Background: an optimization exercise with open tools, aiming at small area. Do not read the settings as production practice.
Where RTL was checked, it was by simulation tests only, not by an equivalence proof against the original.
The series may have gaps, and a smaller design here may also do less where the tests do not look.
No functional check of the RTL was part of runs 4 to 7.

run_1/cts_layout.png
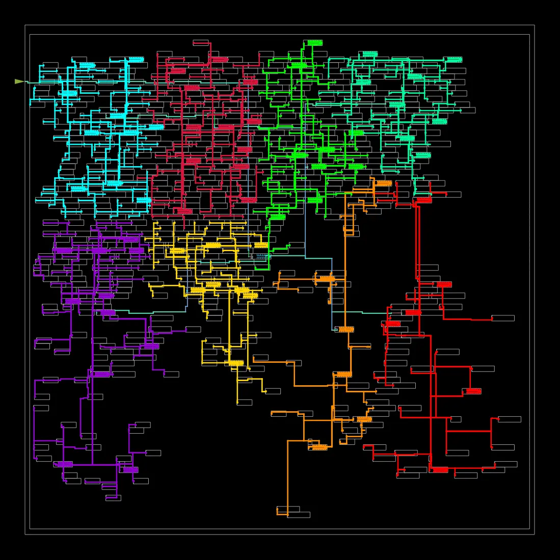
run_1/port_nets.png
Bar = 50 microns.
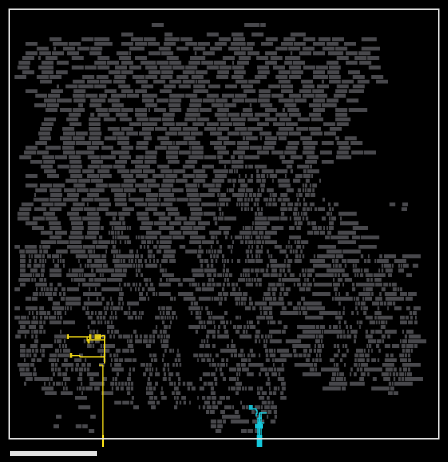
run_1/met2.png
Bar = 50 microns.
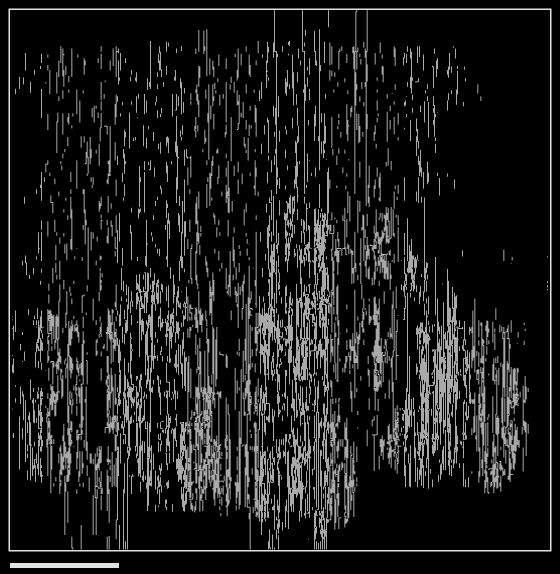
## flow/run.sh

```bash
#!/bin/bash
# synth_recipe.tcl (not shown) runs the flow's synth.tcl, then flattens the netlist and writes it again
# the make line also repeats each setting of config.mk as NAME=value (left out here)
make -C /OpenROAD-flow-scripts/flow DESIGN_CONFIG=/design/flow/config.mk WORK_HOME=/design/flow/orfs CLKGATE_MAP_FILE= SYNTH_SCRIPT=/design/flow/synth_recipe.tcl finish
```

## flow/config.mk

```make
export PLATFORM = sky130hd
export DESIGN_NAME = decodeAndMap
export DESIGN_NICKNAME = decodeAndMap
export VERILOG_FILES = /design/flow/design.v
export SDC_FILE = /design/flow/constraint.sdc
export NUM_CORES = 8
export LEC_CHECK = 0
export CAP_MARGIN = 30
export CORE_MARGIN = 2
export CORE_UTILIZATION = 40
export SLEW_MARGIN = 20
```

## flow/constraint.sdc

```tcl
create_clock -name core_clock -period 12.0 [get_ports {clock}]
set_input_delay 2.4000 -clock core_clock [delete_from_list [all_inputs] [get_ports {clock}]]
set_output_delay 2.4000 -clock core_clock [all_outputs]
set_load 0.01 [all_outputs]
```

## flow/design.v

```verilog
module decodeAndMap(drawX, drawY, drawColour, WE, resetn, clock, shapeselect, inputColour, vs_n, rotateX, rotateY, rotateZ, invert, pitch, roll, yaw, doneShape);
    input clock, resetn, vs_n, invert, rotateX, rotateY, rotateZ;
    input [1:0] shapeselect;
    input [2:0] inputColour;
    output [8:0] drawX, drawY;
    output [2:0] drawColour;
    output WE;
    output reg [7:0] pitch, roll, yaw;
    output doneShape;
    localparam S_CLEAR = 4'd0, S_CAPS = 4'd1, S_CAPE = 4'd2, S_INIT = 4'd3, S_DRAW = 4'd4,
               S_ROTW = 4'd5, S_ROT = 4'd6, S_WAIT = 4'd7, S_DONE = 4'd8;
    reg [3:0] st;
    reg [1:0] shp;
    reg lvs_n;
    wire restart = ~resetn | (shapeselect != shp);
    reg [3:0] bi, wi;
    wire bend = (bi == 4'd15);
    wire wend = (wi == 4'd11);
    reg load;
    reg [191:0] rx, ry, rz;
    wire [2:0] vbit;
    wire [3:0] ea, eb;
    wire elast;
    reg [4:0] ei;
    shapeTypeLUT lut(shp, wi, bi, ei, vbit, ea, eb, elast);
    reg [2:0] rs;         
    reg [1:0] wax;        
    reg win;              
    reg sa, sb;           
    reg [1:0] cA, cB;     
    reg coA, coB;         
    wire odd = rs[2] | (rs[1] & rs[0]);
    wire head = (wi[0] == odd);
    wire [4:0] ii = {~head, bi};
    reg a0, a2, a6, a11, b0, b2, b6, b11;
    always @(*) begin
        case (wax)
            2'd0: begin
                a0 = ry[0]; a2 = ry[2]; a6 = ry[6]; a11 = ry[11];
                b0 = rz[0]; b2 = rz[2]; b6 = rz[6]; b11 = rz[11];
            end
            2'd1: begin
                a0 = rz[0]; a2 = rz[2]; a6 = rz[6]; a11 = rz[11];
                b0 = rx[0]; b2 = rx[2]; b6 = rx[6]; b11 = rx[11];
            end
            default: begin
                a0 = rx[0]; a2 = rx[2]; a6 = rx[6]; a11 = rx[11];
                b0 = ry[0]; b2 = ry[2]; b6 = ry[6]; b11 = ry[11];
            end
        endcase
    end
    wire lt2 = (bi < 4'd2);
    wire lt6 = (bi < 4'd6);
    wire qA1 = head ? b0 : sb;
    wire qA4 = head ? (lt2 ? 1'b0 : b2) : (lt2 ? b2 : sb);
    wire qA64 = head ? (lt6 ? 1'b0 : b6) : (lt6 ? b6 : sb);
    wire pA = head ? a0 : sa;
    wire qB1 = head ? a0 : sa;
    wire qB4 = head ? (lt2 ? 1'b0 : a2) : (lt2 ? a2 : sa);
    wire qB64 = head ? (lt6 ? 1'b0 : a6) : (lt6 ? a6 : sa);
    wire pB = head ? b0 : sb;
    wire nA = ~invert;
    wire nB = invert;
    wire i0 = (ii == 5'd0);
    wire i11 = (ii == 5'd11);
    wire [1:0] cinA = i0 ? {1'b1, nA} : cA;
    wire [1:0] cinB = i0 ? {1'b1, nB} : cB;
    wire oA1 = qA64 ^ nA, oA2 = ~(qA4 ^ nA), oA3 = qA1 ^ nA, oA4 = ~pA;
    wire oB1 = qB64 ^ nB, oB2 = ~(qB4 ^ nB), oB3 = qB1 ^ nB, oB4 = ~pB;
    wire [2:0] sumA = oA1 + oA2 + oA3 + oA4 + cinA;
    wire [2:0] sumB = oB1 + oB2 + oB3 + oB4 + cinB;
    wire dA = sumA[0];
    wire dB = sumB[0];
    wire oinA = i11 ? 1'b0 : coA;
    wire oinB = i11 ? 1'b0 : coB;
    wire [1:0] outA = a11 + dA + oinA;
    wire [1:0] outB = b11 + dB + oinB;
    wire wact = win & (head ? (bi >= 4'd11) : (bi <= 4'd10));
    wire wrx = wact & (wax == 2'd1 | wax == 2'd2);
    wire wry = wact & (wax == 2'd0 | wax == 2'd2);
    wire wrz = wact & (wax == 2'd0 | wax == 2'd1);
    wire nbx = (wax == 2'd1) ? outB[0] : outA[0];
    wire nby = (wax == 2'd0) ? outA[0] : outB[0];
    wire nbz = (wax == 2'd0) ? outB[0] : outA[0];
    wire [3:0] nw = wend ? 4'd0 : wi + 4'd1;
    wire [2:0] rs_n = wend ? rs + 3'd1 : rs;
    wire odd_n = rs_n[2] | (rs_n[1] & rs_n[0]);
    wire next_head = (nw[0] == odd_n);
    wire [1:0] ax_n = (rs_n == 3'd0 || rs_n == 3'd3) ? 2'd0 : ((rs_n == 3'd1 || rs_n == 3'd4) ? 2'd1 : 2'd2);
    wire en_n = (ax_n == 2'd0) ? rotateX : ((ax_n == 2'd1) ? rotateY : rotateZ);
    reg [8:0] PX, PY, DX, DY, N;
    reg signed [10:0] ERR;
    reg XINC;
    wire [8:0] Ex = {rx[0], rx[1], rx[2], rx[3], rx[4], rx[5], rx[6], rx[7], rx[8]};
    wire [8:0] Ey = {ry[0], ry[1], ry[2], ry[3], ry[4], ry[5], ry[6], ry[7], ry[8]};
    wire [9:0] mxw = {1'b0, Ex} - {1'b0, PX};
    wire [9:0] myw = {1'b0, Ey} - {1'b0, PY};
    wire wEx = (Ex >= 9'd202), wSx = (PX >= 9'd202);
    wire wEy = (Ey >= 9'd242), wSy = (PY >= 9'd242);
    wire ltx = (wEx ^ wSx) ? wEx : mxw[9];
    wire lty = (wEy ^ wSy) ? wEy : myw[9];
    wire [8:0] adx = ltx ? (9'd0 - mxw[8:0]) : mxw[8:0];
    wire [8:0] ady = lty ? (9'd0 - myw[8:0]) : myw[8:0];
    wire signed [11:0] e2 = {ERR, 1'b0};
    wire signed [11:0] dx12 = {3'b000, DX};
    wire signed [11:0] dy12 = {3'b000, DY};
    wire signed [11:0] e2dy = e2 + dy12;
    wire mX = ~e2dy[11];
    wire mY = e2 <= dx12;
    wire signed [10:0] dxs = {2'b00, DX};
    wire signed [10:0] dys = {2'b00, DY};
    wire signed [10:0] errn = ERR + (mX ? -dys : 11'sd0) + (mY ? dxs : 11'sd0);
    wire signed [10:0] err0 = dxs - dys;
    wire cap = (bi == 4'd11);
    always @(posedge clock) begin
        lvs_n <= vs_n;
        rx <= {rx[190:12], wrx ? nbx : rx[11], rx[10:1], load ? vbit[2] : rx[0], rx[191]};
        ry <= {ry[190:12], wry ? nby : ry[11], ry[10:1], load ? vbit[1] : ry[0], ry[191]};
        rz <= {rz[190:12], wrz ? nbz : rz[11], rz[10:1], load ? vbit[0] : rz[0], rz[191]};
        if (head & (bi == 4'd15)) begin
            sa <= a0;
            sb <= b0;
        end
        cA <= sumA[2:1];
        cB <= sumB[2:1];
        coA <= outA[1];
        coB <= outB[1];
        if (restart) begin
            st <= S_CLEAR;
            shp <= shapeselect;
            bi <= 4'd0;
            wi <= 4'd0;
            load <= 1'b1;
            PX <= 9'd352;
            PY <= 9'd392;
            pitch <= 8'd0;
            roll <= 8'd0;
            yaw <= 8'd0;
            win <= 1'b0;
            ei <= 5'd0;
        end else begin
            bi <= bi + 4'd1;
            if (bend) wi <= nw;
            if (load & bend & wend) load <= 1'b0;
            case (st)
                S_CLEAR: begin
                    if (PX == 9'd159) begin
                        PX <= 9'd352;
                        if (PY == 9'd119) begin
                            st <= S_CAPS;
                            ei <= 5'd0;
                        end else
                            PY <= PY + 9'd1;
                    end else
                        PX <= PX + 9'd1;
                end
                S_CAPS: begin
                    if (cap && wi == ea) begin
                        PX <= Ex;
                        PY <= Ey;
                        st <= S_CAPE;
                    end
                end
                S_CAPE: begin
                    if (cap && wi == eb) begin
                        DX <= adx;
                        DY <= ady;
                        XINC <= ~(ltx ^ lty);
                        if (lty) begin
                            PX <= Ex;
                            PY <= Ey;
                        end
                        st <= S_INIT;
                    end
                end
                S_INIT: begin
                    ERR <= err0;
                    N <= err0[10] ? DY : DX;
                    st <= S_DRAW;
                end
                S_DRAW: begin
                    if (N == 9'd0) begin
                        if (elast) begin
                            st <= S_ROTW;
                            if (rotateX) pitch <= invert ? pitch - 8'd1 : pitch + 8'd1;
                            if (rotateY) roll <= invert ? roll - 8'd1 : roll + 8'd1;
                            if (rotateZ) yaw <= invert ? yaw - 8'd1 : yaw + 8'd1;
                        end else begin
                            ei <= ei + 5'd1;
                            st <= S_CAPS;
                        end
                    end else begin
                        N <= N - 9'd1;
                        ERR <= errn;
                        if (mX) PX <= XINC ? PX + 9'd1 : PX - 9'd1;
                        if (mY) PY <= PY + 9'd1;
                    end
                end
                S_ROTW: begin
                    if (bend & wend) begin
                        st <= S_ROT;
                        rs <= 3'd0;
                        win <= rotateX;
                        wax <= 2'd0;
                    end
                end
                S_ROT: begin
                    if (bend) begin
                        rs <= rs_n;
                        if (next_head) begin
                            win <= (rs_n <= 3'd5) & en_n;
                            wax <= ax_n;
                        end else if (!head)
                            win <= 1'b0;
                        if (rs_n == 3'd6 && nw == 4'd1)
                            st <= S_WAIT;
                    end
                end
                S_WAIT: begin
                    if (lvs_n & ~vs_n) st <= S_DONE;
                end
                default: begin  
                    st <= S_CLEAR;
                    PX <= 9'd352;
                    PY <= 9'd392;
                end
            endcase
        end
    end
    assign drawX = PX + 9'd160;
    assign drawY = PY + 9'd120;
    wire drawing = (st == S_DRAW);
    assign WE = (st == S_CLEAR) | (drawing & (drawX != 9'd0) & (drawY != 9'd0));
    assign drawColour = drawing ? inputColour : 3'd0;
    assign doneShape = (st == S_DONE);
endmodule
module shapeTypeLUT (
    input wire [1:0] shapeselect,
    input wire [3:0] vi,       
    input wire [3:0] bi,       
    input wire [4:0] ei,       
    output reg [2:0] vbit,     
    output reg [3:0] ea,       
    output reg [3:0] eb,       
    output reg elast           
);
    reg [47:0] w;
    always @(*) begin
        case ({shapeselect, vi})
            6'd0: w = 48'h0000000001A2;
            6'd1: w = 48'hFE00FED8FE5E;
            6'd2: w = 48'h0200FED8FE5E;
            6'd3: w = 48'h0000024FFE5E;
            6'd16: w = 48'h000000000200;
            6'd17: w = 48'h00000000FE00;
            6'd18: w = 48'h000002000000;
            6'd19: w = 48'h0000FE000000;
            6'd20: w = 48'h020000000000;
            6'd21: w = 48'hFE0000000000;
            6'd32: w = 48'hFE00FE00FE00;
            6'd33: w = 48'hFE00FE000200;
            6'd34: w = 48'hFE000200FE00;
            6'd35: w = 48'h0200FE00FE00;
            6'd36: w = 48'h02000200FE00;
            6'd37: w = 48'h0200FE000200;
            6'd38: w = 48'h020002000200;
            6'd39: w = 48'hFE0002000200;
            6'd48: w = 48'h020000000000;
            6'd49: w = 48'h00E501CA0000;
            6'd50: w = 48'h00E5008E01B4;
            6'd51: w = 48'h00E5FE8E010D;
            6'd52: w = 48'h00E5FE8EFEF3;
            6'd53: w = 48'h00E5008EFE4C;
            6'd54: w = 48'hFE0000000000;
            6'd55: w = 48'hFF1BFE360000;
            6'd56: w = 48'hFF1BFF73FE4C;
            6'd57: w = 48'hFF1B0172FEF3;
            6'd58: w = 48'hFF1B0172010D;
            6'd59: w = 48'hFF1BFF7301B4;
            default: w = 48'h0;
        endcase
        vbit = {w[32 + bi], w[16 + bi], w[bi]};
    end
    always @(*) begin
        case ({shapeselect, ei})
            7'd0: begin ea = 4'd0; eb = 4'd1; elast = 1'b0; end
            7'd1: begin ea = 4'd0; eb = 4'd2; elast = 1'b0; end
            7'd2: begin ea = 4'd0; eb = 4'd3; elast = 1'b0; end
            7'd3: begin ea = 4'd1; eb = 4'd2; elast = 1'b0; end
            7'd4: begin ea = 4'd1; eb = 4'd3; elast = 1'b0; end
            7'd5: begin ea = 4'd2; eb = 4'd3; elast = 1'b1; end
            7'd32: begin ea = 4'd0; eb = 4'd3; elast = 1'b0; end
            7'd33: begin ea = 4'd0; eb = 4'd2; elast = 1'b0; end
            7'd34: begin ea = 4'd0; eb = 4'd5; elast = 1'b0; end
            7'd35: begin ea = 4'd0; eb = 4'd4; elast = 1'b0; end
            7'd36: begin ea = 4'd1; eb = 4'd3; elast = 1'b0; end
            7'd37: begin ea = 4'd1; eb = 4'd5; elast = 1'b0; end
            7'd38: begin ea = 4'd1; eb = 4'd2; elast = 1'b0; end
            7'd39: begin ea = 4'd1; eb = 4'd4; elast = 1'b0; end
            7'd40: begin ea = 4'd3; eb = 4'd4; elast = 1'b0; end
            7'd41: begin ea = 4'd3; eb = 4'd5; elast = 1'b0; end
            7'd42: begin ea = 4'd2; eb = 4'd5; elast = 1'b0; end
            7'd43: begin ea = 4'd2; eb = 4'd4; elast = 1'b1; end
            7'd64: begin ea = 4'd0; eb = 4'd2; elast = 1'b0; end
            7'd65: begin ea = 4'd0; eb = 4'd3; elast = 1'b0; end
            7'd66: begin ea = 4'd0; eb = 4'd1; elast = 1'b0; end
            7'd67: begin ea = 4'd1; eb = 4'd7; elast = 1'b0; end
            7'd68: begin ea = 4'd1; eb = 4'd5; elast = 1'b0; end
            7'd69: begin ea = 4'd2; eb = 4'd4; elast = 1'b0; end
            7'd70: begin ea = 4'd2; eb = 4'd7; elast = 1'b0; end
            7'd71: begin ea = 4'd3; eb = 4'd4; elast = 1'b0; end
            7'd72: begin ea = 4'd3; eb = 4'd5; elast = 1'b0; end
            7'd73: begin ea = 4'd4; eb = 4'd6; elast = 1'b0; end
            7'd74: begin ea = 4'd5; eb = 4'd6; elast = 1'b0; end
            7'd75: begin ea = 4'd6; eb = 4'd7; elast = 1'b1; end
            7'd96: begin ea = 4'd0; eb = 4'd5; elast = 1'b0; end
            7'd97: begin ea = 4'd0; eb = 4'd4; elast = 1'b0; end
            7'd98: begin ea = 4'd0; eb = 4'd1; elast = 1'b0; end
            7'd99: begin ea = 4'd0; eb = 4'd2; elast = 1'b0; end
            7'd100: begin ea = 4'd0; eb = 4'd3; elast = 1'b0; end
            7'd101: begin ea = 4'd1; eb = 4'd5; elast = 1'b0; end
            7'd102: begin ea = 4'd1; eb = 4'd9; elast = 1'b0; end
            7'd103: begin ea = 4'd1; eb = 4'd10; elast = 1'b0; end
            7'd104: begin ea = 4'd1; eb = 4'd2; elast = 1'b0; end
            7'd105: begin ea = 4'd2; eb = 4'd3; elast = 1'b0; end
            7'd106: begin ea = 4'd2; eb = 4'd10; elast = 1'b0; end
            7'd107: begin ea = 4'd2; eb = 4'd11; elast = 1'b0; end
            7'd108: begin ea = 4'd3; eb = 4'd7; elast = 1'b0; end
            7'd109: begin ea = 4'd3; eb = 4'd11; elast = 1'b0; end
            7'd110: begin ea = 4'd3; eb = 4'd4; elast = 1'b0; end
            7'd111: begin ea = 4'd4; eb = 4'd7; elast = 1'b0; end
            7'd112: begin ea = 4'd4; eb = 4'd5; elast = 1'b0; end
            7'd113: begin ea = 4'd4; eb = 4'd8; elast = 1'b0; end
            7'd114: begin ea = 4'd5; eb = 4'd8; elast = 1'b0; end
            7'd115: begin ea = 4'd5; eb = 4'd9; elast = 1'b0; end
            7'd116: begin ea = 4'd6; eb = 4'd7; elast = 1'b0; end
            7'd117: begin ea = 4'd6; eb = 4'd8; elast = 1'b0; end
            7'd118: begin ea = 4'd6; eb = 4'd9; elast = 1'b0; end
            7'd119: begin ea = 4'd6; eb = 4'd10; elast = 1'b0; end
            7'd120: begin ea = 4'd6; eb = 4'd11; elast = 1'b0; end
            7'd121: begin ea = 4'd7; eb = 4'd8; elast = 1'b0; end
            7'd122: begin ea = 4'd7; eb = 4'd11; elast = 1'b0; end
            7'd123: begin ea = 4'd8; eb = 4'd9; elast = 1'b0; end
            7'd124: begin ea = 4'd9; eb = 4'd10; elast = 1'b0; end
            7'd125: begin ea = 4'd10; eb = 4'd11; elast = 1'b1; end
            default: begin ea = 4'd0; eb = 4'd0; elast = 1'b1; end
        endcase
    end
endmodule
```

==> metrics.md, run 1 <==
| Metric | Value |
|---|---|
| Final hold slack | 317.2 ps |
| Async S/R FF share, synth | 0% |
| Placer Congestion | 0.8759 |
| Synth Area in XOR/XNOR | 3.644% |
| Num rows | 88 |
| Antenna viol nets, final | 0 |
| Clk Latency, worst-skew pair | 610 ps |
| Sequential share of cell area | 52.50% |
| Cell class contributing the biggest share of worst-path delay | buffers and inverters |
| Share of the synthesized area in the top cell type | 54.74% |
| Largest cell class | registers |
| Core Area | 0.05792 sq mm |
| Slew margin rel. | 35.97% |
| Main combinational cell family by area after synthesis | compound AO/OA/AOI/OAI gates |
| Max-slew violation count | 0 |
| Post-DR wirelength/cell | 15.95 microns |
| Period utilization | 49.59% |
| Antenna Cells | 0 |
| Mapped cell area | 0.02355 sq mm |
| CP max FO | 1 |
| Initial Util | 40.66% |
| Met2 WL | 20,840 microns |
| CTS tree | done |
| Fin util | 47.14% |
| R2r startpoint | DX[3] |
| Final Non-Filler Cells | 2,989 |
| Top cells by area, synth | dfxtp_1, edfxtp_1, ha_1 |
| Unrepaired setup endpoints after global routing | no |
| Drc violations | 0 |
| Layout cells sized above 1 | 7.239% |
| Final Skew | 29.17 ps |
| DP HPWL | 31,630 microns |
| Result of the run | finished clean |
| Worst Hold End | rx[17] |
| YS warnings | 2 |
| GR Overflow Total | 0 |
| Worst hold path class | reg -> reg |
| Largest net degree at the start of global routing | 42 |
| Setup WS pre-CTS | 6044 ps |
| Adder-Cell Fraction of Synth Area | 8.086% |
| Max layer used | met4 |
| Multi-input gate area | 0.008414 sq mm |
| Width of the die | 246.7 microns |
| Most common cell in the netlist | dfxtp_1 |
| CTS max path bufs | 3 |
| Hold_buf cts | 0 |
| Commonest non-fill, non-tap cell in the layout | dfxtp_1 |
| Slowest cell on crit path | clkdlybuf4s50_1 |
| Inverters | 112 |
| Total of max-cap violations | 0 |
| Sequential Area | 0.01433 sq mm |
| CP max stage delay | 540 ps |
| EDFF count, synth | 48 |
| Die ar. | 0.06084 sq mm |
| Setup-failing EPs final | 0 |
| Crit. End Element | primary output |
| Initial antenna violation count | 0 |
| Clock buf/inv share | 9.018% |
| Prevailing post-synth register cell | dfxtp_1 |
| Multi-In Gates | 1,215 |
| Buffering overhead | 2.621% |
| Most frequent cells after synthesis | dfxtp_1, nor2_1, a21oi_1 |
| Crit. path cell count | 3 |
| Clk slew on worst S/H paths | 60 ps |
| Fin. Hold Viols | 0 |
| Met3 WL | 2573 microns |
| Top Registers | rx: 192 flops, ry: 192 flops, rz: 192 flops |
| Avg Inst Size Synth | 11.17 sq um |
| Worst setup endpoint | drawColour[2] |
| First-pass GRT wire length | 77,660 microns |
| Distinct cells, synth | 80 |
| Total iterations of the first detailed-routing run | 6 |
| Total track usage | 15.76% |
| Vias per cell | 5.053 |
| Number of global-route vias before repair | 14,880 |
| Simple-gate area share of the yosys netlist | 10.71% |
About cts_layout.png:
FFs & Latches: 692
Root Buffer: clkbuf_16
clock sinks: 692
TritonCTS Buffers: 71
CTS HTree Levels: 3

About port_nets.png:
legend:
  cyan:
    port: `drawColour`
    bits: 3
    direction: output
    end_cells: 3
    buffers: 3
    wire: 61.4 microns
  yellow:
    port: `rotateY`
    bits: 1
    direction: input
    end_cells: 5
    buffers: 1
    wire: 108 microns
Ports: 59
Port Buffers: 58

About met2.png:
share of all routed wire: 44%
wire length on this layer: 20.8 mm
longest straight run: 70.4 microns
nets with wire on the layer: 1,945
final WL: 47,670 microns
met2 Resource Use GR: 24.00%
via count: 15,100

run_1/pins.png
Bar = 50 microns. Pins as bars across the die edge, other pins in grey.
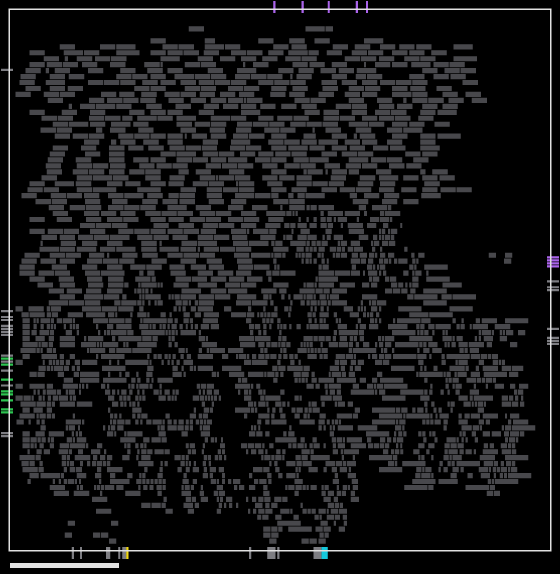

==> run 2, diff against run 1 <==
--- a/flow/config.mk
+++ b/flow/config.mk
@@ -8,4 +8,5 @@
 export CAP_MARGIN = 30
 export CORE_MARGIN = 2
 export CORE_UTILIZATION = 40
+export CTS_BUF_LIST = sky130_fd_sc_hd__clkbuf_4
 export SLEW_MARGIN = 20
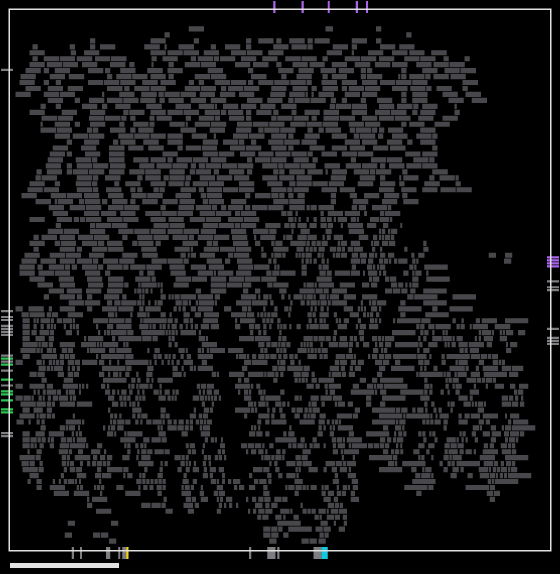
run_2/pins.png
Bar = 50 microns. Pins as bars across the die edge, other pins in grey.
legend:
  yellow:
    port: `rotateY`
    pins: 1
    direction: input
    edge: bottom
  purple:
    port: `drawY`
    pins: 9
    direction: output
    edge: 5 top, 4 right
  cyan:
    port: `drawColour`
    pins: 3
    direction: output
    edge: bottom
  green:
    port: `roll`
    pins: 8
    direction: output
    edge: left
all pins by edge: 22 left, 21 bottom, 11 right, 5 top
width of the die: 246.7 microns
Die Ht: 246.7 microns

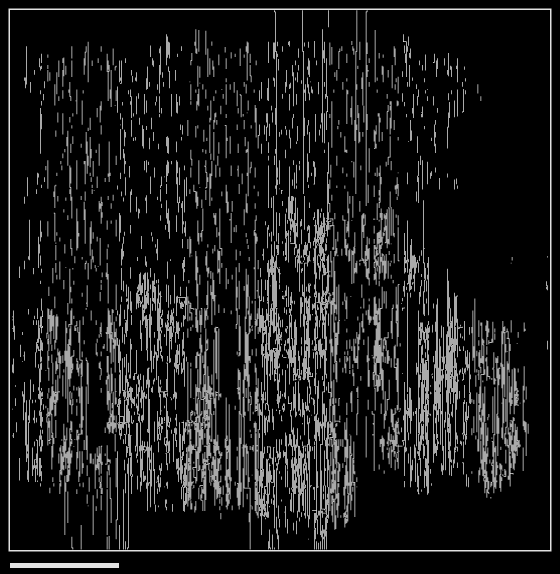
run_2/met2.png
Bar = 50 microns.
wire length on this layer: 21.2 mm
nets with wire on the layer: 2,043
longest straight run: 88.6 microns
share of all routed wire: 44%
main direction: vertical
final WL: 48,680 microns
met2 Resource Use GR: 24.28%

==> run 2 against run 1 <==
Net effect: still clean on timing, DRC and antenna; synthesized area unchanged; sequential share of layout area increased by 0.61 points; critical path depth increased by 3; critical endpoint is now WE; largest cell class unchanged.
==> metrics.md, run 2 <==
| Metric | Value |
|---|---|
| Adder-Cell Fraction of Synth Area | 8.086% |
| Total track usage | 16.34% |
| CTS HTree Levels | 4 |
| Prevailing post-synth register cell | dfxtp_1 |
| Main combinational cell family by area after synthesis | compound AO/OA/AOI/OAI gates |
| CP max stage delay | 670 ps |
| Number of global-route vias before repair | 15,790 |
| Total iterations of the first detailed-routing run | 5 |
| Slowest cell on crit path | dfxtp_1 |
| Post-DR wirelength/cell | 15.40 microns |
| Synth Area in XOR/XNOR | 3.644% |
| Top Registers | rx: 192 flops, ry: 192 flops, rz: 192 flops |
| Final Skew | 99.86 ps |
| Result of the run | finished clean |
| Commonest non-fill, non-tap cell in the layout | dfxtp_1 |
| Setup-failing EPs final | 0 |
| CTS tree | done |
| Die ar. | 0.06084 sq mm |
| Largest cell class | registers |
| Max layer used | met4 |
| Final hold slack | 285.4 ps |
| Via count | 15,730 |
| Multi-In Gates | 1,215 |
| R2r startpoint | DX[5] |
| Buffering overhead | 2.652% |
| Antenna Cells | 1 |
| Met2 WL | 21,220 microns |
| Clk slew on worst S/H paths | 60 ps |
| Initial Util | 40.66% |
| Antenna viol nets, final | 0 |
| Root Buffer | clkbuf_4 |
| Num rows | 88 |
| YS warnings | 2 |
| Total of max-cap violations | 0 |
| Worst hold path class | reg -> reg |
| Most frequent cells after synthesis | dfxtp_1, nor2_1, a21oi_1 |
| Unrepaired setup endpoints after global routing | no |
| Placer Congestion | 0.8759 |
| Share of the synthesized area in the top cell type | 54.74% |
| CP max FO | 16 |
| Async S/R FF share, synth | 0% |
| DP HPWL | 31,630 microns |
| First-pass GRT wire length | 79,940 microns |
| Fin. Hold Viols | 0 |
| Largest net degree at the start of global routing | 42 |
| Sequential share of cell area | 53.11% |
| EDFF count, synth | 48 |
| Layout cells sized above 1 | 13.28% |
| Ports | 59 |
| Core Area | 0.05792 sq mm |
| Drc violations | 0 |
| Final Non-Filler Cells | 3,160 |
| Inverters | 112 |
| Crit. End Element | primary output |
| Worst Hold End | ry[34] |
| Fin util | 46.60% |
| Met3 WL | 2837 microns |
| Multi-input gate area | 0.008414 sq mm |
| Port Buffers | 58 |
| Top cells by area, synth | dfxtp_1, edfxtp_1, ha_1 |
| Slew margin rel. | 36.67% |
| Clock buf/inv share | 7.951% |
| Initial antenna violation count | 2 |
| CTS max path bufs | 3 |
| Distinct cells, synth | 80 |
| Mapped cell area | 0.02355 sq mm |
| Clock sinks | 692 |
| Clk Latency, worst-skew pair | 950 ps |
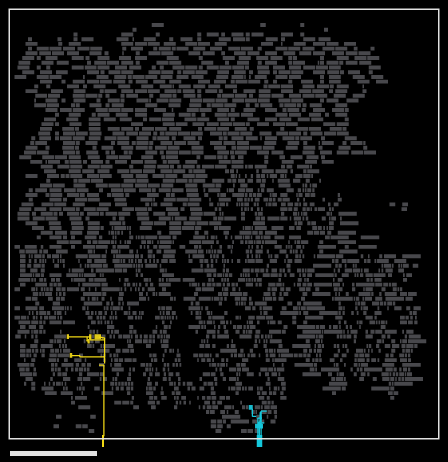
run_2/port_nets.png
Bar = 50 microns.
legend:
  yellow:
    port: `rotateY`
    bits: 1
    direction: input
    end_cells: 5
    buffers: 1
    wire: 108 microns
  cyan:
    port: `drawColour`
    bits: 3
    direction: output
    end_cells: 3
    buffers: 3
    wire: 61.5 microns

run_2/gate_families.png
Bar = 50 microns.
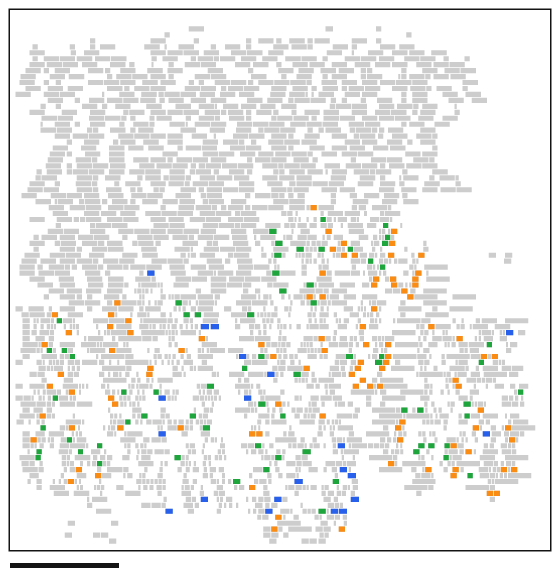

==> run 3, diff against run 2 <==
--- a/flow/config.mk
+++ b/flow/config.mk
@@ -8,5 +8,5 @@
 export CAP_MARGIN = 30
 export CORE_MARGIN = 2
 export CORE_UTILIZATION = 40
-export CTS_BUF_LIST = sky130_fd_sc_hd__clkbuf_4
+export CTS_BUF_LIST = sky130_fd_sc_hd__clkbuf_8
 export SLEW_MARGIN = 20
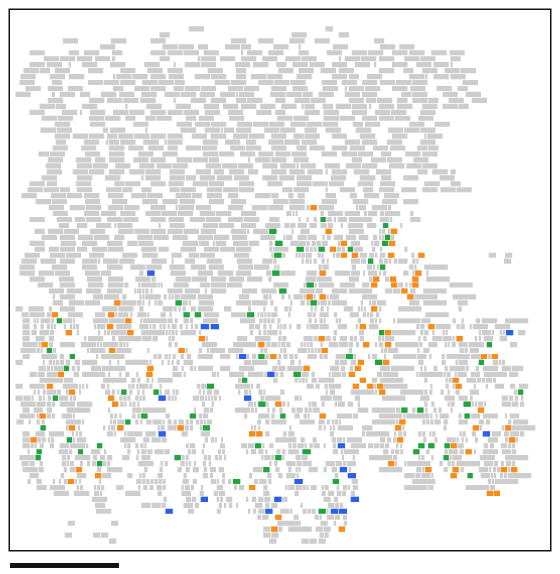
run_3/gate_families.png
Bar = 50 microns.
legend:
  green:
    family: AND-OR and OR-AND gates
    cells: 68
  blue:
    family: multiplexers
    cells: 21
    where: bottom centre
  orange:
    family: XOR/XNOR gates
    cells: 98
commonest non-fill, non-tap cell in the layout: dfxtp_1
Final Non-Filler Cells: 3,046
multi-input combinational area share: 31.12%

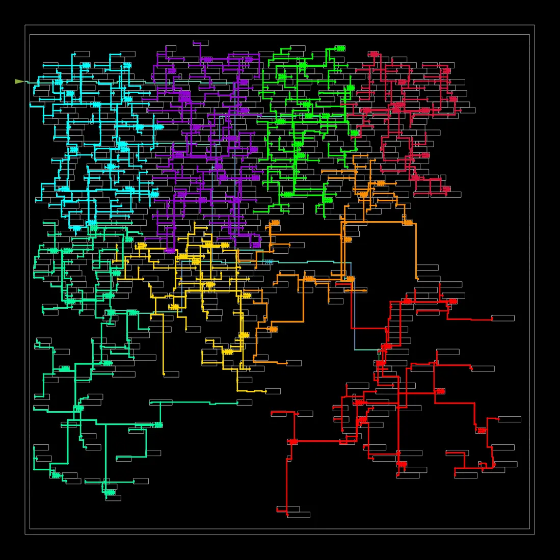
run_3/cts_layout.png
Root Buffer: clkbuf_8
TritonCTS Buffers: 104

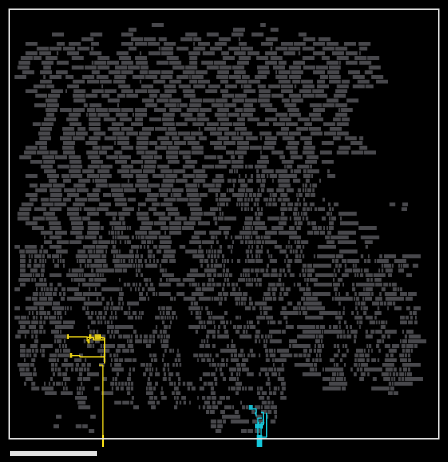
run_3/port_nets.png
Bar = 50 microns.
legend:
  yellow:
    port: `rotateY`
    bits: 1
    direction: input
    end_cells: 5
    buffers: 1
    wire: 107 microns
  cyan:
    port: `drawColour`
    bits: 3
    direction: output
    end_cells: 3
    buffers: 3
    wire: 60.1 microns

==> run 3 against run 2 <==
Net effect: die area unchanged; final area up 0.17%; final cell count fell by 3.6%; synthesized cell count unchanged; register-to-register slack about the same; clock skew decreased by 43 ps; wire length is 1.5% lower; non-clock buffer count unchanged; synthesized area is the same; largest cell class unchanged.
==> metrics.md, run 3 <==
| Metric | Value |
|---|---|
| Result of the run | finished clean |
| Multi-input gate area | 0.008414 sq mm |
| Post-DR wirelength/cell | 15.74 microns |
| Prevailing post-synth register cell | dfxtp_1 |
| Synth Area in XOR/XNOR | 3.644% |
| Clk slew on worst S/H paths | 60 ps |
| Most frequent cells after synthesis | dfxtp_1, nor2_1, a21oi_1 |
| Multi-In Gates | 1,215 |
| Main combinational cell family by area after synthesis | compound AO/OA/AOI/OAI gates |
| R2r startpoint | DX[3] |
| CTS tree | done |
| Initial Util | 40.66% |
| GR Overflow Total | 0 |
| Final WL | 47,960 microns |
| Via count | 15,250 |
| CTS max path bufs | 3 |
| Share of the synthesized area in the top cell type | 54.74% |
| Worst Hold End | rz[14] |
| Avg Inst Size Synth | 11.17 sq um |
| CP max stage delay | 540 ps |
| Most frequent cells in the layout | dfxtp_1, nor2_1, inv_1, a21oi_1, clkbuf_8 |
| Sequential share of cell area | 53.02% |
| Crit. End Element | primary output |
| Worst setup endpoint | drawColour[2] |
| Reg2Reg Capture Point | ERR[10] |
| Async S/R FF share, synth | 0% |
| Total iterations of the first detailed-routing run | 6 |
| Crit-path most repeated cell | clkdlybuf4s50_1 |
| CP max FO | 1 |
| Period utilization | 49.55% |
| Unrepaired setup endpoints after global routing | no |
| Max-slew violation count | 0 |
| YS warnings | 2 |
| Inverters | 112 |
| Clock buf/inv share | 8.117% |
| Met2 Resource Use GR | 24.09% |
| Met2 WL | 21,130 microns |
| Met3 WL | 2714 microns |
| Core Area | 0.05792 sq mm |
| Setup-failing EPs final | 0 |
| Adder-Cell Fraction of Synth Area | 8.086% |
| Placer Congestion | 0.8759 |
| Port Buffers | 58 |
| Vias per cell | 5.008 |
| Setup WS pre-CTS | 6044 ps |
| Top Registers | rx: 192 flops, ry: 192 flops, rz: 192 flops |
| Largest cell class | registers |
| Initial antenna violation count | 0 |
| Layout cells sized above 1 | 8.637% |
| Top cells by area, synth | dfxtp_1, edfxtp_1, ha_1 |
| Total of max-cap violations | 0 |
| Mapped cell area | 0.02355 sq mm |
| Total track usage | 15.84% |
| Most common cell in the netlist | dfxtp_1 |
| Cell class contributing the biggest share of worst-path delay | buffers and inverters |
| Placed insts | 2,858 |
| Max layer used | met4 |
| Hold_buf cts | 0 |
| Antenna viol nets, final | 0 |
| Fin util | 46.68% |
| EDFF count, synth | 48 |
| DP HPWL | 31,630 microns |
| Final hold slack | 290.5 ps |
| Ports | 59 |
| Buffering overhead | 2.647% |
| FFs & Latches | 692 |
| Die ar. | 0.06084 sq mm |
| Width of the die | 246.7 microns |
| Fin. Hold Viols | 0 |
| Final Skew | 56.91 ps |
| Number of global-route vias before repair | 15,190 |
| Num rows | 88 |
| Met1 track demand over resource | 22.03% |
| Largest net degree at the start of global routing | 42 |
| Antenna Cells | 0 |
| First-pass GRT wire length | 78,280 microns |
| Die Ht | 246.7 microns |
| Simple-gate area share of the yosys netlist | 10.71% |
| Worst hold path class | reg -> reg |
| Clk Latency, worst-skew pair | 710 ps |
| Distinct cells, synth | 80 |
| Drc violations | 0 |
| Crit. path cell count | 3 |
| Slew margin rel. | 36.75% |
| Clock sinks | 692 |
| Worst EP arrival | 3550 ps |
| Sequential Area | 0.01433 sq mm |
| CTS HTree Levels | 3 |
run_3/met2.png
Bar = 50 microns.
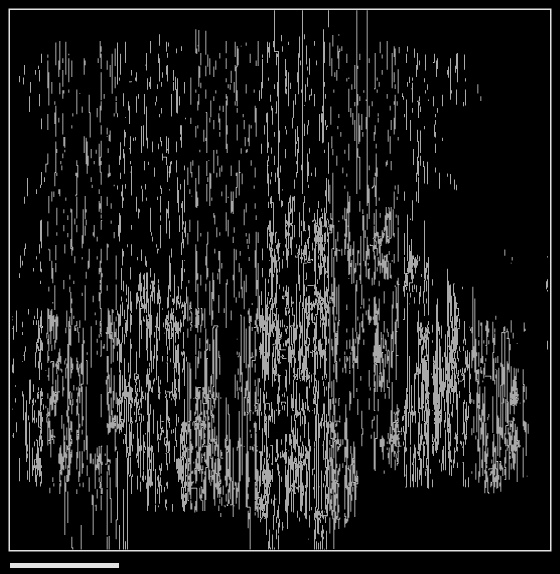

==> run 4: a larger rewrite; changed files in full <==
==> flow/design.v <==
module decodeAndMap(drawX, drawY, drawColour, WE, resetn, clock, shapeselect, inputColour, vs_n, rotateX, rotateY, rotateZ, invert, pitch, roll, yaw, doneShape);
    input clock, resetn, vs_n, invert, rotateX, rotateY, rotateZ;
    input [1:0] shapeselect;
    input [2:0] inputColour;
    output [8:0] drawX, drawY;
    output [2:0] drawColour;
    output WE;
    output reg [7:0] pitch, roll, yaw;
    output doneShape;
    function [12:0] rca;
        input [11:0] a, b;
        input ci;
        integer k;
        reg c;
        begin
            c = ci;
            for (k = 0; k < 12; k = k + 1) begin
                rca[k] = a[k] ^ b[k] ^ c;
                c = (a[k] & b[k]) | (a[k] & c) | (b[k] & c);
            end
            rca[12] = c;
        end
    endfunction
    localparam S_CLEAR = 4'd0, S_CAPS = 4'd1, S_CAPE = 4'd2, S_INIT1 = 4'd3, S_INIT2 = 4'd4,
               S_INIT3 = 4'd5, S_DRAW = 4'd6, S_ROTW = 4'd7, S_ROT = 4'd8, S_WAIT = 4'd9,
               S_DONE = 4'd10;
    reg [3:0] st;
    reg [1:0] shp;
    reg lvs_n;
    wire restart = ~resetn | (shapeselect != shp);
    reg [3:0] bi, wi;
    wire bend = (bi == 4'd15);
    wire wend = (wi == 4'd11);
    reg load;
    reg [191:0] rx, ry, rz;
    wire [2:0] vbit;
    wire [3:0] ea, eb;
    wire elast;
    reg [4:0] ei;
    shapeTypeLUT lut(shp, wi, bi, ei, vbit, ea, eb, elast);
    wire [12:0] bi_inc = rca({8'd0, bi}, 12'd0, 1'b1);
    wire [12:0] wi_inc = rca({8'd0, wi}, 12'd0, 1'b1);
    wire [3:0] nw = wend ? 4'd0 : wi_inc[3:0];
    reg [2:0] rs;         
    reg [1:0] wax;        
    reg win;              
    reg sa, sb;           
    reg [1:0] cA, cB;     
    reg coA, coB;         
    wire odd = rs[2] | (rs[1] & rs[0]);
    wire head = (wi[0] == odd);
    reg a0, a2, a6, a11, b0, b2, b6, b11;
    always @(*) begin
        case (wax)
            2'd0: begin
                a0 = ry[0]; a2 = ry[2]; a6 = ry[6]; a11 = ry[11];
                b0 = rz[0]; b2 = rz[2]; b6 = rz[6]; b11 = rz[11];
            end
            2'd1: begin
                a0 = rz[0]; a2 = rz[2]; a6 = rz[6]; a11 = rz[11];
                b0 = rx[0]; b2 = rx[2]; b6 = rx[6]; b11 = rx[11];
            end
            default: begin
                a0 = rx[0]; a2 = rx[2]; a6 = rx[6]; a11 = rx[11];
                b0 = ry[0]; b2 = ry[2]; b6 = ry[6]; b11 = ry[11];
            end
        endcase
    end
    wire lt2 = ~bi[3] & ~bi[2] & ~bi[1];
    wire lt6 = ~bi[3] & ~(bi[2] & bi[1]);
    wire qA1 = head ? b0 : sb;
    wire qA4 = head ? (~lt2 & b2) : (lt2 ? b2 : sb);
    wire qA64 = head ? (~lt6 & b6) : (lt6 ? b6 : sb);
    wire pA = head ? a0 : sa;
    wire qB1 = head ? a0 : sa;
    wire qB4 = head ? (~lt2 & a2) : (lt2 ? a2 : sa);
    wire qB64 = head ? (~lt6 & a6) : (lt6 ? a6 : sa);
    wire pB = head ? b0 : sb;
    wire nA = ~invert;
    wire nB = invert;
    wire i0 = head & (bi == 4'd0);
    wire i11 = head & (bi == 4'd11);
    wire [1:0] cinA = i0 ? {1'b1, nA} : cA;
    wire [1:0] cinB = i0 ? {1'b1, nB} : cB;
    wire oA1 = qA64 ^ nA, oA2 = ~(qA4 ^ nA), oA3 = qA1 ^ nA, oA4 = ~pA;
    wire oB1 = qB64 ^ nB, oB2 = ~(qB4 ^ nB), oB3 = qB1 ^ nB, oB4 = ~pB;
    wire sA1 = oA1 ^ oA2 ^ oA3, kA1 = (oA1 & oA2) | (oA1 & oA3) | (oA2 & oA3);
    wire sA2 = sA1 ^ oA4 ^ cinA[0], kA2 = (sA1 & oA4) | (sA1 & cinA[0]) | (oA4 & cinA[0]);
    wire dA = sA2;
    wire [1:0] cAn = {kA1 & (kA2 | cinA[1]) | (kA2 & cinA[1]), kA1 ^ kA2 ^ cinA[1]};
    wire sB1 = oB1 ^ oB2 ^ oB3, kB1 = (oB1 & oB2) | (oB1 & oB3) | (oB2 & oB3);
    wire sB2 = sB1 ^ oB4 ^ cinB[0], kB2 = (sB1 & oB4) | (sB1 & cinB[0]) | (oB4 & cinB[0]);
    wire dB = sB2;
    wire [1:0] cBn = {kB1 & (kB2 | cinB[1]) | (kB2 & cinB[1]), kB1 ^ kB2 ^ cinB[1]};
    wire oinA = ~i11 & coA;
    wire oinB = ~i11 & coB;
    wire nbA = a11 ^ dA ^ oinA, coAn = (a11 & dA) | (a11 & oinA) | (dA & oinA);
    wire nbB = b11 ^ dB ^ oinB, coBn = (b11 & dB) | (b11 & oinB) | (dB & oinB);
    wire wact = win & (head ? (bi[3] & (bi[2] | (bi[1] & bi[0]))) : ~(bi[3] & (bi[2] | (bi[1] & bi[0]))));
    wire wrx = wact & (wax[1] | wax[0]);
    wire wry = wact & ~wax[0];
    wire wrz = wact & ~wax[1];
    wire nbx = wax[1] ? nbA : nbB;
    wire nby = wax[1] ? nbB : nbA;
    wire nbz = wax[0] ? nbA : nbB;
    wire [2:0] rs_n = wend ? rs + 3'd1 : rs;
    wire odd_n = rs_n[2] | (rs_n[1] & rs_n[0]);
    wire next_head = (nw[0] == odd_n);
    wire [1:0] ax_n = (rs_n == 3'd0 || rs_n == 3'd3) ? 2'd0 : ((rs_n == 3'd1 || rs_n == 3'd4) ? 2'd1 : 2'd2);
    wire en_n = (ax_n == 2'd0) ? rotateX : ((ax_n == 2'd1) ? rotateY : rotateZ);
    reg [8:0] PX, PY, K, M, N;
    reg [9:0] H;
    reg XINC, MAJX, SWP;
    wire [8:0] Ex = {rx[0], rx[1], rx[2], rx[3], rx[4], rx[5], rx[6], rx[7], rx[8]};
    wire [8:0] Ey = {ry[0], ry[1], ry[2], ry[3], ry[4], ry[5], ry[6], ry[7], ry[8]};
    wire [12:0] mxw = rca({3'd0, Ex}, {3'd0, ~PX}, 1'b1);
    wire [12:0] myw = rca({3'd0, Ey}, {3'd0, ~PY}, 1'b1);
    wire wEx = Ex[8] | (Ex[7] & Ex[6] & (Ex[5] | Ex[4] | (Ex[3] & (Ex[2] | Ex[1]))));    
    wire wSx = PX[8] | (PX[7] & PX[6] & (PX[5] | PX[4] | (PX[3] & (PX[2] | PX[1]))));
    wire wEy = Ey[8] | (Ey[7] & Ey[6] & Ey[5] & Ey[4] & (Ey[3] | Ey[2] | Ey[1]));       
    wire wSy = PY[8] | (PY[7] & PY[6] & PY[5] & PY[4] & (PY[3] | PY[2] | PY[1]));
    wire ltx = (wEx ^ wSx) ? wEx : ~mxw[9];
    wire lty = (wEy ^ wSy) ? wEy : ~myw[9];
    wire [12:0] adx = rca({3'd0, mxw[8:0] ^ {9{ltx}}}, 12'd0, ltx);
    wire [12:0] ady = rca({3'd0, myw[8:0] ^ {9{lty}}}, 12'd0, lty);
    wire minor = H[9];
    wire drawing = (st == S_DRAW);
    wire init3 = (st == S_INIT3);
    wire [9:0] aop = drawing ? H : (init3 ? {2'b00, N[8:1]} : {1'b0, K});
    wire [9:0] bop = (drawing & minor) ? {1'b0, K} : ~{1'b0, M};
    wire aci = drawing ? ~minor : (init3 ? N[0] : 1'b1);
    wire [12:0] asum = rca({2'b00, aop}, {2'b00, bop}, aci);
    wire [12:0] pxs = rca({3'd0, PX}, {3'd0, {9{~XINC & drawing}}}, XINC | ~drawing);
    wire [12:0] pys = rca({3'd0, PY}, 12'd0, 1'b1);
    wire [12:0] nds = rca({3'd0, N}, 12'h1ff, 1'b0);
    wire cap = (bi == 4'd11);
    wire [12:0] ei_inc = rca({7'd0, ei}, 12'd0, 1'b1);
    wire [12:0] pitch_n = rca({4'd0, pitch}, {4'd0, {8{invert}}}, ~invert);
    wire [12:0] roll_n = rca({4'd0, roll}, {4'd0, {8{invert}}}, ~invert);
    wire [12:0] yaw_n = rca({4'd0, yaw}, {4'd0, {8{invert}}}, ~invert);
    always @(posedge clock) begin
        lvs_n <= vs_n;
        rx <= {rx[190:12], wrx ? nbx : rx[11], rx[10:1], load ? vbit[2] : rx[0], rx[191]};
        ry <= {ry[190:12], wry ? nby : ry[11], ry[10:1], load ? vbit[1] : ry[0], ry[191]};
        rz <= {rz[190:12], wrz ? nbz : rz[11], rz[10:1], load ? vbit[0] : rz[0], rz[191]};
        if (head & bend) begin
            sa <= a0;
            sb <= b0;
        end
        cA <= cAn;
        cB <= cBn;
        coA <= coAn;
        coB <= coBn;
        if (restart) begin
            st <= S_CLEAR;
            shp <= shapeselect;
            bi <= 4'd0;
            wi <= 4'd0;
            load <= 1'b1;
            PX <= 9'd352;
            PY <= 9'd392;
            pitch <= 8'd0;
            roll <= 8'd0;
            yaw <= 8'd0;
            win <= 1'b0;
            ei <= 5'd0;
        end else begin
            bi <= bi_inc[3:0];
            if (bend) wi <= nw;
            if (load & bend & wend) load <= 1'b0;
            case (st)
                S_CLEAR: begin
                    if (PX == 9'd159) begin
                        PX <= 9'd352;
                        if (PY == 9'd119) begin
                            st <= S_CAPS;
                            ei <= 5'd0;
                        end else
                            PY <= pys[8:0];
                    end else
                        PX <= pxs[8:0];
                end
                S_CAPS: begin
                    if (cap && wi == ea) begin
                        PX <= Ex;
                        PY <= Ey;
                        st <= S_CAPE;
                    end
                end
                S_CAPE: begin
                    if (cap && wi == eb) begin
                        K <= adx[8:0];
                        M <= ady[8:0];
                        XINC <= ~(ltx ^ lty);
                        if (lty) begin
                            PX <= Ex;
                            PY <= Ey;
                        end
                        SWP <= 1'b0;
                        st <= S_INIT1;
                    end
                end
                S_INIT1: begin
                    if (~asum[9]) begin
                        N <= K;
                        K <= asum[8:0];
                        st <= S_INIT3;
                    end else begin
                        K <= M;
                        M <= K;
                        SWP <= 1'b1;
                    end
                    if (~SWP) MAJX <= ~asum[9];
                end
                S_INIT3: begin
                    H <= asum[9:0];
                    st <= S_DRAW;
                end
                S_DRAW: begin
                    if (N == 9'd0) begin
                        if (elast) begin
                            st <= S_ROTW;
                            if (rotateX) pitch <= pitch_n[7:0];
                            if (rotateY) roll <= roll_n[7:0];
                            if (rotateZ) yaw <= yaw_n[7:0];
                        end else begin
                            ei <= ei_inc[4:0];
                            st <= S_CAPS;
                        end
                    end else begin
                        N <= nds[8:0];
                        H <= asum[9:0];
                        if (MAJX | minor) PX <= pxs[8:0];
                        if (~MAJX | minor) PY <= pys[8:0];
                    end
                end
                S_ROTW: begin
                    if (bend & wend) begin
                        st <= S_ROT;
                        rs <= 3'd0;
                        win <= rotateX;
                        wax <= 2'd0;
                    end
                end
                S_ROT: begin
                    if (bend) begin
                        rs <= rs_n;
                        if (next_head) begin
                            win <= (rs_n <= 3'd5) & en_n;
                            wax <= ax_n;
                        end else if (!head)
                            win <= 1'b0;
                        if (rs_n == 3'd6 && nw == 4'd1)
                            st <= S_WAIT;
                    end
                end
                S_WAIT: begin
                    if (lvs_n & ~vs_n) st <= S_DONE;
                end
                default: begin  
                    st <= S_CLEAR;
                    PX <= 9'd352;
                    PY <= 9'd392;
                end
            endcase
        end
    end
    wire [12:0] sx = rca({3'd0, PX}, 12'd160, 1'b0);
    wire [12:0] sy = rca({3'd0, PY}, 12'd120, 1'b0);
    assign drawX = sx[8:0];
    assign drawY = sy[8:0];
    assign WE = (st == S_CLEAR) | (drawing & (PX != 9'd352) & (PY != 9'd392));
    assign drawColour = drawing ? inputColour : 3'd0;
    assign doneShape = (st == S_DONE);
endmodule
module shapeTypeLUT (
    input wire [1:0] shapeselect,
    input wire [3:0] vi,       
    input wire [3:0] bi,       
    input wire [4:0] ei,       
    output reg [2:0] vbit,     
    output reg [3:0] ea,       
    output reg [3:0] eb,       
    output reg elast           
);
    reg [47:0] w;
    always @(*) begin
        case ({shapeselect, vi})
            6'd0: w = 48'h0000000001A2;
            6'd1: w = 48'hFE00FED8FE5E;
            6'd2: w = 48'h0200FED8FE5E;
            6'd3: w = 48'h0000024FFE5E;
            6'd16: w = 48'h000000000200;
            6'd17: w = 48'h00000000FE00;
            6'd18: w = 48'h000002000000;
            6'd19: w = 48'h0000FE000000;
            6'd20: w = 48'h020000000000;
            6'd21: w = 48'hFE0000000000;
            6'd32: w = 48'hFE00FE00FE00;
            6'd33: w = 48'hFE00FE000200;
            6'd34: w = 48'hFE000200FE00;
            6'd35: w = 48'h0200FE00FE00;
            6'd36: w = 48'h02000200FE00;
            6'd37: w = 48'h0200FE000200;
            6'd38: w = 48'h020002000200;
            6'd39: w = 48'hFE0002000200;
            6'd48: w = 48'h020000000000;
            6'd49: w = 48'h00E501CA0000;
            6'd50: w = 48'h00E5008E01B4;
            6'd51: w = 48'h00E5FE8E010D;
            6'd52: w = 48'h00E5FE8EFEF3;
            6'd53: w = 48'h00E5008EFE4C;
            6'd54: w = 48'hFE0000000000;
            6'd55: w = 48'hFF1BFE360000;
            6'd56: w = 48'hFF1BFF73FE4C;
            6'd57: w = 48'hFF1B0172FEF3;
            6'd58: w = 48'hFF1B0172010D;
            6'd59: w = 48'hFF1BFF7301B4;
            default: w = 48'h0;
        endcase
        vbit = {w[32 + bi], w[16 + bi], w[bi]};
    end
    always @(*) begin
        case ({shapeselect, ei})
            7'd0: begin ea = 4'd0; eb = 4'd1; elast = 1'b0; end
            7'd1: begin ea = 4'd0; eb = 4'd2; elast = 1'b0; end
            7'd2: begin ea = 4'd0; eb = 4'd3; elast = 1'b0; end
            7'd3: begin ea = 4'd1; eb = 4'd2; elast = 1'b0; end
            7'd4: begin ea = 4'd1; eb = 4'd3; elast = 1'b0; end
            7'd5: begin ea = 4'd2; eb = 4'd3; elast = 1'b1; end
            7'd32: begin ea = 4'd0; eb = 4'd3; elast = 1'b0; end
            7'd33: begin ea = 4'd0; eb = 4'd2; elast = 1'b0; end
            7'd34: begin ea = 4'd0; eb = 4'd5; elast = 1'b0; end
            7'd35: begin ea = 4'd0; eb = 4'd4; elast = 1'b0; end
            7'd36: begin ea = 4'd1; eb = 4'd3; elast = 1'b0; end
            7'd37: begin ea = 4'd1; eb = 4'd5; elast = 1'b0; end
            7'd38: begin ea = 4'd1; eb = 4'd2; elast = 1'b0; end
            7'd39: begin ea = 4'd1; eb = 4'd4; elast = 1'b0; end
            7'd40: begin ea = 4'd3; eb = 4'd4; elast = 1'b0; end
            7'd41: begin ea = 4'd3; eb = 4'd5; elast = 1'b0; end
            7'd42: begin ea = 4'd2; eb = 4'd5; elast = 1'b0; end
            7'd43: begin ea = 4'd2; eb = 4'd4; elast = 1'b1; end
            7'd64: begin ea = 4'd0; eb = 4'd2; elast = 1'b0; end
            7'd65: begin ea = 4'd0; eb = 4'd3; elast = 1'b0; end
            7'd66: begin ea = 4'd0; eb = 4'd1; elast = 1'b0; end
            7'd67: begin ea = 4'd1; eb = 4'd7; elast = 1'b0; end
            7'd68: begin ea = 4'd1; eb = 4'd5; elast = 1'b0; end
            7'd69: begin ea = 4'd2; eb = 4'd4; elast = 1'b0; end
            7'd70: begin ea = 4'd2; eb = 4'd7; elast = 1'b0; end
            7'd71: begin ea = 4'd3; eb = 4'd4; elast = 1'b0; end
            7'd72: begin ea = 4'd3; eb = 4'd5; elast = 1'b0; end
            7'd73: begin ea = 4'd4; eb = 4'd6; elast = 1'b0; end
            7'd74: begin ea = 4'd5; eb = 4'd6; elast = 1'b0; end
            7'd75: begin ea = 4'd6; eb = 4'd7; elast = 1'b1; end
            7'd96: begin ea = 4'd0; eb = 4'd5; elast = 1'b0; end
            7'd97: begin ea = 4'd0; eb = 4'd4; elast = 1'b0; end
            7'd98: begin ea = 4'd0; eb = 4'd1; elast = 1'b0; end
            7'd99: begin ea = 4'd0; eb = 4'd2; elast = 1'b0; end
            7'd100: begin ea = 4'd0; eb = 4'd3; elast = 1'b0; end
            7'd101: begin ea = 4'd1; eb = 4'd5; elast = 1'b0; end
            7'd102: begin ea = 4'd1; eb = 4'd9; elast = 1'b0; end
            7'd103: begin ea = 4'd1; eb = 4'd10; elast = 1'b0; end
            7'd104: begin ea = 4'd1; eb = 4'd2; elast = 1'b0; end
            7'd105: begin ea = 4'd2; eb = 4'd3; elast = 1'b0; end
            7'd106: begin ea = 4'd2; eb = 4'd10; elast = 1'b0; end
            7'd107: begin ea = 4'd2; eb = 4'd11; elast = 1'b0; end
            7'd108: begin ea = 4'd3; eb = 4'd7; elast = 1'b0; end
            7'd109: begin ea = 4'd3; eb = 4'd11; elast = 1'b0; end
            7'd110: begin ea = 4'd3; eb = 4'd4; elast = 1'b0; end
            7'd111: begin ea = 4'd4; eb = 4'd7; elast = 1'b0; end
            7'd112: begin ea = 4'd4; eb = 4'd5; elast = 1'b0; end
            7'd113: begin ea = 4'd4; eb = 4'd8; elast = 1'b0; end
            7'd114: begin ea = 4'd5; eb = 4'd8; elast = 1'b0; end
            7'd115: begin ea = 4'd5; eb = 4'd9; elast = 1'b0; end
            7'd116: begin ea = 4'd6; eb = 4'd7; elast = 1'b0; end
            7'd117: begin ea = 4'd6; eb = 4'd8; elast = 1'b0; end
            7'd118: begin ea = 4'd6; eb = 4'd9; elast = 1'b0; end
            7'd119: begin ea = 4'd6; eb = 4'd10; elast = 1'b0; end
            7'd120: begin ea = 4'd6; eb = 4'd11; elast = 1'b0; end
            7'd121: begin ea = 4'd7; eb = 4'd8; elast = 1'b0; end
            7'd122: begin ea = 4'd7; eb = 4'd11; elast = 1'b0; end
            7'd123: begin ea = 4'd8; eb = 4'd9; elast = 1'b0; end
            7'd124: begin ea = 4'd9; eb = 4'd10; elast = 1'b0; end
            7'd125: begin ea = 4'd10; eb = 4'd11; elast = 1'b1; end
            default: begin ea = 4'd0; eb = 4'd0; elast = 1'b1; end
        endcase
    end
endmodule
==> flow/config.mk <==
export PLATFORM = sky130hd
export DESIGN_NAME = decodeAndMap
export DESIGN_NICKNAME = decodeAndMap
export VERILOG_FILES = /design/flow/design.v
export SDC_FILE = /design/flow/constraint.sdc
export NUM_CORES = 8
export LEC_CHECK = 0
export CAP_MARGIN = 30
export CORE_MARGIN = 2
export CORE_UTILIZATION = 40
export CTS_BUF_LIST = sky130_fd_sc_hd__clkbuf_4 sky130_fd_sc_hd__clkbuf_8 sky130_fd_sc_hd__clkbuf_16
export CTS_CLUSTER_DIAMETER = 100
export CTS_CLUSTER_SIZE = 30
export SLEW_MARGIN = 20
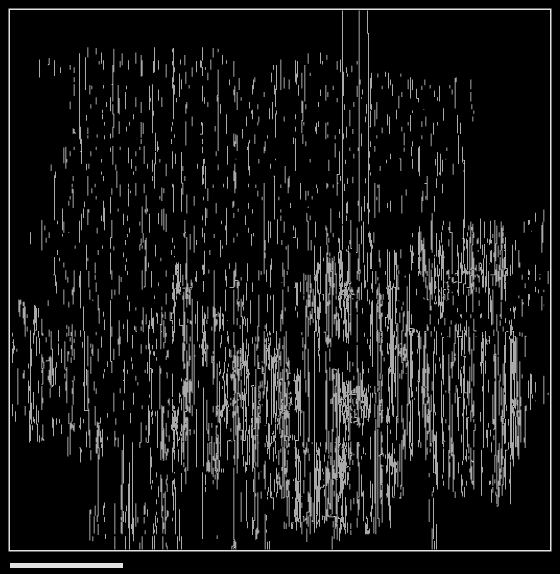
run_4/met2.png
Bar = 50 microns.
wire length on this layer: 16,600 microns
longest straight run: 94.0 microns
nets with wire on the layer: 1,634
share of all routed wire: 43%
met2 Resource Use GR: 21.23%
via count: 12,030

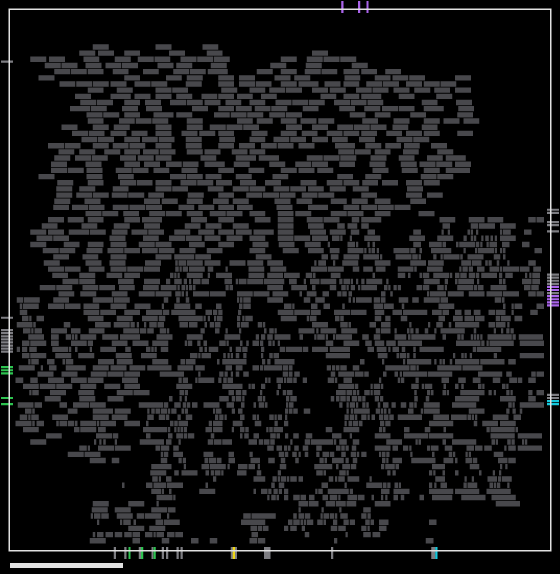
run_4/pins.png
Bar = 50 microns. Pins as bars across the die edge, other pins in grey.
legend:
  green:
    port: `roll`
    pins: 8
    direction: output
    edge: 5 left, 3 bottom
  yellow:
    port: `rotateY`
    pins: 1
    direction: input
    edge: bottom
  purple:
    port: `drawY`
    pins: 9
    direction: output
    edge: 6 right, 3 top
  cyan:
    port: `drawColour`
    pins: 3
    direction: output
    edge: 2 right, 1 bottom
all pins by edge: 21 bottom, 20 right, 15 left, 3 top
Die Ht: 238.0 microns
width of the die: 238.0 microns

==> run 4 against run 3 <==
Net effect: wire length shrank 19%; synthesized area shrank 7.0%; sequential cell count grew 1; sequential share of layout area grew 6.5 points; global-route usage shrank 2.0 points; largest cell class unchanged; first-iteration DRC count shrank 30%; final area shrank 11%; via count shrank 21%.
==> metrics.md, run 4 <==
| Metric | Value |
|---|---|
| Most frequent cells in the layout | dfxtp_1, nand2_1, nor2_1, o21ai_0, inv_1 |
| Final Non-Filler Cells | 2,505 |
| Total iterations of the first detailed-routing run | 5 |
| EDFF count, synth | 49 |
| Main combinational cell family by area after synthesis | adder cells |
| Reg2Reg Depth | 20 |
| Placer Congestion | 0.8746 |
| Mapped cell area | 0.02190 sq mm |
| Worst Hold End | rx[34] |
| Fin. Hold Viols | 0 |
| Num rows | 85 |
| Ports | 59 |
| Prevailing post-synth register cell | dfxtp_1 |
| Met2 WL | 16,620 microns |
| Antenna Cells | 0 |
| Worst Setup SP | st[1] |
| Top Registers | rx: 192 flops, ry: 192 flops, rz: 192 flops |
| Drc violations | 0 |
| DP HPWL | 25,810 microns |
| Die ar. | 0.05663 sq mm |
| Final WL | 38,630 microns |
| Nonclk buf count | 74 |
| Crit. End Element | register |
| Slew margin rel. | 39.44% |
| Period utilization | 55.75% |
| Adder-Cell Fraction of Synth Area | 9.280% |
| Vias per cell | 4.802 |
| Final Skew | 27.23 ps |
| Placed insts | 2,458 |
| Worst EP arrival | 7230 ps |
| Distinct cells, synth | 72 |
| Avg Inst Size Synth | 12.35 sq um |
| Total track usage | 13.85% |
| Worst reg-to-reg setup slack | 5310 ps |
| Initial antenna violation count | 0 |
| FFs & Latches | 693 |
| Worst slew pin tran | 908.4 ps |
| Unrepaired setup endpoints after global routing | no |
| Met3 WL | 1828 microns |
| Layout cells sized above 1 | 4.367% |
| Clk slew on worst S/H paths | 100 ps |
| Slowest cell on crit path | dfxtp_1 |
| Buffering overhead | 3.009% |
| Mux contribution to synthesized area | 3.600% |
| YS warnings | 2 |
| Final hold slack | 316.0 ps |
| Largest net degree at the start of global routing | 56 |
| Synth Area in XOR/XNOR | 2.280% |
| Reg2Reg Capture Point | st[0] |
| Initial Util | 40.61% |
| CTS max path bufs | 3 |
| Commonest non-fill, non-tap cell in the layout | dfxtp_1 |
| R2r startpoint | st[1] |
| Startpoint Class | register |
| Seq/Total Area, Yosys | 65.60% |
| Synth area leader | dfxtp_1 |
| Worst hold path class | reg -> reg |
| GR Overflow Total | 0 |
| First-pass GRT wire length | 64,010 microns |
| Inverters | 86 |
| Port Buffers | 58 |
| Sequential share of cell area | 59.55% |
| Period minus WS final | 6690 ps |
| Max-slew violation count | 0 |
| CP max stage delay | 570 ps |
| Core Area | 0.05392 sq mm |
| Root Buffer | clkbuf_16 |
| Number of global-route vias before repair | 11,930 |
| Crit. path cell count | 20 |
| Design Area, Final | 0.02412 sq mm |
| Most common cell in the netlist | dfxtp_1 |
| Setup WS pre-CTS | 5348 ps |
| Multi-input combinational area share | 28.41% |
| Worst setup endpoint | st[0] |
| Met1 track demand over resource | 20.49% |
| Simple-gate area share of the yosys netlist | 8.217% |
| Largest cell class | registers |
| Sequential Area | 0.01436 sq mm |
| CTS tree | done |
| Multi-input gate area | 0.006852 sq mm |
| Clock buf/inv share | 4.088% |
| Most frequent cells after synthesis | dfxtp_1, nand2_1, nor2_1 |
| Share of the synthesized area in the top cell type | 58.88% |
| Top cells by area, synth | dfxtp_1, edfxtp_1, fa_1 |
| Cell class contributing the biggest share of worst-path delay | adder cells |
| TritonCTS Buffers | 30 |
| Antenna viol nets, final | 0 |
| CP max FO | 19 |
| Multi-In Gates | 914 |
| Total of max-cap violations | 0 |
| Setup-failing EPs final | 0 |
| Hold_buf cts | 0 |
| Fin util | 44.73% |
| Clk Latency, worst-skew pair | 630 ps |
| Result of the run | finished clean |
| Post-DR wirelength/cell | 15.42 microns |
| Async S/R FF share, synth | 0% |
| Crit-path most repeated cell | fa_1 |
| Max layer used | met4 |
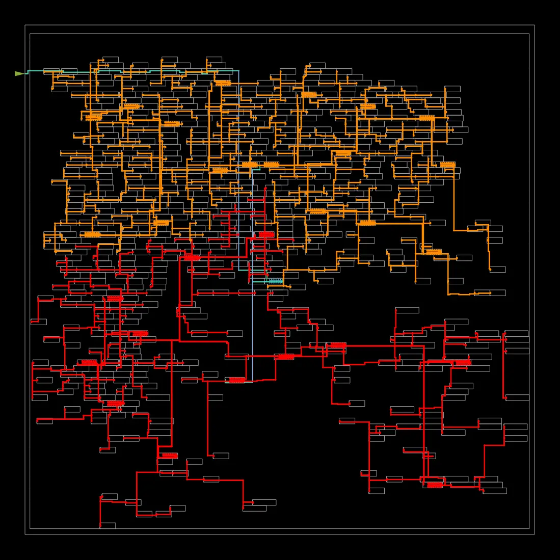
run_4/cts_layout.png
CTS HTree Levels: 1
clock sinks: 693

run_4/gate_families.png
Bar = 50 microns.
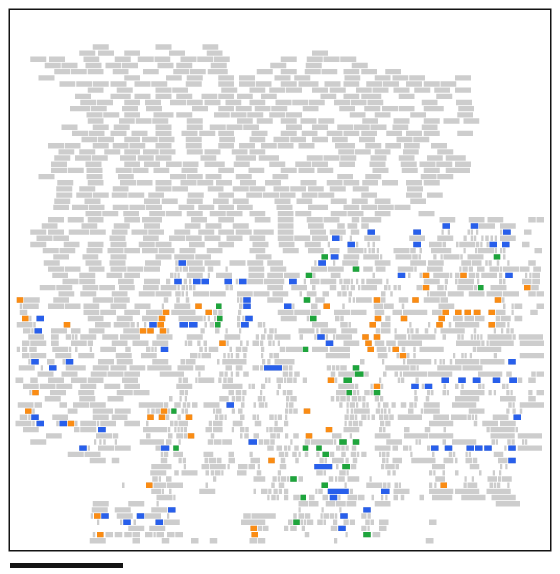

==> run 5, diff against run 4 <==
--- a/flow/config.mk
+++ b/flow/config.mk
@@ -8,7 +8,4 @@
 export CAP_MARGIN = 30
 export CORE_MARGIN = 2
 export CORE_UTILIZATION = 40
-export CTS_BUF_LIST = sky130_fd_sc_hd__clkbuf_4 sky130_fd_sc_hd__clkbuf_8 sky130_fd_sc_hd__clkbuf_16
-export CTS_CLUSTER_DIAMETER = 100
-export CTS_CLUSTER_SIZE = 30
 export SLEW_MARGIN = 20
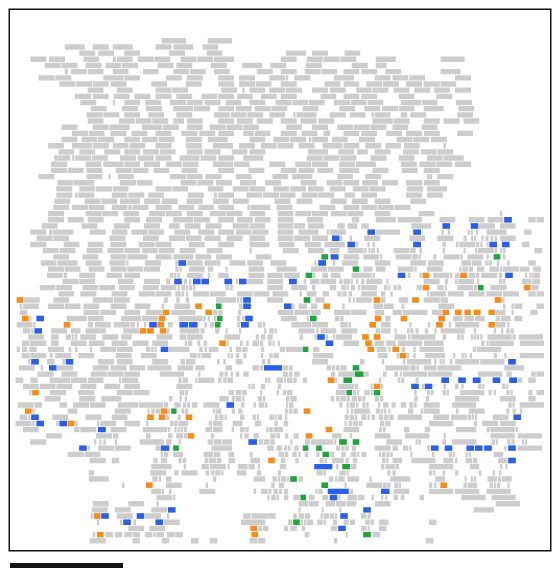
run_5/gate_families.png
Bar = 50 microns.
legend:
  green:
    family: AND-OR and OR-AND gates
    cells: 29
  blue:
    family: multiplexers
    cells: 74
  orange:
    family: XOR/XNOR gates
    cells: 57
multi-input combinational area share: 27.04%
Final Non-Filler Cells: 2,584

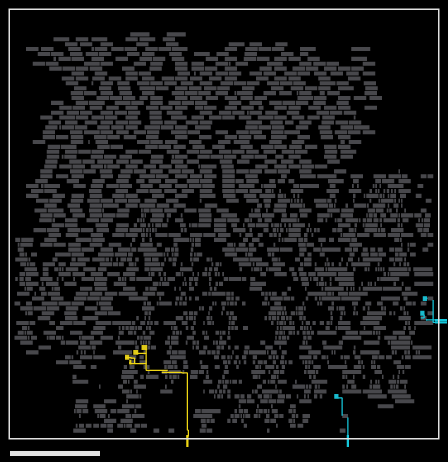
run_5/port_nets.png
Bar = 50 microns.
legend:
  cyan:
    port: `drawColour`
    bits: 3
    direction: output
    end_cells: 3
    buffers: 3
    wire: 48.0 microns
  yellow:
    port: `rotateY`
    bits: 1
    direction: input
    end_cells: 4
    buffers: 1
    wire: 99.0 microns

==> run 5 against run 4 <==
Net effect: utilization grew 2.3 points; non-clock buffer count is the same; register-to-register slack gained 40 ps; synthesized cell count is the same; wire length grew 2.8%; worst setup slack gained 36 ps; count of clock-buffer cells in the layout grew 61; final area grew 5.1%; sequential cell count is the same; die area is the same; critical path type unchanged; critical endpoint unchanged; highest routed layer unchanged.
==> metrics.md, run 5 <==
| Metric | Value |
|---|---|
| Distinct cells, synth | 72 |
| Met1 track demand over resource | 20.29% |
| Num rows | 85 |
| Initial antenna violation count | 0 |
| Largest net degree at the start of global routing | 56 |
| Antenna Cells | 0 |
| Prevailing post-synth register cell | dfxtp_1 |
| DP HPWL | 25,810 microns |
| Largest cell class | registers |
| Crit. End Element | register |
| First-pass GRT wire length | 65,650 microns |
| R2r startpoint | st[1] |
| Setup WS pre-CTS | 5348 ps |
| Nonclk buf count | 74 |
| Worst setup endpoint | st[0] |
| Buffering overhead | 2.864% |
| Die ar. | 0.05663 sq mm |
| TritonCTS Buffers | 68 |
| Slowest cell on crit path | fa_1 |
| Total track usage | 14.44% |
| CP max stage delay | 560 ps |
| Most frequent cells after synthesis | dfxtp_1, nand2_1, nor2_1 |
| Total of max-cap violations | 0 |
| Unrepaired setup endpoints after global routing | no |
| Synth area leader | dfxtp_1 |
| Vias per cell | 4.765 |
| Met2 WL | 17,130 microns |
| Via count | 12,310 |
| Reg2Reg Capture Point | st[0] |
| Slew margin rel. | 40.68% |
| Fin util | 47.00% |
| Result of the run | finished clean |
| Cell class contributing the biggest share of worst-path delay | adder cells |
| Crit. path cell count | 20 |
| Avg Inst Size Synth | 12.35 sq um |
| Sequential Area | 0.01436 sq mm |
| Reg2Reg Depth | 20 |
| Final WL | 39,710 microns |
| Core Area | 0.05392 sq mm |
| Commonest non-fill, non-tap cell in the layout | dfxtp_1 |
| Mux contribution to synthesized area | 3.600% |
| Width of the die | 238.0 microns |
| Synth Area in XOR/XNOR | 2.280% |
| Clock sinks | 693 |
| Clock buf/inv share | 8.709% |
| CP max FO | 19 |
| Mapped cell area | 0.02190 sq mm |
| Most frequent cells in the layout | dfxtp_1, nand2_1, nor2_1, o21ai_0, inv_1 |
| Setup-failing EPs final | 0 |
| GR Overflow Total | 0 |
| Ports | 59 |
| Antenna viol nets, final | 0 |
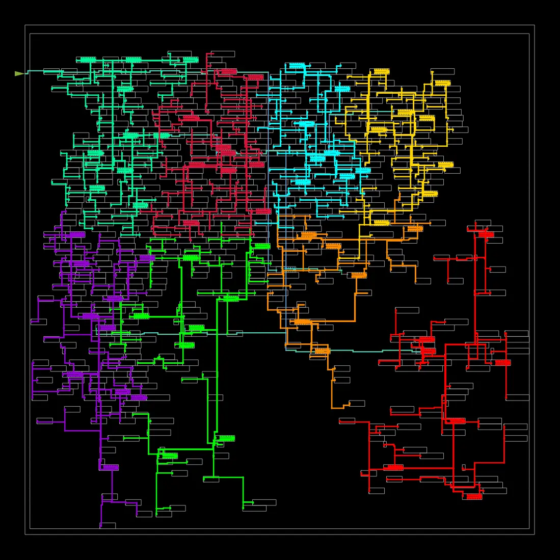
run_5/cts_layout.png
CTS HTree Levels: 3
FFs & Latches: 693

run_5/met2.png
Bar = 50 microns.
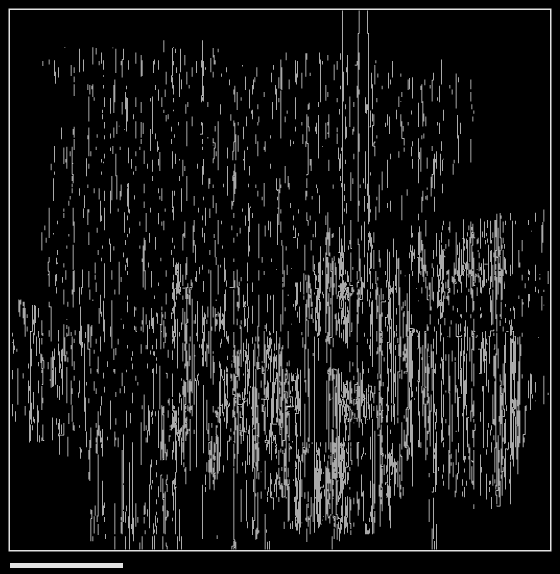

--- run 6: outline of the changes from run 5 ---
flow/design.v: 388 -> 693 lines; modules unchanged: 0
  decodeAndMap: edited, 275 -> 352 lines
  shapeTypeLUT: edited, 113 -> 341 lines
==> module shapeTypeLUT as of run 6 <==
module shapeTypeLUT (
    input wire [1:0] shapeselect,
    input wire [3:0] vi,       
    input wire [3:0] bi,       
    input wire [3:0] ea,       
    input wire [3:0] eb,
    output reg [2:0] vbit,     
    output reg edge_ab         
);
    always @(*) begin
        case ({shapeselect, vi, bi})
            10'd1: vbit = 3'd1;
            10'd5: vbit = 3'd1;
            10'd7: vbit = 3'd1;
            10'd8: vbit = 3'd1;
            10'd17: vbit = 3'd1;
            10'd18: vbit = 3'd1;
            10'd19: vbit = 3'd3;
            10'd20: vbit = 3'd3;
            10'd22: vbit = 3'd3;
            10'd23: vbit = 3'd2;
            10'd25: vbit = 3'd7;
            10'd26: vbit = 3'd7;
            10'd27: vbit = 3'd7;
            10'd28: vbit = 3'd7;
            10'd29: vbit = 3'd7;
            10'd30: vbit = 3'd7;
            10'd31: vbit = 3'd7;
            10'd33: vbit = 3'd1;
            10'd34: vbit = 3'd1;
            10'd35: vbit = 3'd3;
            10'd36: vbit = 3'd3;
            10'd38: vbit = 3'd3;
            10'd39: vbit = 3'd2;
            10'd41: vbit = 3'd7;
            10'd42: vbit = 3'd3;
            10'd43: vbit = 3'd3;
            10'd44: vbit = 3'd3;
            10'd45: vbit = 3'd3;
            10'd46: vbit = 3'd3;
            10'd47: vbit = 3'd3;
            10'd48: vbit = 3'd2;
            10'd49: vbit = 3'd3;
            10'd50: vbit = 3'd3;
            10'd51: vbit = 3'd3;
            10'd52: vbit = 3'd1;
            10'd54: vbit = 3'd3;
            10'd57: vbit = 3'd3;
            10'd58: vbit = 3'd1;
            10'd59: vbit = 3'd1;
            10'd60: vbit = 3'd1;
            10'd61: vbit = 3'd1;
            10'd62: vbit = 3'd1;
            10'd63: vbit = 3'd1;
            10'd265: vbit = 3'd1;
            10'd281: vbit = 3'd1;
            10'd282: vbit = 3'd1;
            10'd283: vbit = 3'd1;
            10'd284: vbit = 3'd1;
            10'd285: vbit = 3'd1;
            10'd286: vbit = 3'd1;
            10'd287: vbit = 3'd1;
            10'd297: vbit = 3'd2;
            10'd313: vbit = 3'd2;
            10'd314: vbit = 3'd2;
            10'd315: vbit = 3'd2;
            10'd316: vbit = 3'd2;
            10'd317: vbit = 3'd2;
            10'd318: vbit = 3'd2;
            10'd319: vbit = 3'd2;
            10'd329: vbit = 3'd4;
            10'd345: vbit = 3'd4;
            10'd346: vbit = 3'd4;
            10'd347: vbit = 3'd4;
            10'd348: vbit = 3'd4;
            10'd349: vbit = 3'd4;
            10'd350: vbit = 3'd4;
            10'd351: vbit = 3'd4;
            10'd521: vbit = 3'd7;
            10'd522: vbit = 3'd7;
            10'd523: vbit = 3'd7;
            10'd524: vbit = 3'd7;
            10'd525: vbit = 3'd7;
            10'd526: vbit = 3'd7;
            10'd527: vbit = 3'd7;
            10'd537: vbit = 3'd7;
            10'd538: vbit = 3'd6;
            10'd539: vbit = 3'd6;
            10'd540: vbit = 3'd6;
            10'd541: vbit = 3'd6;
            10'd542: vbit = 3'd6;
            10'd543: vbit = 3'd6;
            10'd553: vbit = 3'd7;
            10'd554: vbit = 3'd5;
            10'd555: vbit = 3'd5;
            10'd556: vbit = 3'd5;
            10'd557: vbit = 3'd5;
            10'd558: vbit = 3'd5;
            10'd559: vbit = 3'd5;
            10'd569: vbit = 3'd7;
            10'd570: vbit = 3'd3;
            10'd571: vbit = 3'd3;
            10'd572: vbit = 3'd3;
            10'd573: vbit = 3'd3;
            10'd574: vbit = 3'd3;
            10'd575: vbit = 3'd3;
            10'd585: vbit = 3'd7;
            10'd586: vbit = 3'd1;
            10'd587: vbit = 3'd1;
            10'd588: vbit = 3'd1;
            10'd589: vbit = 3'd1;
            10'd590: vbit = 3'd1;
            10'd591: vbit = 3'd1;
            10'd601: vbit = 3'd7;
            10'd602: vbit = 3'd2;
            10'd603: vbit = 3'd2;
            10'd604: vbit = 3'd2;
            10'd605: vbit = 3'd2;
            10'd606: vbit = 3'd2;
            10'd607: vbit = 3'd2;
            10'd617: vbit = 3'd7;
            10'd633: vbit = 3'd7;
            10'd634: vbit = 3'd4;
            10'd635: vbit = 3'd4;
            10'd636: vbit = 3'd4;
            10'd637: vbit = 3'd4;
            10'd638: vbit = 3'd4;
            10'd639: vbit = 3'd4;
            10'd777: vbit = 3'd4;
            10'd784: vbit = 3'd4;
            10'd785: vbit = 3'd2;
            10'd786: vbit = 3'd4;
            10'd787: vbit = 3'd2;
            10'd789: vbit = 3'd4;
            10'd790: vbit = 3'd6;
            10'd791: vbit = 3'd6;
            10'd792: vbit = 3'd2;
            10'd800: vbit = 3'd4;
            10'd801: vbit = 3'd2;
            10'd802: vbit = 3'd7;
            10'd803: vbit = 3'd2;
            10'd804: vbit = 3'd1;
            10'd805: vbit = 3'd5;
            10'd806: vbit = 3'd4;
            10'd807: vbit = 3'd7;
            10'd808: vbit = 3'd1;
            10'd816: vbit = 3'd5;
            10'd817: vbit = 3'd2;
            10'd818: vbit = 3'd7;
            10'd819: vbit = 3'd3;
            10'd821: vbit = 3'd4;
            10'd822: vbit = 3'd4;
            10'd823: vbit = 3'd6;
            10'd824: vbit = 3'd1;
            10'd825: vbit = 3'd2;
            10'd826: vbit = 3'd2;
            10'd827: vbit = 3'd2;
            10'd828: vbit = 3'd2;
            10'd829: vbit = 3'd2;
            10'd830: vbit = 3'd2;
            10'd831: vbit = 3'd2;
            10'd832: vbit = 3'd5;
            10'd833: vbit = 3'd3;
            10'd834: vbit = 3'd6;
            10'd835: vbit = 3'd2;
            10'd836: vbit = 3'd1;
            10'd837: vbit = 3'd5;
            10'd838: vbit = 3'd5;
            10'd839: vbit = 3'd7;
            10'd841: vbit = 3'd3;
            10'd842: vbit = 3'd3;
            10'd843: vbit = 3'd3;
            10'd844: vbit = 3'd3;
            10'd845: vbit = 3'd3;
            10'd846: vbit = 3'd3;
            10'd847: vbit = 3'd3;
            10'd848: vbit = 3'd4;
            10'd849: vbit = 3'd2;
            10'd850: vbit = 3'd7;
            10'd851: vbit = 3'd3;
            10'd853: vbit = 3'd4;
            10'd854: vbit = 3'd5;
            10'd855: vbit = 3'd6;
            10'd857: vbit = 3'd1;
            10'd858: vbit = 3'd1;
            10'd859: vbit = 3'd1;
            10'd860: vbit = 3'd1;
            10'd861: vbit = 3'd1;
            10'd862: vbit = 3'd1;
            10'd863: vbit = 3'd1;
            10'd873: vbit = 3'd4;
            10'd874: vbit = 3'd4;
            10'd875: vbit = 3'd4;
            10'd876: vbit = 3'd4;
            10'd877: vbit = 3'd4;
            10'd878: vbit = 3'd4;
            10'd879: vbit = 3'd4;
            10'd880: vbit = 3'd4;
            10'd881: vbit = 3'd6;
            10'd882: vbit = 3'd2;
            10'd883: vbit = 3'd4;
            10'd884: vbit = 3'd6;
            10'd885: vbit = 3'd2;
            10'd888: vbit = 3'd4;
            10'd889: vbit = 3'd6;
            10'd890: vbit = 3'd6;
            10'd891: vbit = 3'd6;
            10'd892: vbit = 3'd6;
            10'd893: vbit = 3'd6;
            10'd894: vbit = 3'd6;
            10'd895: vbit = 3'd6;
            10'd896: vbit = 3'd6;
            10'd897: vbit = 3'd6;
            10'd898: vbit = 3'd1;
            10'd899: vbit = 3'd5;
            10'd900: vbit = 3'd6;
            10'd901: vbit = 3'd2;
            10'd902: vbit = 3'd3;
            10'd904: vbit = 3'd6;
            10'd905: vbit = 3'd7;
            10'd906: vbit = 3'd7;
            10'd907: vbit = 3'd7;
            10'd908: vbit = 3'd7;
            10'd909: vbit = 3'd7;
            10'd910: vbit = 3'd7;
            10'd911: vbit = 3'd7;
            10'd912: vbit = 3'd5;
            10'd913: vbit = 3'd7;
            10'd915: vbit = 3'd4;
            10'd916: vbit = 3'd7;
            10'd917: vbit = 3'd3;
            10'd918: vbit = 3'd3;
            10'd919: vbit = 3'd1;
            10'd920: vbit = 3'd6;
            10'd921: vbit = 3'd5;
            10'd922: vbit = 3'd5;
            10'd923: vbit = 3'd5;
            10'd924: vbit = 3'd5;
            10'd925: vbit = 3'd5;
            10'd926: vbit = 3'd5;
            10'd927: vbit = 3'd5;
            10'd928: vbit = 3'd5;
            10'd929: vbit = 3'd6;
            10'd930: vbit = 3'd1;
            10'd931: vbit = 3'd5;
            10'd932: vbit = 3'd6;
            10'd933: vbit = 3'd2;
            10'd934: vbit = 3'd2;
            10'd936: vbit = 3'd7;
            10'd937: vbit = 3'd4;
            10'd938: vbit = 3'd4;
            10'd939: vbit = 3'd4;
            10'd940: vbit = 3'd4;
            10'd941: vbit = 3'd4;
            10'd942: vbit = 3'd4;
            10'd943: vbit = 3'd4;
            10'd944: vbit = 3'd6;
            10'd945: vbit = 3'd6;
            10'd946: vbit = 3'd1;
            10'd947: vbit = 3'd4;
            10'd948: vbit = 3'd7;
            10'd949: vbit = 3'd3;
            10'd950: vbit = 3'd2;
            10'd951: vbit = 3'd1;
            10'd952: vbit = 3'd7;
            10'd953: vbit = 3'd6;
            10'd954: vbit = 3'd6;
            10'd955: vbit = 3'd6;
            10'd956: vbit = 3'd6;
            10'd957: vbit = 3'd6;
            10'd958: vbit = 3'd6;
            10'd959: vbit = 3'd6;
            default: vbit = 3'd0;
        endcase
    end
    always @(*) begin
        case ({shapeselect, ea, eb})
            10'd1: edge_ab = 1'b1;
            10'd2: edge_ab = 1'b1;
            10'd3: edge_ab = 1'b1;
            10'd18: edge_ab = 1'b1;
            10'd19: edge_ab = 1'b1;
            10'd35: edge_ab = 1'b1;
            10'd258: edge_ab = 1'b1;
            10'd259: edge_ab = 1'b1;
            10'd260: edge_ab = 1'b1;
            10'd261: edge_ab = 1'b1;
            10'd274: edge_ab = 1'b1;
            10'd275: edge_ab = 1'b1;
            10'd276: edge_ab = 1'b1;
            10'd277: edge_ab = 1'b1;
            10'd292: edge_ab = 1'b1;
            10'd293: edge_ab = 1'b1;
            10'd308: edge_ab = 1'b1;
            10'd309: edge_ab = 1'b1;
            10'd513: edge_ab = 1'b1;
            10'd514: edge_ab = 1'b1;
            10'd515: edge_ab = 1'b1;
            10'd533: edge_ab = 1'b1;
            10'd535: edge_ab = 1'b1;
            10'd548: edge_ab = 1'b1;
            10'd551: edge_ab = 1'b1;
            10'd564: edge_ab = 1'b1;
            10'd565: edge_ab = 1'b1;
            10'd582: edge_ab = 1'b1;
            10'd598: edge_ab = 1'b1;
            10'd615: edge_ab = 1'b1;
            10'd769: edge_ab = 1'b1;
            10'd770: edge_ab = 1'b1;
            10'd771: edge_ab = 1'b1;
            10'd772: edge_ab = 1'b1;
            10'd773: edge_ab = 1'b1;
            10'd786: edge_ab = 1'b1;
            10'd789: edge_ab = 1'b1;
            10'd793: edge_ab = 1'b1;
            10'd794: edge_ab = 1'b1;
            10'd803: edge_ab = 1'b1;
            10'd810: edge_ab = 1'b1;
            10'd811: edge_ab = 1'b1;
            10'd820: edge_ab = 1'b1;
            10'd823: edge_ab = 1'b1;
            10'd827: edge_ab = 1'b1;
            10'd837: edge_ab = 1'b1;
            10'd839: edge_ab = 1'b1;
            10'd840: edge_ab = 1'b1;
            10'd856: edge_ab = 1'b1;
            10'd857: edge_ab = 1'b1;
            10'd871: edge_ab = 1'b1;
            10'd872: edge_ab = 1'b1;
            10'd873: edge_ab = 1'b1;
            10'd874: edge_ab = 1'b1;
            10'd875: edge_ab = 1'b1;
            10'd888: edge_ab = 1'b1;
            10'd891: edge_ab = 1'b1;
            10'd905: edge_ab = 1'b1;
            10'd922: edge_ab = 1'b1;
            10'd939: edge_ab = 1'b1;
            default: edge_ab = 1'b0;
        endcase
    end
endmodule
--- a/flow/config.mk
+++ b/flow/config.mk
@@ -9,3 +9,6 @@
 export CORE_MARGIN = 2
 export CORE_UTILIZATION = 40
+export CTS_BUF_LIST = sky130_fd_sc_hd__clkbuf_4 sky130_fd_sc_hd__clkbuf_8 sky130_fd_sc_hd__clkbuf_16
+export CTS_CLUSTER_DIAMETER = 100
+export CTS_CLUSTER_SIZE = 30
 export SLEW_MARGIN = 20
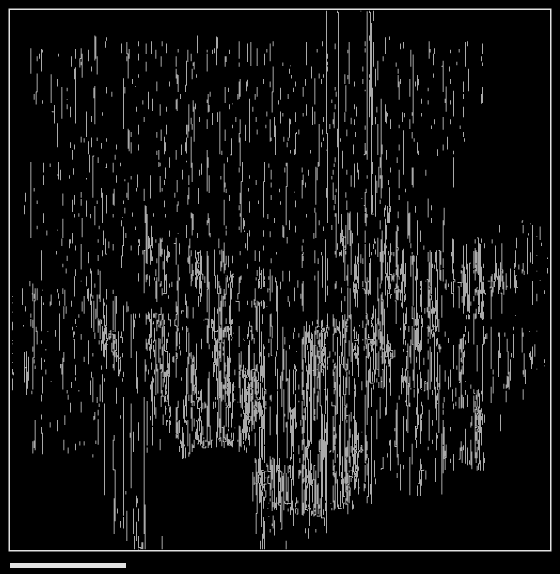
run_6/met2.png
Bar = 50 microns.
wire length on this layer: 14,400 microns
longest straight run: 90.9 microns
main direction: vertical
nets with wire on the layer: 1,452
share of all routed wire: 41%
via count: 11,210
final WL: 34,850 microns
met2 Resource Use GR: 19.16%

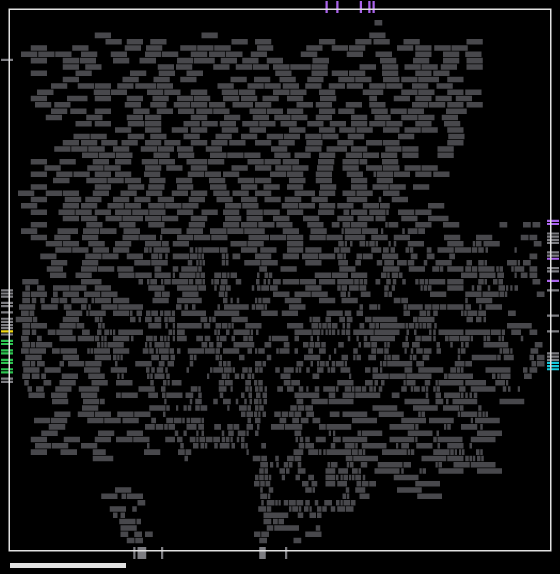
run_6/pins.png
Bar = 50 microns. Pins as bars across the die edge, other pins in grey.
legend:
  green:
    port: `roll`
    pins: 8
    direction: output
    edge: left
  cyan:
    port: `drawColour`
    pins: 3
    direction: output
    edge: right
  purple:
    port: `drawY`
    pins: 9
    direction: output
    edge: 5 top, 4 right
  yellow:
    port: `rotateY`
    pins: 1
    direction: input
    edge: left
all pins by edge: 23 left, 21 right, 10 bottom, 5 top
Die Ht: 232.6 microns
width of the die: 232.6 microns

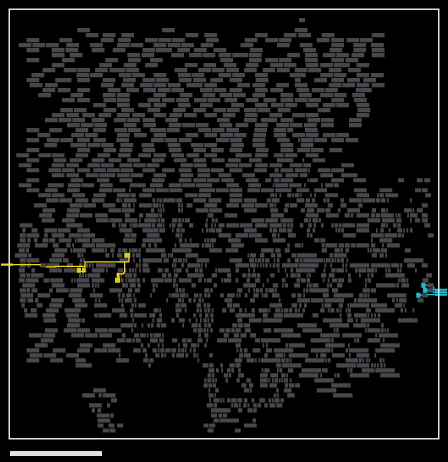
run_6/port_nets.png
Bar = 50 microns.
legend:
  yellow:
    port: `rotateY`
    bits: 1
    direction: input
    end_cells: 5
    buffers: 1
    wire: 88.7 microns
  cyan:
    port: `drawColour`
    bits: 3
    direction: output
    end_cells: 3
    buffers: 3
    wire: 14.1 microns

==> run 6 against run 5 <==
Net effect: still clean on timing, DRC and antenna; register-to-register slack better by 1800 ps; final cell count is 9.2% lower; first-iteration DRC count up 7.9%; largest cell class unchanged.
==> metrics.md, run 6 <==
| Metric | Value |
|---|---|
| Most frequent cells after synthesis | dfxtp_1, nand2_1, nor2_1 |
| Unrepaired setup endpoints after global routing | no |
| Synth Area in XOR/XNOR | 2.083% |
| Prevailing post-synth register cell | dfxtp_1 |
| Distinct cells, synth | 84 |
| Fin. Hold Viols | 0 |
| Largest net degree at the start of global routing | 38 |
| Cell class contributing the biggest share of worst-path delay | buffers and inverters |
| Final hold slack | 324.5 ps |
| Multi-In Gates | 780 |
| Final Non-Filler Cells | 2,347 |
| Top Registers | rx: 192 flops, ry: 192 flops, rz: 192 flops |
| Buffering overhead | 2.967% |
| Total iterations of the first detailed-routing run | 5 |
| Worst Hold End | ry[44] |
| Worst slew pin tran | 794.6 ps |
| Inverters | 78 |
| FFs & Latches | 702 |
| Sequential Area | 0.01465 sq mm |
| Antenna viol nets, final | 0 |
| Multi-input gate area | 0.005562 sq mm |
| Clk Latency, worst-skew pair | 600 ps |
| Placed insts | 2,309 |
| Design Area, Final | 0.02285 sq mm |
| R2r startpoint | st[0] |
| Period minus WS final | 5885 ps |
| Sequential share of cell area | 64.12% |
| Max layer used | met4 |
| Clock buf/inv share | 3.570% |
| Initial antenna violation count | 0 |
| Num rows | 83 |
| Multi-input combinational area share | 24.34% |
| Initial Util | 40.58% |
| Die ar. | 0.05411 sq mm |
| Ports | 59 |
| Crit-path most repeated cell | clkdlybuf4s50_1 |
| EDFF count, synth | 60 |
| CTS HTree Levels | 1 |
| Reg2Reg Capture Point | PX[8] |
| Met3 WL | 1766 microns |
| Worst hold path class | reg -> reg |
| Result of the run | finished clean |
| Met1 track demand over resource | 20.28% |
| Total of max-cap violations | 0 |
| Clock sinks | 702 |
| Startpoint Class | input port |
| Crit. End Element | primary output |
| Placer Congestion | 0.8377 |
| Post-DR wirelength/cell | 14.85 microns |
| Nonclk buf count | 71 |
| Port Buffers | 58 |
| Slowest cell on crit path | clkdlybuf4s50_1 |
| Root Buffer | clkbuf_16 |
| TritonCTS Buffers | 28 |
| Mux contribution to synthesized area | 1.640% |
| Met2 WL | 14,380 microns |
| GR Overflow Total | 0 |
| DP HPWL | 22,590 microns |
| Async S/R FF share, synth | 0% |
| Worst EP arrival | 3480 ps |
| Antenna Cells | 0 |
| Avg Inst Size Synth | 12.72 sq um |
| Synth area leader | dfxtp_1 |
| Simple-gate area share of the yosys netlist | 8.469% |
| Clk slew on worst S/H paths | 110 ps |
| Largest cell class | registers |
run_6/gate_families.png
Bar = 50 microns.
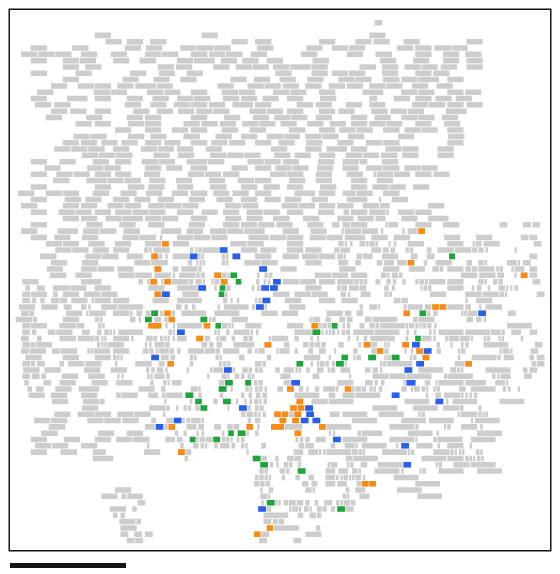

==> run 7, diff against run 6 <==
--- a/flow/config.mk
+++ b/flow/config.mk
@@ -7,7 +7,7 @@
 export LEC_CHECK = 0
 export CAP_MARGIN = 30
 export CORE_MARGIN = 2
-export CORE_UTILIZATION = 40
+export CORE_UTILIZATION = 60
 export CTS_BUF_LIST = sky130_fd_sc_hd__clkbuf_4 sky130_fd_sc_hd__clkbuf_8 sky130_fd_sc_hd__clkbuf_16
 export CTS_CLUSTER_DIAMETER = 100
 export CTS_CLUSTER_SIZE = 30
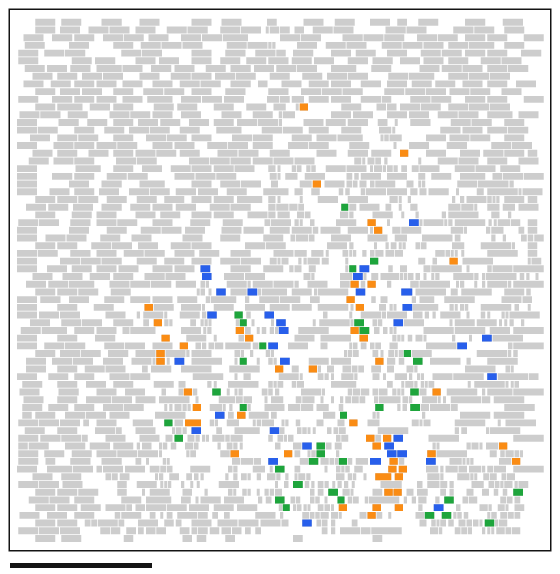
run_7/gate_families.png
Bar = 50 microns.
legend:
  orange:
    family: XOR/XNOR gates
    cells: 48
  blue:
    family: multiplexers
    cells: 34
  green:
    family: AND-OR and OR-AND gates
    cells: 34
Final Non-Filler Cells: 2,122
multi-input combinational area share: 24.65%

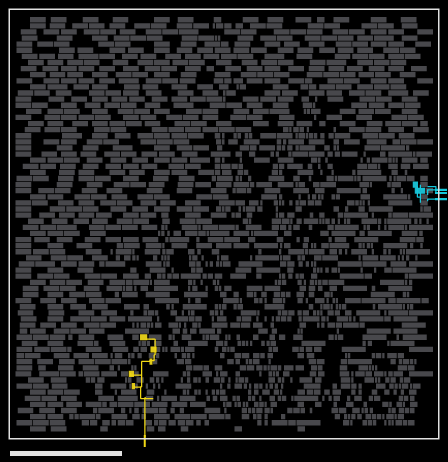
run_7/port_nets.png
Bar = 50 microns.
legend:
  cyan:
    port: `drawColour`
    bits: 3
    direction: output
    end_cells: 3
    buffers: 3
    wire: 32.2 microns
  yellow:
    port: `rotateY`
    bits: 1
    direction: input
    end_cells: 5
    buffers: 1
    wire: 69.8 microns

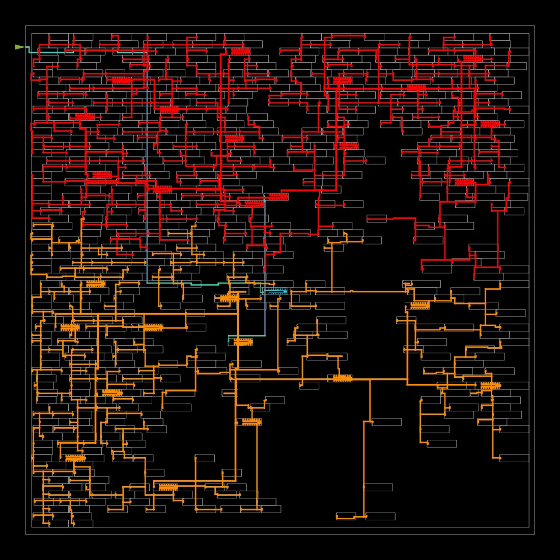
run_7/cts_layout.png
Root Buffer: clkbuf_16
CTS HTree Levels: 1
clock sinks: 702

==> run 7 against run 6 <==
Net effect: via count down 0.20%; critical path depth unchanged; first-iteration DRC count shrank 9.7%; synthesized area stayed put; wire length is 1.7% lower; utilization rose by 21 points; die area is 33% lower; fmax is 0.26% lower; final area is 1.4% lower.
==> metrics.md, run 7 <==
| Metric | Value |
|---|---|
| Worst reg-to-reg setup slack | 7180 ps |
| CP max stage delay | 530 ps |
| Via count | 11,190 |
| Max-slew violation count | 0 |
| YS warnings | 2 |
| Met3 WL | 1563 microns |
| Sequential share of cell area | 65.02% |
| Result of the run | finished clean |
| Final WL | 34,260 microns |
| Initial antenna violation count | 0 |
| Ports | 59 |
| Met2 WL | 14,940 microns |
| Crit-path most repeated cell | clkdlybuf4s50_1 |
| Worst Hold End | rz[4] |
| Number of global-route vias before repair | 10,760 |
| Seq/Total Area, Yosys | 70.10% |
| Period utilization | 49.16% |
| Layout cells sized above 1 | 4.379% |
| Antenna viol nets, final | 0 |
| R2r startpoint | H[9] |
| Multi-input gate area | 0.005557 sq mm |
| Async S/R FF share, synth | 0% |
| Setup-failing EPs final | 0 |
| Port Buffers | 58 |
| Fin util | 65.41% |
| Worst hold path class | reg -> reg |
| GR Overflow Total | 0 |
| Total of max-cap violations | 0 |
| CTS tree | done |
| Clock buf/inv share | 3.486% |
| EDFF count, synth | 60 |
| Worst Setup SP | inputColour[1] |
| Slew margin rel. | 44.94% |
| Antenna Cells | 0 |
| Startpoint Class | input port |
| Inverters | 78 |
| Worst EP arrival | 3500 ps |
| Clk Latency, worst-skew pair | 590 ps |
| Drc violations | 0 |
| DP HPWL | 22,130 microns |
| Synth Area in XOR/XNOR | 2.083% |
| Sequential Area | 0.01465 sq mm |
| Placer Congestion | 0.8675 |
| Prevailing post-synth register cell | dfxtp_1 |
| Largest cell class | registers |
| Core Area | 0.03446 sq mm |
| Reg2Reg Depth | 13 |
| Crit. path cell count | 3 |
| Slowest cell on crit path | clkdlybuf4s50_1 |
| Initial Util | 60.67% |
| Unrepaired setup endpoints after global routing | no |
| CTS max path bufs | 3 |
| Max layer used | met4 |
| TritonCTS Buffers | 28 |
| Hold_buf cts | 0 |
| Main combinational cell family by area after synthesis | compound AO/OA/AOI/OAI gates |
| Simple-gate area share of the yosys netlist | 8.469% |
run_7/pins.png
Bar = 50 microns. Pins as bars across the die edge, other pins in grey.
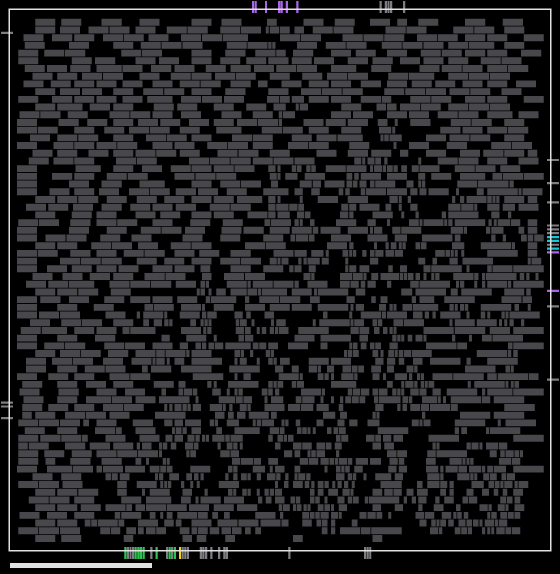

==> run 8, diff against run 7 <==
--- a/flow/design.v
+++ b/flow/design.v
@@ -46,30 +46,15 @@
     wire eb_last = (eb == 4'd11);
     wire pair_last = eb_last & (ea == 4'd10);
     reg [2:0] rs;         
-    reg [1:0] wax;        
     reg win;              
+    reg wen;              
     reg sa, sb;           
     reg [1:0] cA, cB;     
     reg coA, coB;         
     wire odd = rs[2] | (rs[1] & rs[0]);
     wire head = (wi[0] == odd);
-    reg a0, a2, a6, a11, b0, b2, b6, b11;
-    always @(*) begin
-        case (wax)
-            2'd0: begin
-                a0 = ry[0]; a2 = ry[2]; a6 = ry[6]; a11 = ry[11];
-                b0 = rz[0]; b2 = rz[2]; b6 = rz[6]; b11 = rz[11];
-            end
-            2'd1: begin
-                a0 = rz[0]; a2 = rz[2]; a6 = rz[6]; a11 = rz[11];
-                b0 = rx[0]; b2 = rx[2]; b6 = rx[6]; b11 = rx[11];
-            end
-            default: begin
-                a0 = rx[0]; a2 = rx[2]; a6 = rx[6]; a11 = rx[11];
-                b0 = ry[0]; b2 = ry[2]; b6 = ry[6]; b11 = ry[11];
-            end
-        endcase
-    end
+    wire a0 = ry[0], a2 = ry[2], a6 = ry[6], a11 = ry[11];
+    wire b0 = rz[0], b2 = rz[2], b6 = rz[6], b11 = rz[11];
     wire lt2 = ~bi[3] & ~bi[2] & ~bi[1];
     wire lt6 = ~bi[3] & ~(bi[2] & bi[1]);
     wire qA1 = head ? b0 : sb;
@@ -90,23 +75,17 @@
     wire oB1 = qB64 ^ nB, oB2 = ~(qB4 ^ nB), oB3 = qB1 ^ nB, oB4 = ~pB;
     wire sA1 = oA1 ^ oA2 ^ oA3, kA1 = (oA1 & oA2) | (oA1 & oA3) | (oA2 & oA3);
     wire sA2 = sA1 ^ oA4 ^ cinA[0], kA2 = (sA1 & oA4) | (sA1 & cinA[0]) | (oA4 & cinA[0]);
-    wire dA = sA2;
+    wire dA = sA2 & wen;
     wire [1:0] cAn = {kA1 & (kA2 | cinA[1]) | (kA2 & cinA[1]), kA1 ^ kA2 ^ cinA[1]};
     wire sB1 = oB1 ^ oB2 ^ oB3, kB1 = (oB1 & oB2) | (oB1 & oB3) | (oB2 & oB3);
     wire sB2 = sB1 ^ oB4 ^ cinB[0], kB2 = (sB1 & oB4) | (sB1 & cinB[0]) | (oB4 & cinB[0]);
-    wire dB = sB2;
+    wire dB = sB2 & wen;
     wire [1:0] cBn = {kB1 & (kB2 | cinB[1]) | (kB2 & cinB[1]), kB1 ^ kB2 ^ cinB[1]};
     wire oinA = ~i11 & coA;
     wire oinB = ~i11 & coB;
     wire nbA = a11 ^ dA ^ oinA, coAn = (a11 & dA) | (a11 & oinA) | (dA & oinA);
     wire nbB = b11 ^ dB ^ oinB, coBn = (b11 & dB) | (b11 & oinB) | (dB & oinB);
     wire wact = win & (head ? (bi[3] & (bi[2] | (bi[1] & bi[0]))) : ~(bi[3] & (bi[2] | (bi[1] & bi[0]))));
-    wire wrx = wact & (wax[1] | wax[0]);
-    wire wry = wact & ~wax[0];
-    wire wrz = wact & ~wax[1];
-    wire nbx = wax[1] ? nbA : nbB;
-    wire nby = wax[1] ? nbB : nbA;
-    wire nbz = wax[0] ? nbA : nbB;
     wire [2:0] rs_n = wend ? rs + 3'd1 : rs;
     wire odd_n = rs_n[2] | (rs_n[1] & rs_n[0]);
     wire next_head = (nw[0] == odd_n);
@@ -160,9 +139,9 @@
     wire hit2 = (bi == 4'd3) & (wi == (fb ? ea : eb));
     always @(posedge clock) begin
         lvs_n <= vs_n;
-        rx <= {rx[190:12], wrx ? nbx : rx[11], rx[10:1], load ? vbit[2] : rx[0], rx[191]};
-        ry <= {ry[190:12], wry ? nby : ry[11], ry[10:1], load ? vbit[1] : ry[0], ry[191]};
-        rz <= {rz[190:12], wrz ? nbz : rz[11], rz[10:1], load ? vbit[0] : rz[0], rz[191]};
+        rx <= {rx[190:12], wact ? nbA : rx[11], rx[10:1], load ? vbit[2] : rx[0], rx[191]};
+        ry <= {ry[190:12], wact ? nbB : ry[11], ry[10:1], load ? vbit[1] : ry[0], ry[191]};
+        rz <= {rz[190:12], wact ? rx[11] : rz[11], rz[10:1], load ? vbit[0] : rz[0], rz[191]};
         if (head & bend) begin
             sa <= a0;
             sb <= b0;
@@ -312,16 +291,16 @@
                     if (bend & wend) begin
                         st <= S_ROT;
                         rs <= 3'd0;
-                        win <= rotateX;
-                        wax <= 2'd0;
+                        win <= 1'b1;
+                        wen <= rotateX;
                     end
                 end
                 S_ROT: begin
                     if (bend) begin
                         rs <= rs_n;
                         if (next_head) begin
-                            win <= (rs_n <= 3'd5) & en_n;
-                            wax <= ax_n;
+                            win <= (rs_n <= 3'd5);
+                            wen <= en_n;
                         end else if (!head)
                             win <= 1'b0;
                         if (rs_n == 3'd6 && nw == 4'd1)
--- a/flow/config.mk
+++ b/flow/config.mk
@@ -5,9 +5,10 @@
 export SDC_FILE = /design/flow/constraint.sdc
 export NUM_CORES = 8
 export LEC_CHECK = 0
+export ABC_AREA = 1
 export CAP_MARGIN = 30
 export CORE_MARGIN = 2
-export CORE_UTILIZATION = 60
+export CORE_UTILIZATION = 75
 export CTS_BUF_LIST = sky130_fd_sc_hd__clkbuf_4 sky130_fd_sc_hd__clkbuf_8 sky130_fd_sc_hd__clkbuf_16
 export CTS_CLUSTER_DIAMETER = 100
 export CTS_CLUSTER_SIZE = 30
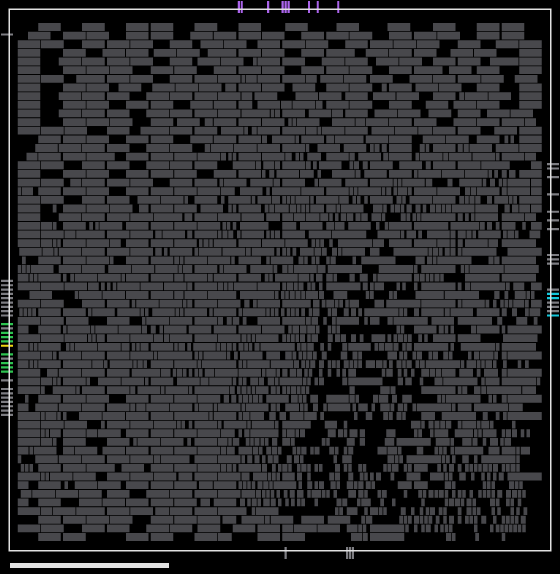
run_8/pins.png
Bar = 50 microns. Pins as bars across the die edge, other pins in grey.
legend:
  cyan:
    port: `drawColour`
    pins: 3
    direction: output
    edge: right
  purple:
    port: `drawY`
    pins: 9
    direction: output
    edge: top
  yellow:
    port: `rotateY`
    pins: 1
    direction: input
    edge: left
  green:
    port: `roll`
    pins: 8
    direction: output
    edge: left
width of the die: 169.9 microns
Die Ht: 169.9 microns

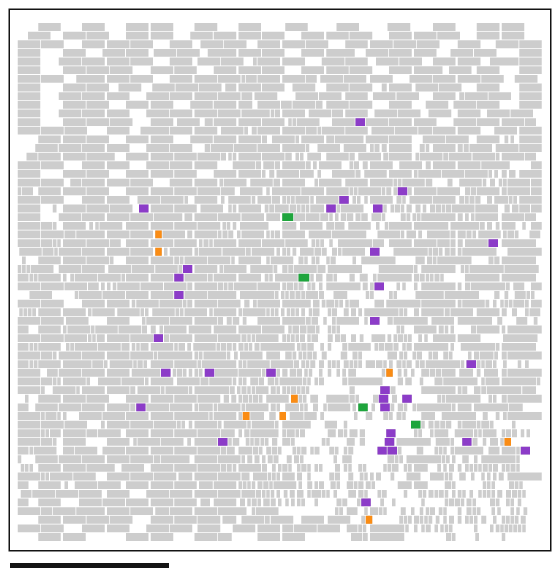
run_8/gate_families.png
Bar = 50 microns.
legend:
  orange:
    family: AND and OR gates
    cells: 8
  purple:
    family: XOR/XNOR gates
    cells: 31
  green:
    family: AND-OR and OR-AND gates
    cells: 4
multi-input combinational area share: 22.53%
Final Non-Filler Cells: 2,224

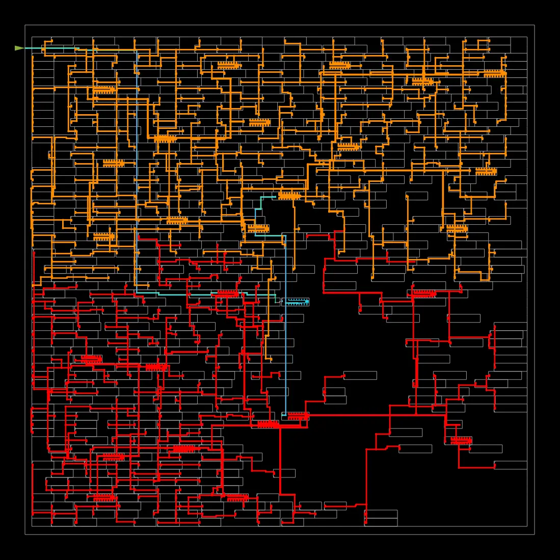
run_8/cts_layout.png
TritonCTS Buffers: 27
FFs & Latches: 701
clock sinks: 701

==> run 8 against run 7 <==
Net effect: final area decreased by 1.4%; wire length up 42%; register-to-register slack lost 500 ps; synthesized cell count rose by 11%; hold slack improved by 2.0 ps; die area shrank 21%; critical path depth increased by 1.
==> metrics.md, run 8 <==
| Metric | Value |
|---|---|
| Result of the run | finished clean |
| Worst hold path class | reg -> reg |
| Multi-input gate area | 0.005006 sq mm |
| Placed insts | 2,190 |
| CP max FO | 1 |
| Sequential share of cell area | 65.81% |
| Max layer used | met4 |
| Reg2Reg Capture Point | ry[12] |
| Total of max-cap violations | 0 |
| Mux contribution to synthesized area | 0% |
| Total track usage | 34.75% |
| Largest net degree at the start of global routing | 46 |
| Clk slew on worst S/H paths | 120 ps |
| Inverters | 211 |
| Nonclk buf count | 64 |
| Synth area leader | dfxtp_1 |
| R2r startpoint | wi[0] |
| Simple-gate area share of the yosys netlist | 11.17% |
| Period utilization | 49.63% |
| Unrepaired setup endpoints after global routing | no |
| Largest cell class | registers |
| CTS HTree Levels | 1 |
| Port Buffers | 58 |
| EDFF count, synth | 59 |
| Worst reg-to-reg setup slack | 6680 ps |
| Setup-failing EPs final | 0 |
| Initial antenna violation count | 0 |
| Drc violations | 0 |
| Most frequent cells after synthesis | dfxtp_1, nand2_1, inv_1 |
| Avg Inst Size Synth | 11.32 sq um |
| Buffering overhead | 2.804% |
| Commonest non-fill, non-tap cell in the layout | dfxtp_1 |
| Top Registers | rx: 192 flops, ry: 192 flops, rz: 192 flops |
| Adder-Cell Fraction of Synth Area | 5.831% |
| Worst slew pin tran | 978.6 ps |
| Fin. Hold Viols | 0 |
| Worst EP arrival | 3560 ps |
| Root Buffer | clkbuf_16 |
| Final hold slack | 326.8 ps |
| Antenna Cells | 0 |
| Clock buf/inv share | 3.345% |
| Period minus WS final | 5955 ps |
| Sequential Area | 0.01462 sq mm |
| Placer Congestion | 0.9189 |
| Crit. End Element | primary output |
| Met3 WL | 3760 microns |
| Setup WS pre-CTS | 6021 ps |
| Final Skew | 20.50 ps |
| Main combinational cell family by area after synthesis | simple AND/OR/NAND/NOR gates |
| GR Overflow Total | 0 |
run_8/port_nets.png
Bar = 50 microns.
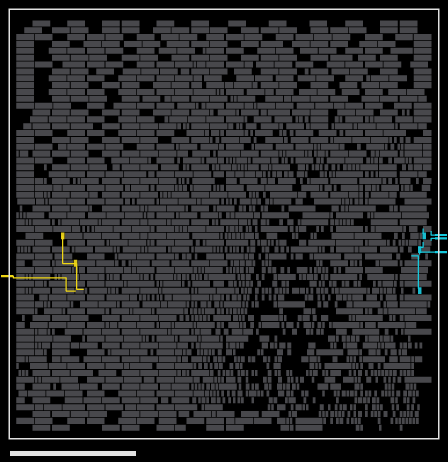

==> run 9, diff against run 8 <==
--- a/flow/config.mk
+++ b/flow/config.mk
@@ -5,10 +5,9 @@
 export SDC_FILE = /design/flow/constraint.sdc
 export NUM_CORES = 8
 export LEC_CHECK = 0
-export ABC_AREA = 1
 export CAP_MARGIN = 30
 export CORE_MARGIN = 2
-export CORE_UTILIZATION = 75
+export CORE_UTILIZATION = 60
 export CTS_BUF_LIST = sky130_fd_sc_hd__clkbuf_4 sky130_fd_sc_hd__clkbuf_8 sky130_fd_sc_hd__clkbuf_16
 export CTS_CLUSTER_DIAMETER = 100
 export CTS_CLUSTER_SIZE = 30
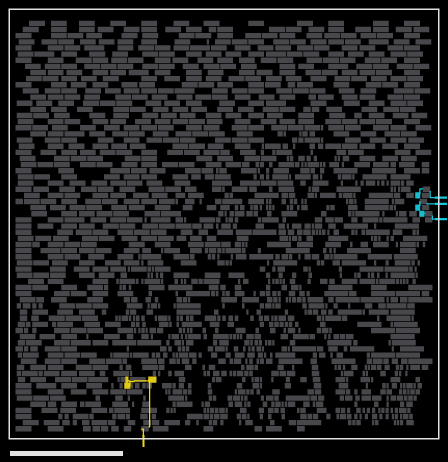
run_9/port_nets.png
Bar = 50 microns.
legend:
  cyan:
    port: `drawColour`
    bits: 3
    direction: output
    end_cells: 3
    buffers: 3
    wire: 20.3 microns
  yellow:
    port: `rotateY`
    bits: 1
    direction: input
    end_cells: 3
    buffers: 1
    wire: 39.2 microns

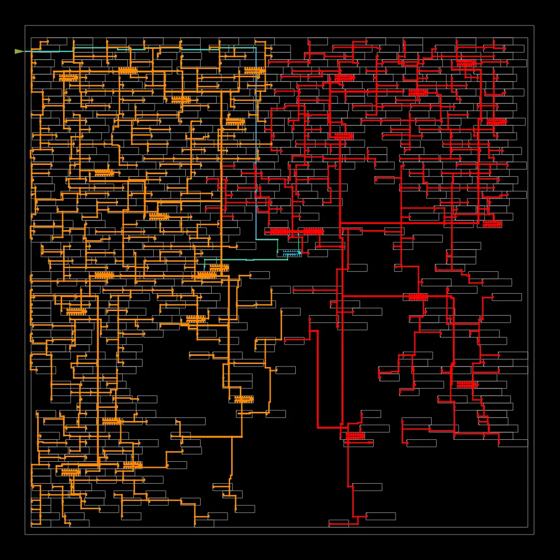
run_9/cts_layout.png
TritonCTS Buffers: 28

==> run 9 against run 8 <==
Net effect: die area increased by 24%; register-to-register slack better by 540 ps; highest routed layer unchanged; critical path type unchanged; final area is 0.70% higher; wire length shrank 31%; via count down 16%; clock skew rose by 2.6 ps; sequential cell count did not move; synthesized cell count down 12%; critical path depth fell by 1; sequential share of layout area is 0.46 points lower; critical endpoint unchanged.
==> metrics.md, run 9 <==
| Metric | Value |
|---|---|
| Result of the run | finished clean |
| Final WL | 33,540 microns |
| Avg Inst Size Synth | 12.80 sq um |
| Initial Util | 61.28% |
| Startpoint Class | input port |
| Mux contribution to synthesized area | 1.478% |
| Final hold slack | 324.5 ps |
| Number of global-route vias before repair | 10,490 |
| Inverters | 85 |
| Num rows | 67 |
| Drc violations | 0 |
| Sequential share of cell area | 65.36% |
| Buffering overhead | 3.042% |
| Root Buffer | clkbuf_16 |
| Crit. path cell count | 3 |
| R2r startpoint | H[9] |
| Fmax | 170.0 MHz |
| Met2 WL | 14,140 microns |
| Met3 WL | 1719 microns |
| Seq/Total Area, Yosys | 70.81% |
| Prevailing post-synth register cell | dfxtp_1 |
| Vias per cell | 5.204 |
| Max-slew violation count | 0 |
| Port Buffers | 58 |
| Top cells by area, synth | dfxtp_1, edfxtp_1, ha_1 |
| Met2 Resource Use GR | 28.84% |
| YS warnings | 2 |
| Adder-Cell Fraction of Synth Area | 5.895% |
| Multi-input combinational area share | 23.93% |
| Reg2Reg Capture Point | H[8] |
| Most frequent cells in the layout | dfxtp_1, nand2_1, nor2_1, inv_1, a21oi_1 |
| Async S/R FF share, synth | 0% |
| Multi-input gate area | 0.005355 sq mm |
| Largest cell class | registers |
| Total track usage | 18.93% |
| Final Skew | 23.11 ps |
| Commonest non-fill, non-tap cell in the layout | dfxtp_1 |
| Mapped cell area | 0.02065 sq mm |
| Fin. Hold Viols | 0 |
| Worst reg-to-reg setup slack | 7220 ps |
| Setup-failing EPs final | 0 |
| Most common cell in the netlist | dfxtp_1 |
| Total of max-cap violations | 0 |
| Fin util | 66.40% |
| Worst Hold End | rx[169] |
| Simple-gate area share of the yosys netlist | 8.634% |
| Most frequent cells after synthesis | dfxtp_1, nand2_1, nor2_1 |
| Slowest cell on crit path | clkdlybuf4s50_1 |
| Worst hold path class | reg -> reg |
| CTS HTree Levels | 1 |
| EDFF count, synth | 59 |
| Design Area, Final | 0.02238 sq mm |
| Hold_buf cts | 0 |
| Synth area leader | dfxtp_1 |
| Met1 WL | 16,960 microns |
| Worst setup endpoint | drawColour[0] |
| Worst EP arrival | 3480 ps |
| Initial antenna violation count | 0 |
| Sequential Area | 0.01462 sq mm |
| DP HPWL | 21,630 microns |
| Met1 track demand over resource | 29.09% |
| Antenna viol nets, final | 0 |
| Max layer used | met4 |
| Core Area | 0.03370 sq mm |
| Post-DR wirelength/cell | 16.05 microns |
| First-pass GRT wire length | 55,190 microns |
| CTS tree | done |
| Share of the synthesized area in the top cell type | 62.24% |
| CP max stage delay | 520 ps |
| Unrepaired setup endpoints after global routing | no |
| Reg2Reg Depth | 13 |
| Main combinational cell family by area after synthesis | simple AND/OR/NAND/NOR gates |
| GR Overflow Total | 0 |
| Final Non-Filler Cells | 2,089 |
| Total iterations of the first detailed-routing run | 5 |
| Setup WS pre-CTS | 6113 ps |
| CP Cell Sequence | clkdlybuf4s50_1 -> and2_1 -> clkdlybuf4s50_1 |
| Slew margin rel. | 40.81% |
| Period utilization | 49.01% |
| Top Registers | rx: 192 flops, ry: 192 flops, rz: 192 flops |
| CP max FO | 1 |
| Worst slew pin tran | 884.6 ps |
| Clk slew on worst S/H paths | 110 ps |
| Clock sinks | 701 |
| Cell class contributing the biggest share of worst-path delay | buffers and inverters |
| Synth Area in Compound Gates | 7.876% |
| Distinct cells, synth | 74 |
| Layout cells sized above 1 | 4.997% |
| Nonclk buf count | 72 |
| Multi-In Gates | 747 |
| Antenna Cells | 0 |
| Clock buf/inv share | 3.735% |
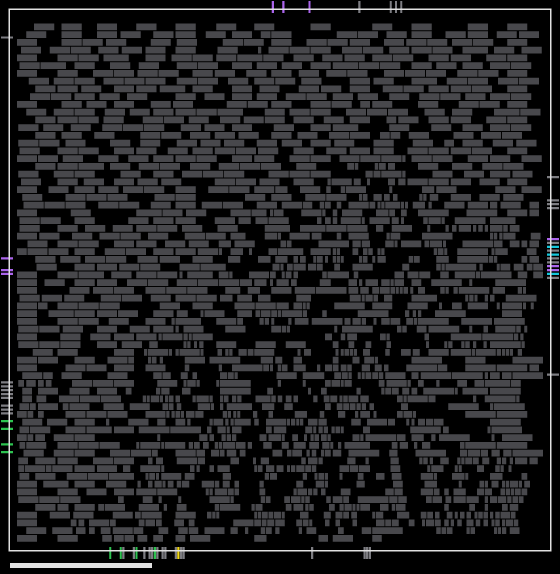
run_9/pins.png
Bar = 50 microns. Pins as bars across the die edge, other pins in grey.
legend:
  yellow:
    port: `rotateY`
    pins: 1
    direction: input
    edge: bottom
  green:
    port: `roll`
    pins: 8
    direction: output
    edge: 4 bottom, 4 left
  cyan:
    port: `drawColour`
    pins: 3
    direction: output
    edge: right
  purple:
    port: `drawY`
    pins: 9
    direction: output
    edge: 3 top, 3 right, 3 left
width of the die: 189.5 microns
Die Ht: 189.5 microns

[afterwards: timing with drivers on the ports]
How much do the figures lean on ideal ports? The routed layouts below were timed once more, with nothing changed but the port constraints. Step 1: set_driving_cell puts a clkbuf_16 on clock and a buf_2 on each other input, an assumption about the parent block. Step 2, shift: input delay + t, output delay - t, t = (earliest + latest rising clock arrival at the registers) / 2. This alone moves slack from input paths to output paths. a / b / c = no drivers / after step 1 / after step 2; a / b = the first two.
run | t, ns | slack for setup (ns) | worst setup path at the end | slew at the worst register clock pin (ns)
run 1 | 0.647 | 6.050 / 6.025 / 6.025 | input to output | 0.06 / 0.06
run 2 | 0.949 | 5.999 / 5.946 / 6.031 | input to output | 0.08 / 0.08
run 3 | 0.736 | 6.054 / 6.029 / 6.029 | input to output | 0.07 / 0.07
run 4 | 0.669 | 5.310 / 5.310 / 5.310 | register to register | 0.12 / 0.12
run 5 | 0.631 | 5.346 / 5.346 / 5.346 | register to register | 0.06 / 0.06
run 6 | 0.635 | 6.115 / 6.087 / 6.087 | input to output | 0.12 / 0.12
run 7 | 0.631 | 6.100 / 6.069 / 6.069 | input to output | 0.11 / 0.11
run 8 | 0.651 | 6.045 / 6.021 / 5.775 | input to register | 0.12 / 0.12
run 9 | 0.636 | 6.118 / 6.089 / 6.089 | input to output | 0.12 / 0.12
After both steps every run listed still meets setup and hold. The setup slack of run 8, which loses most, moves by -0.024 ns with the drivers and by -0.270 ns with both steps.
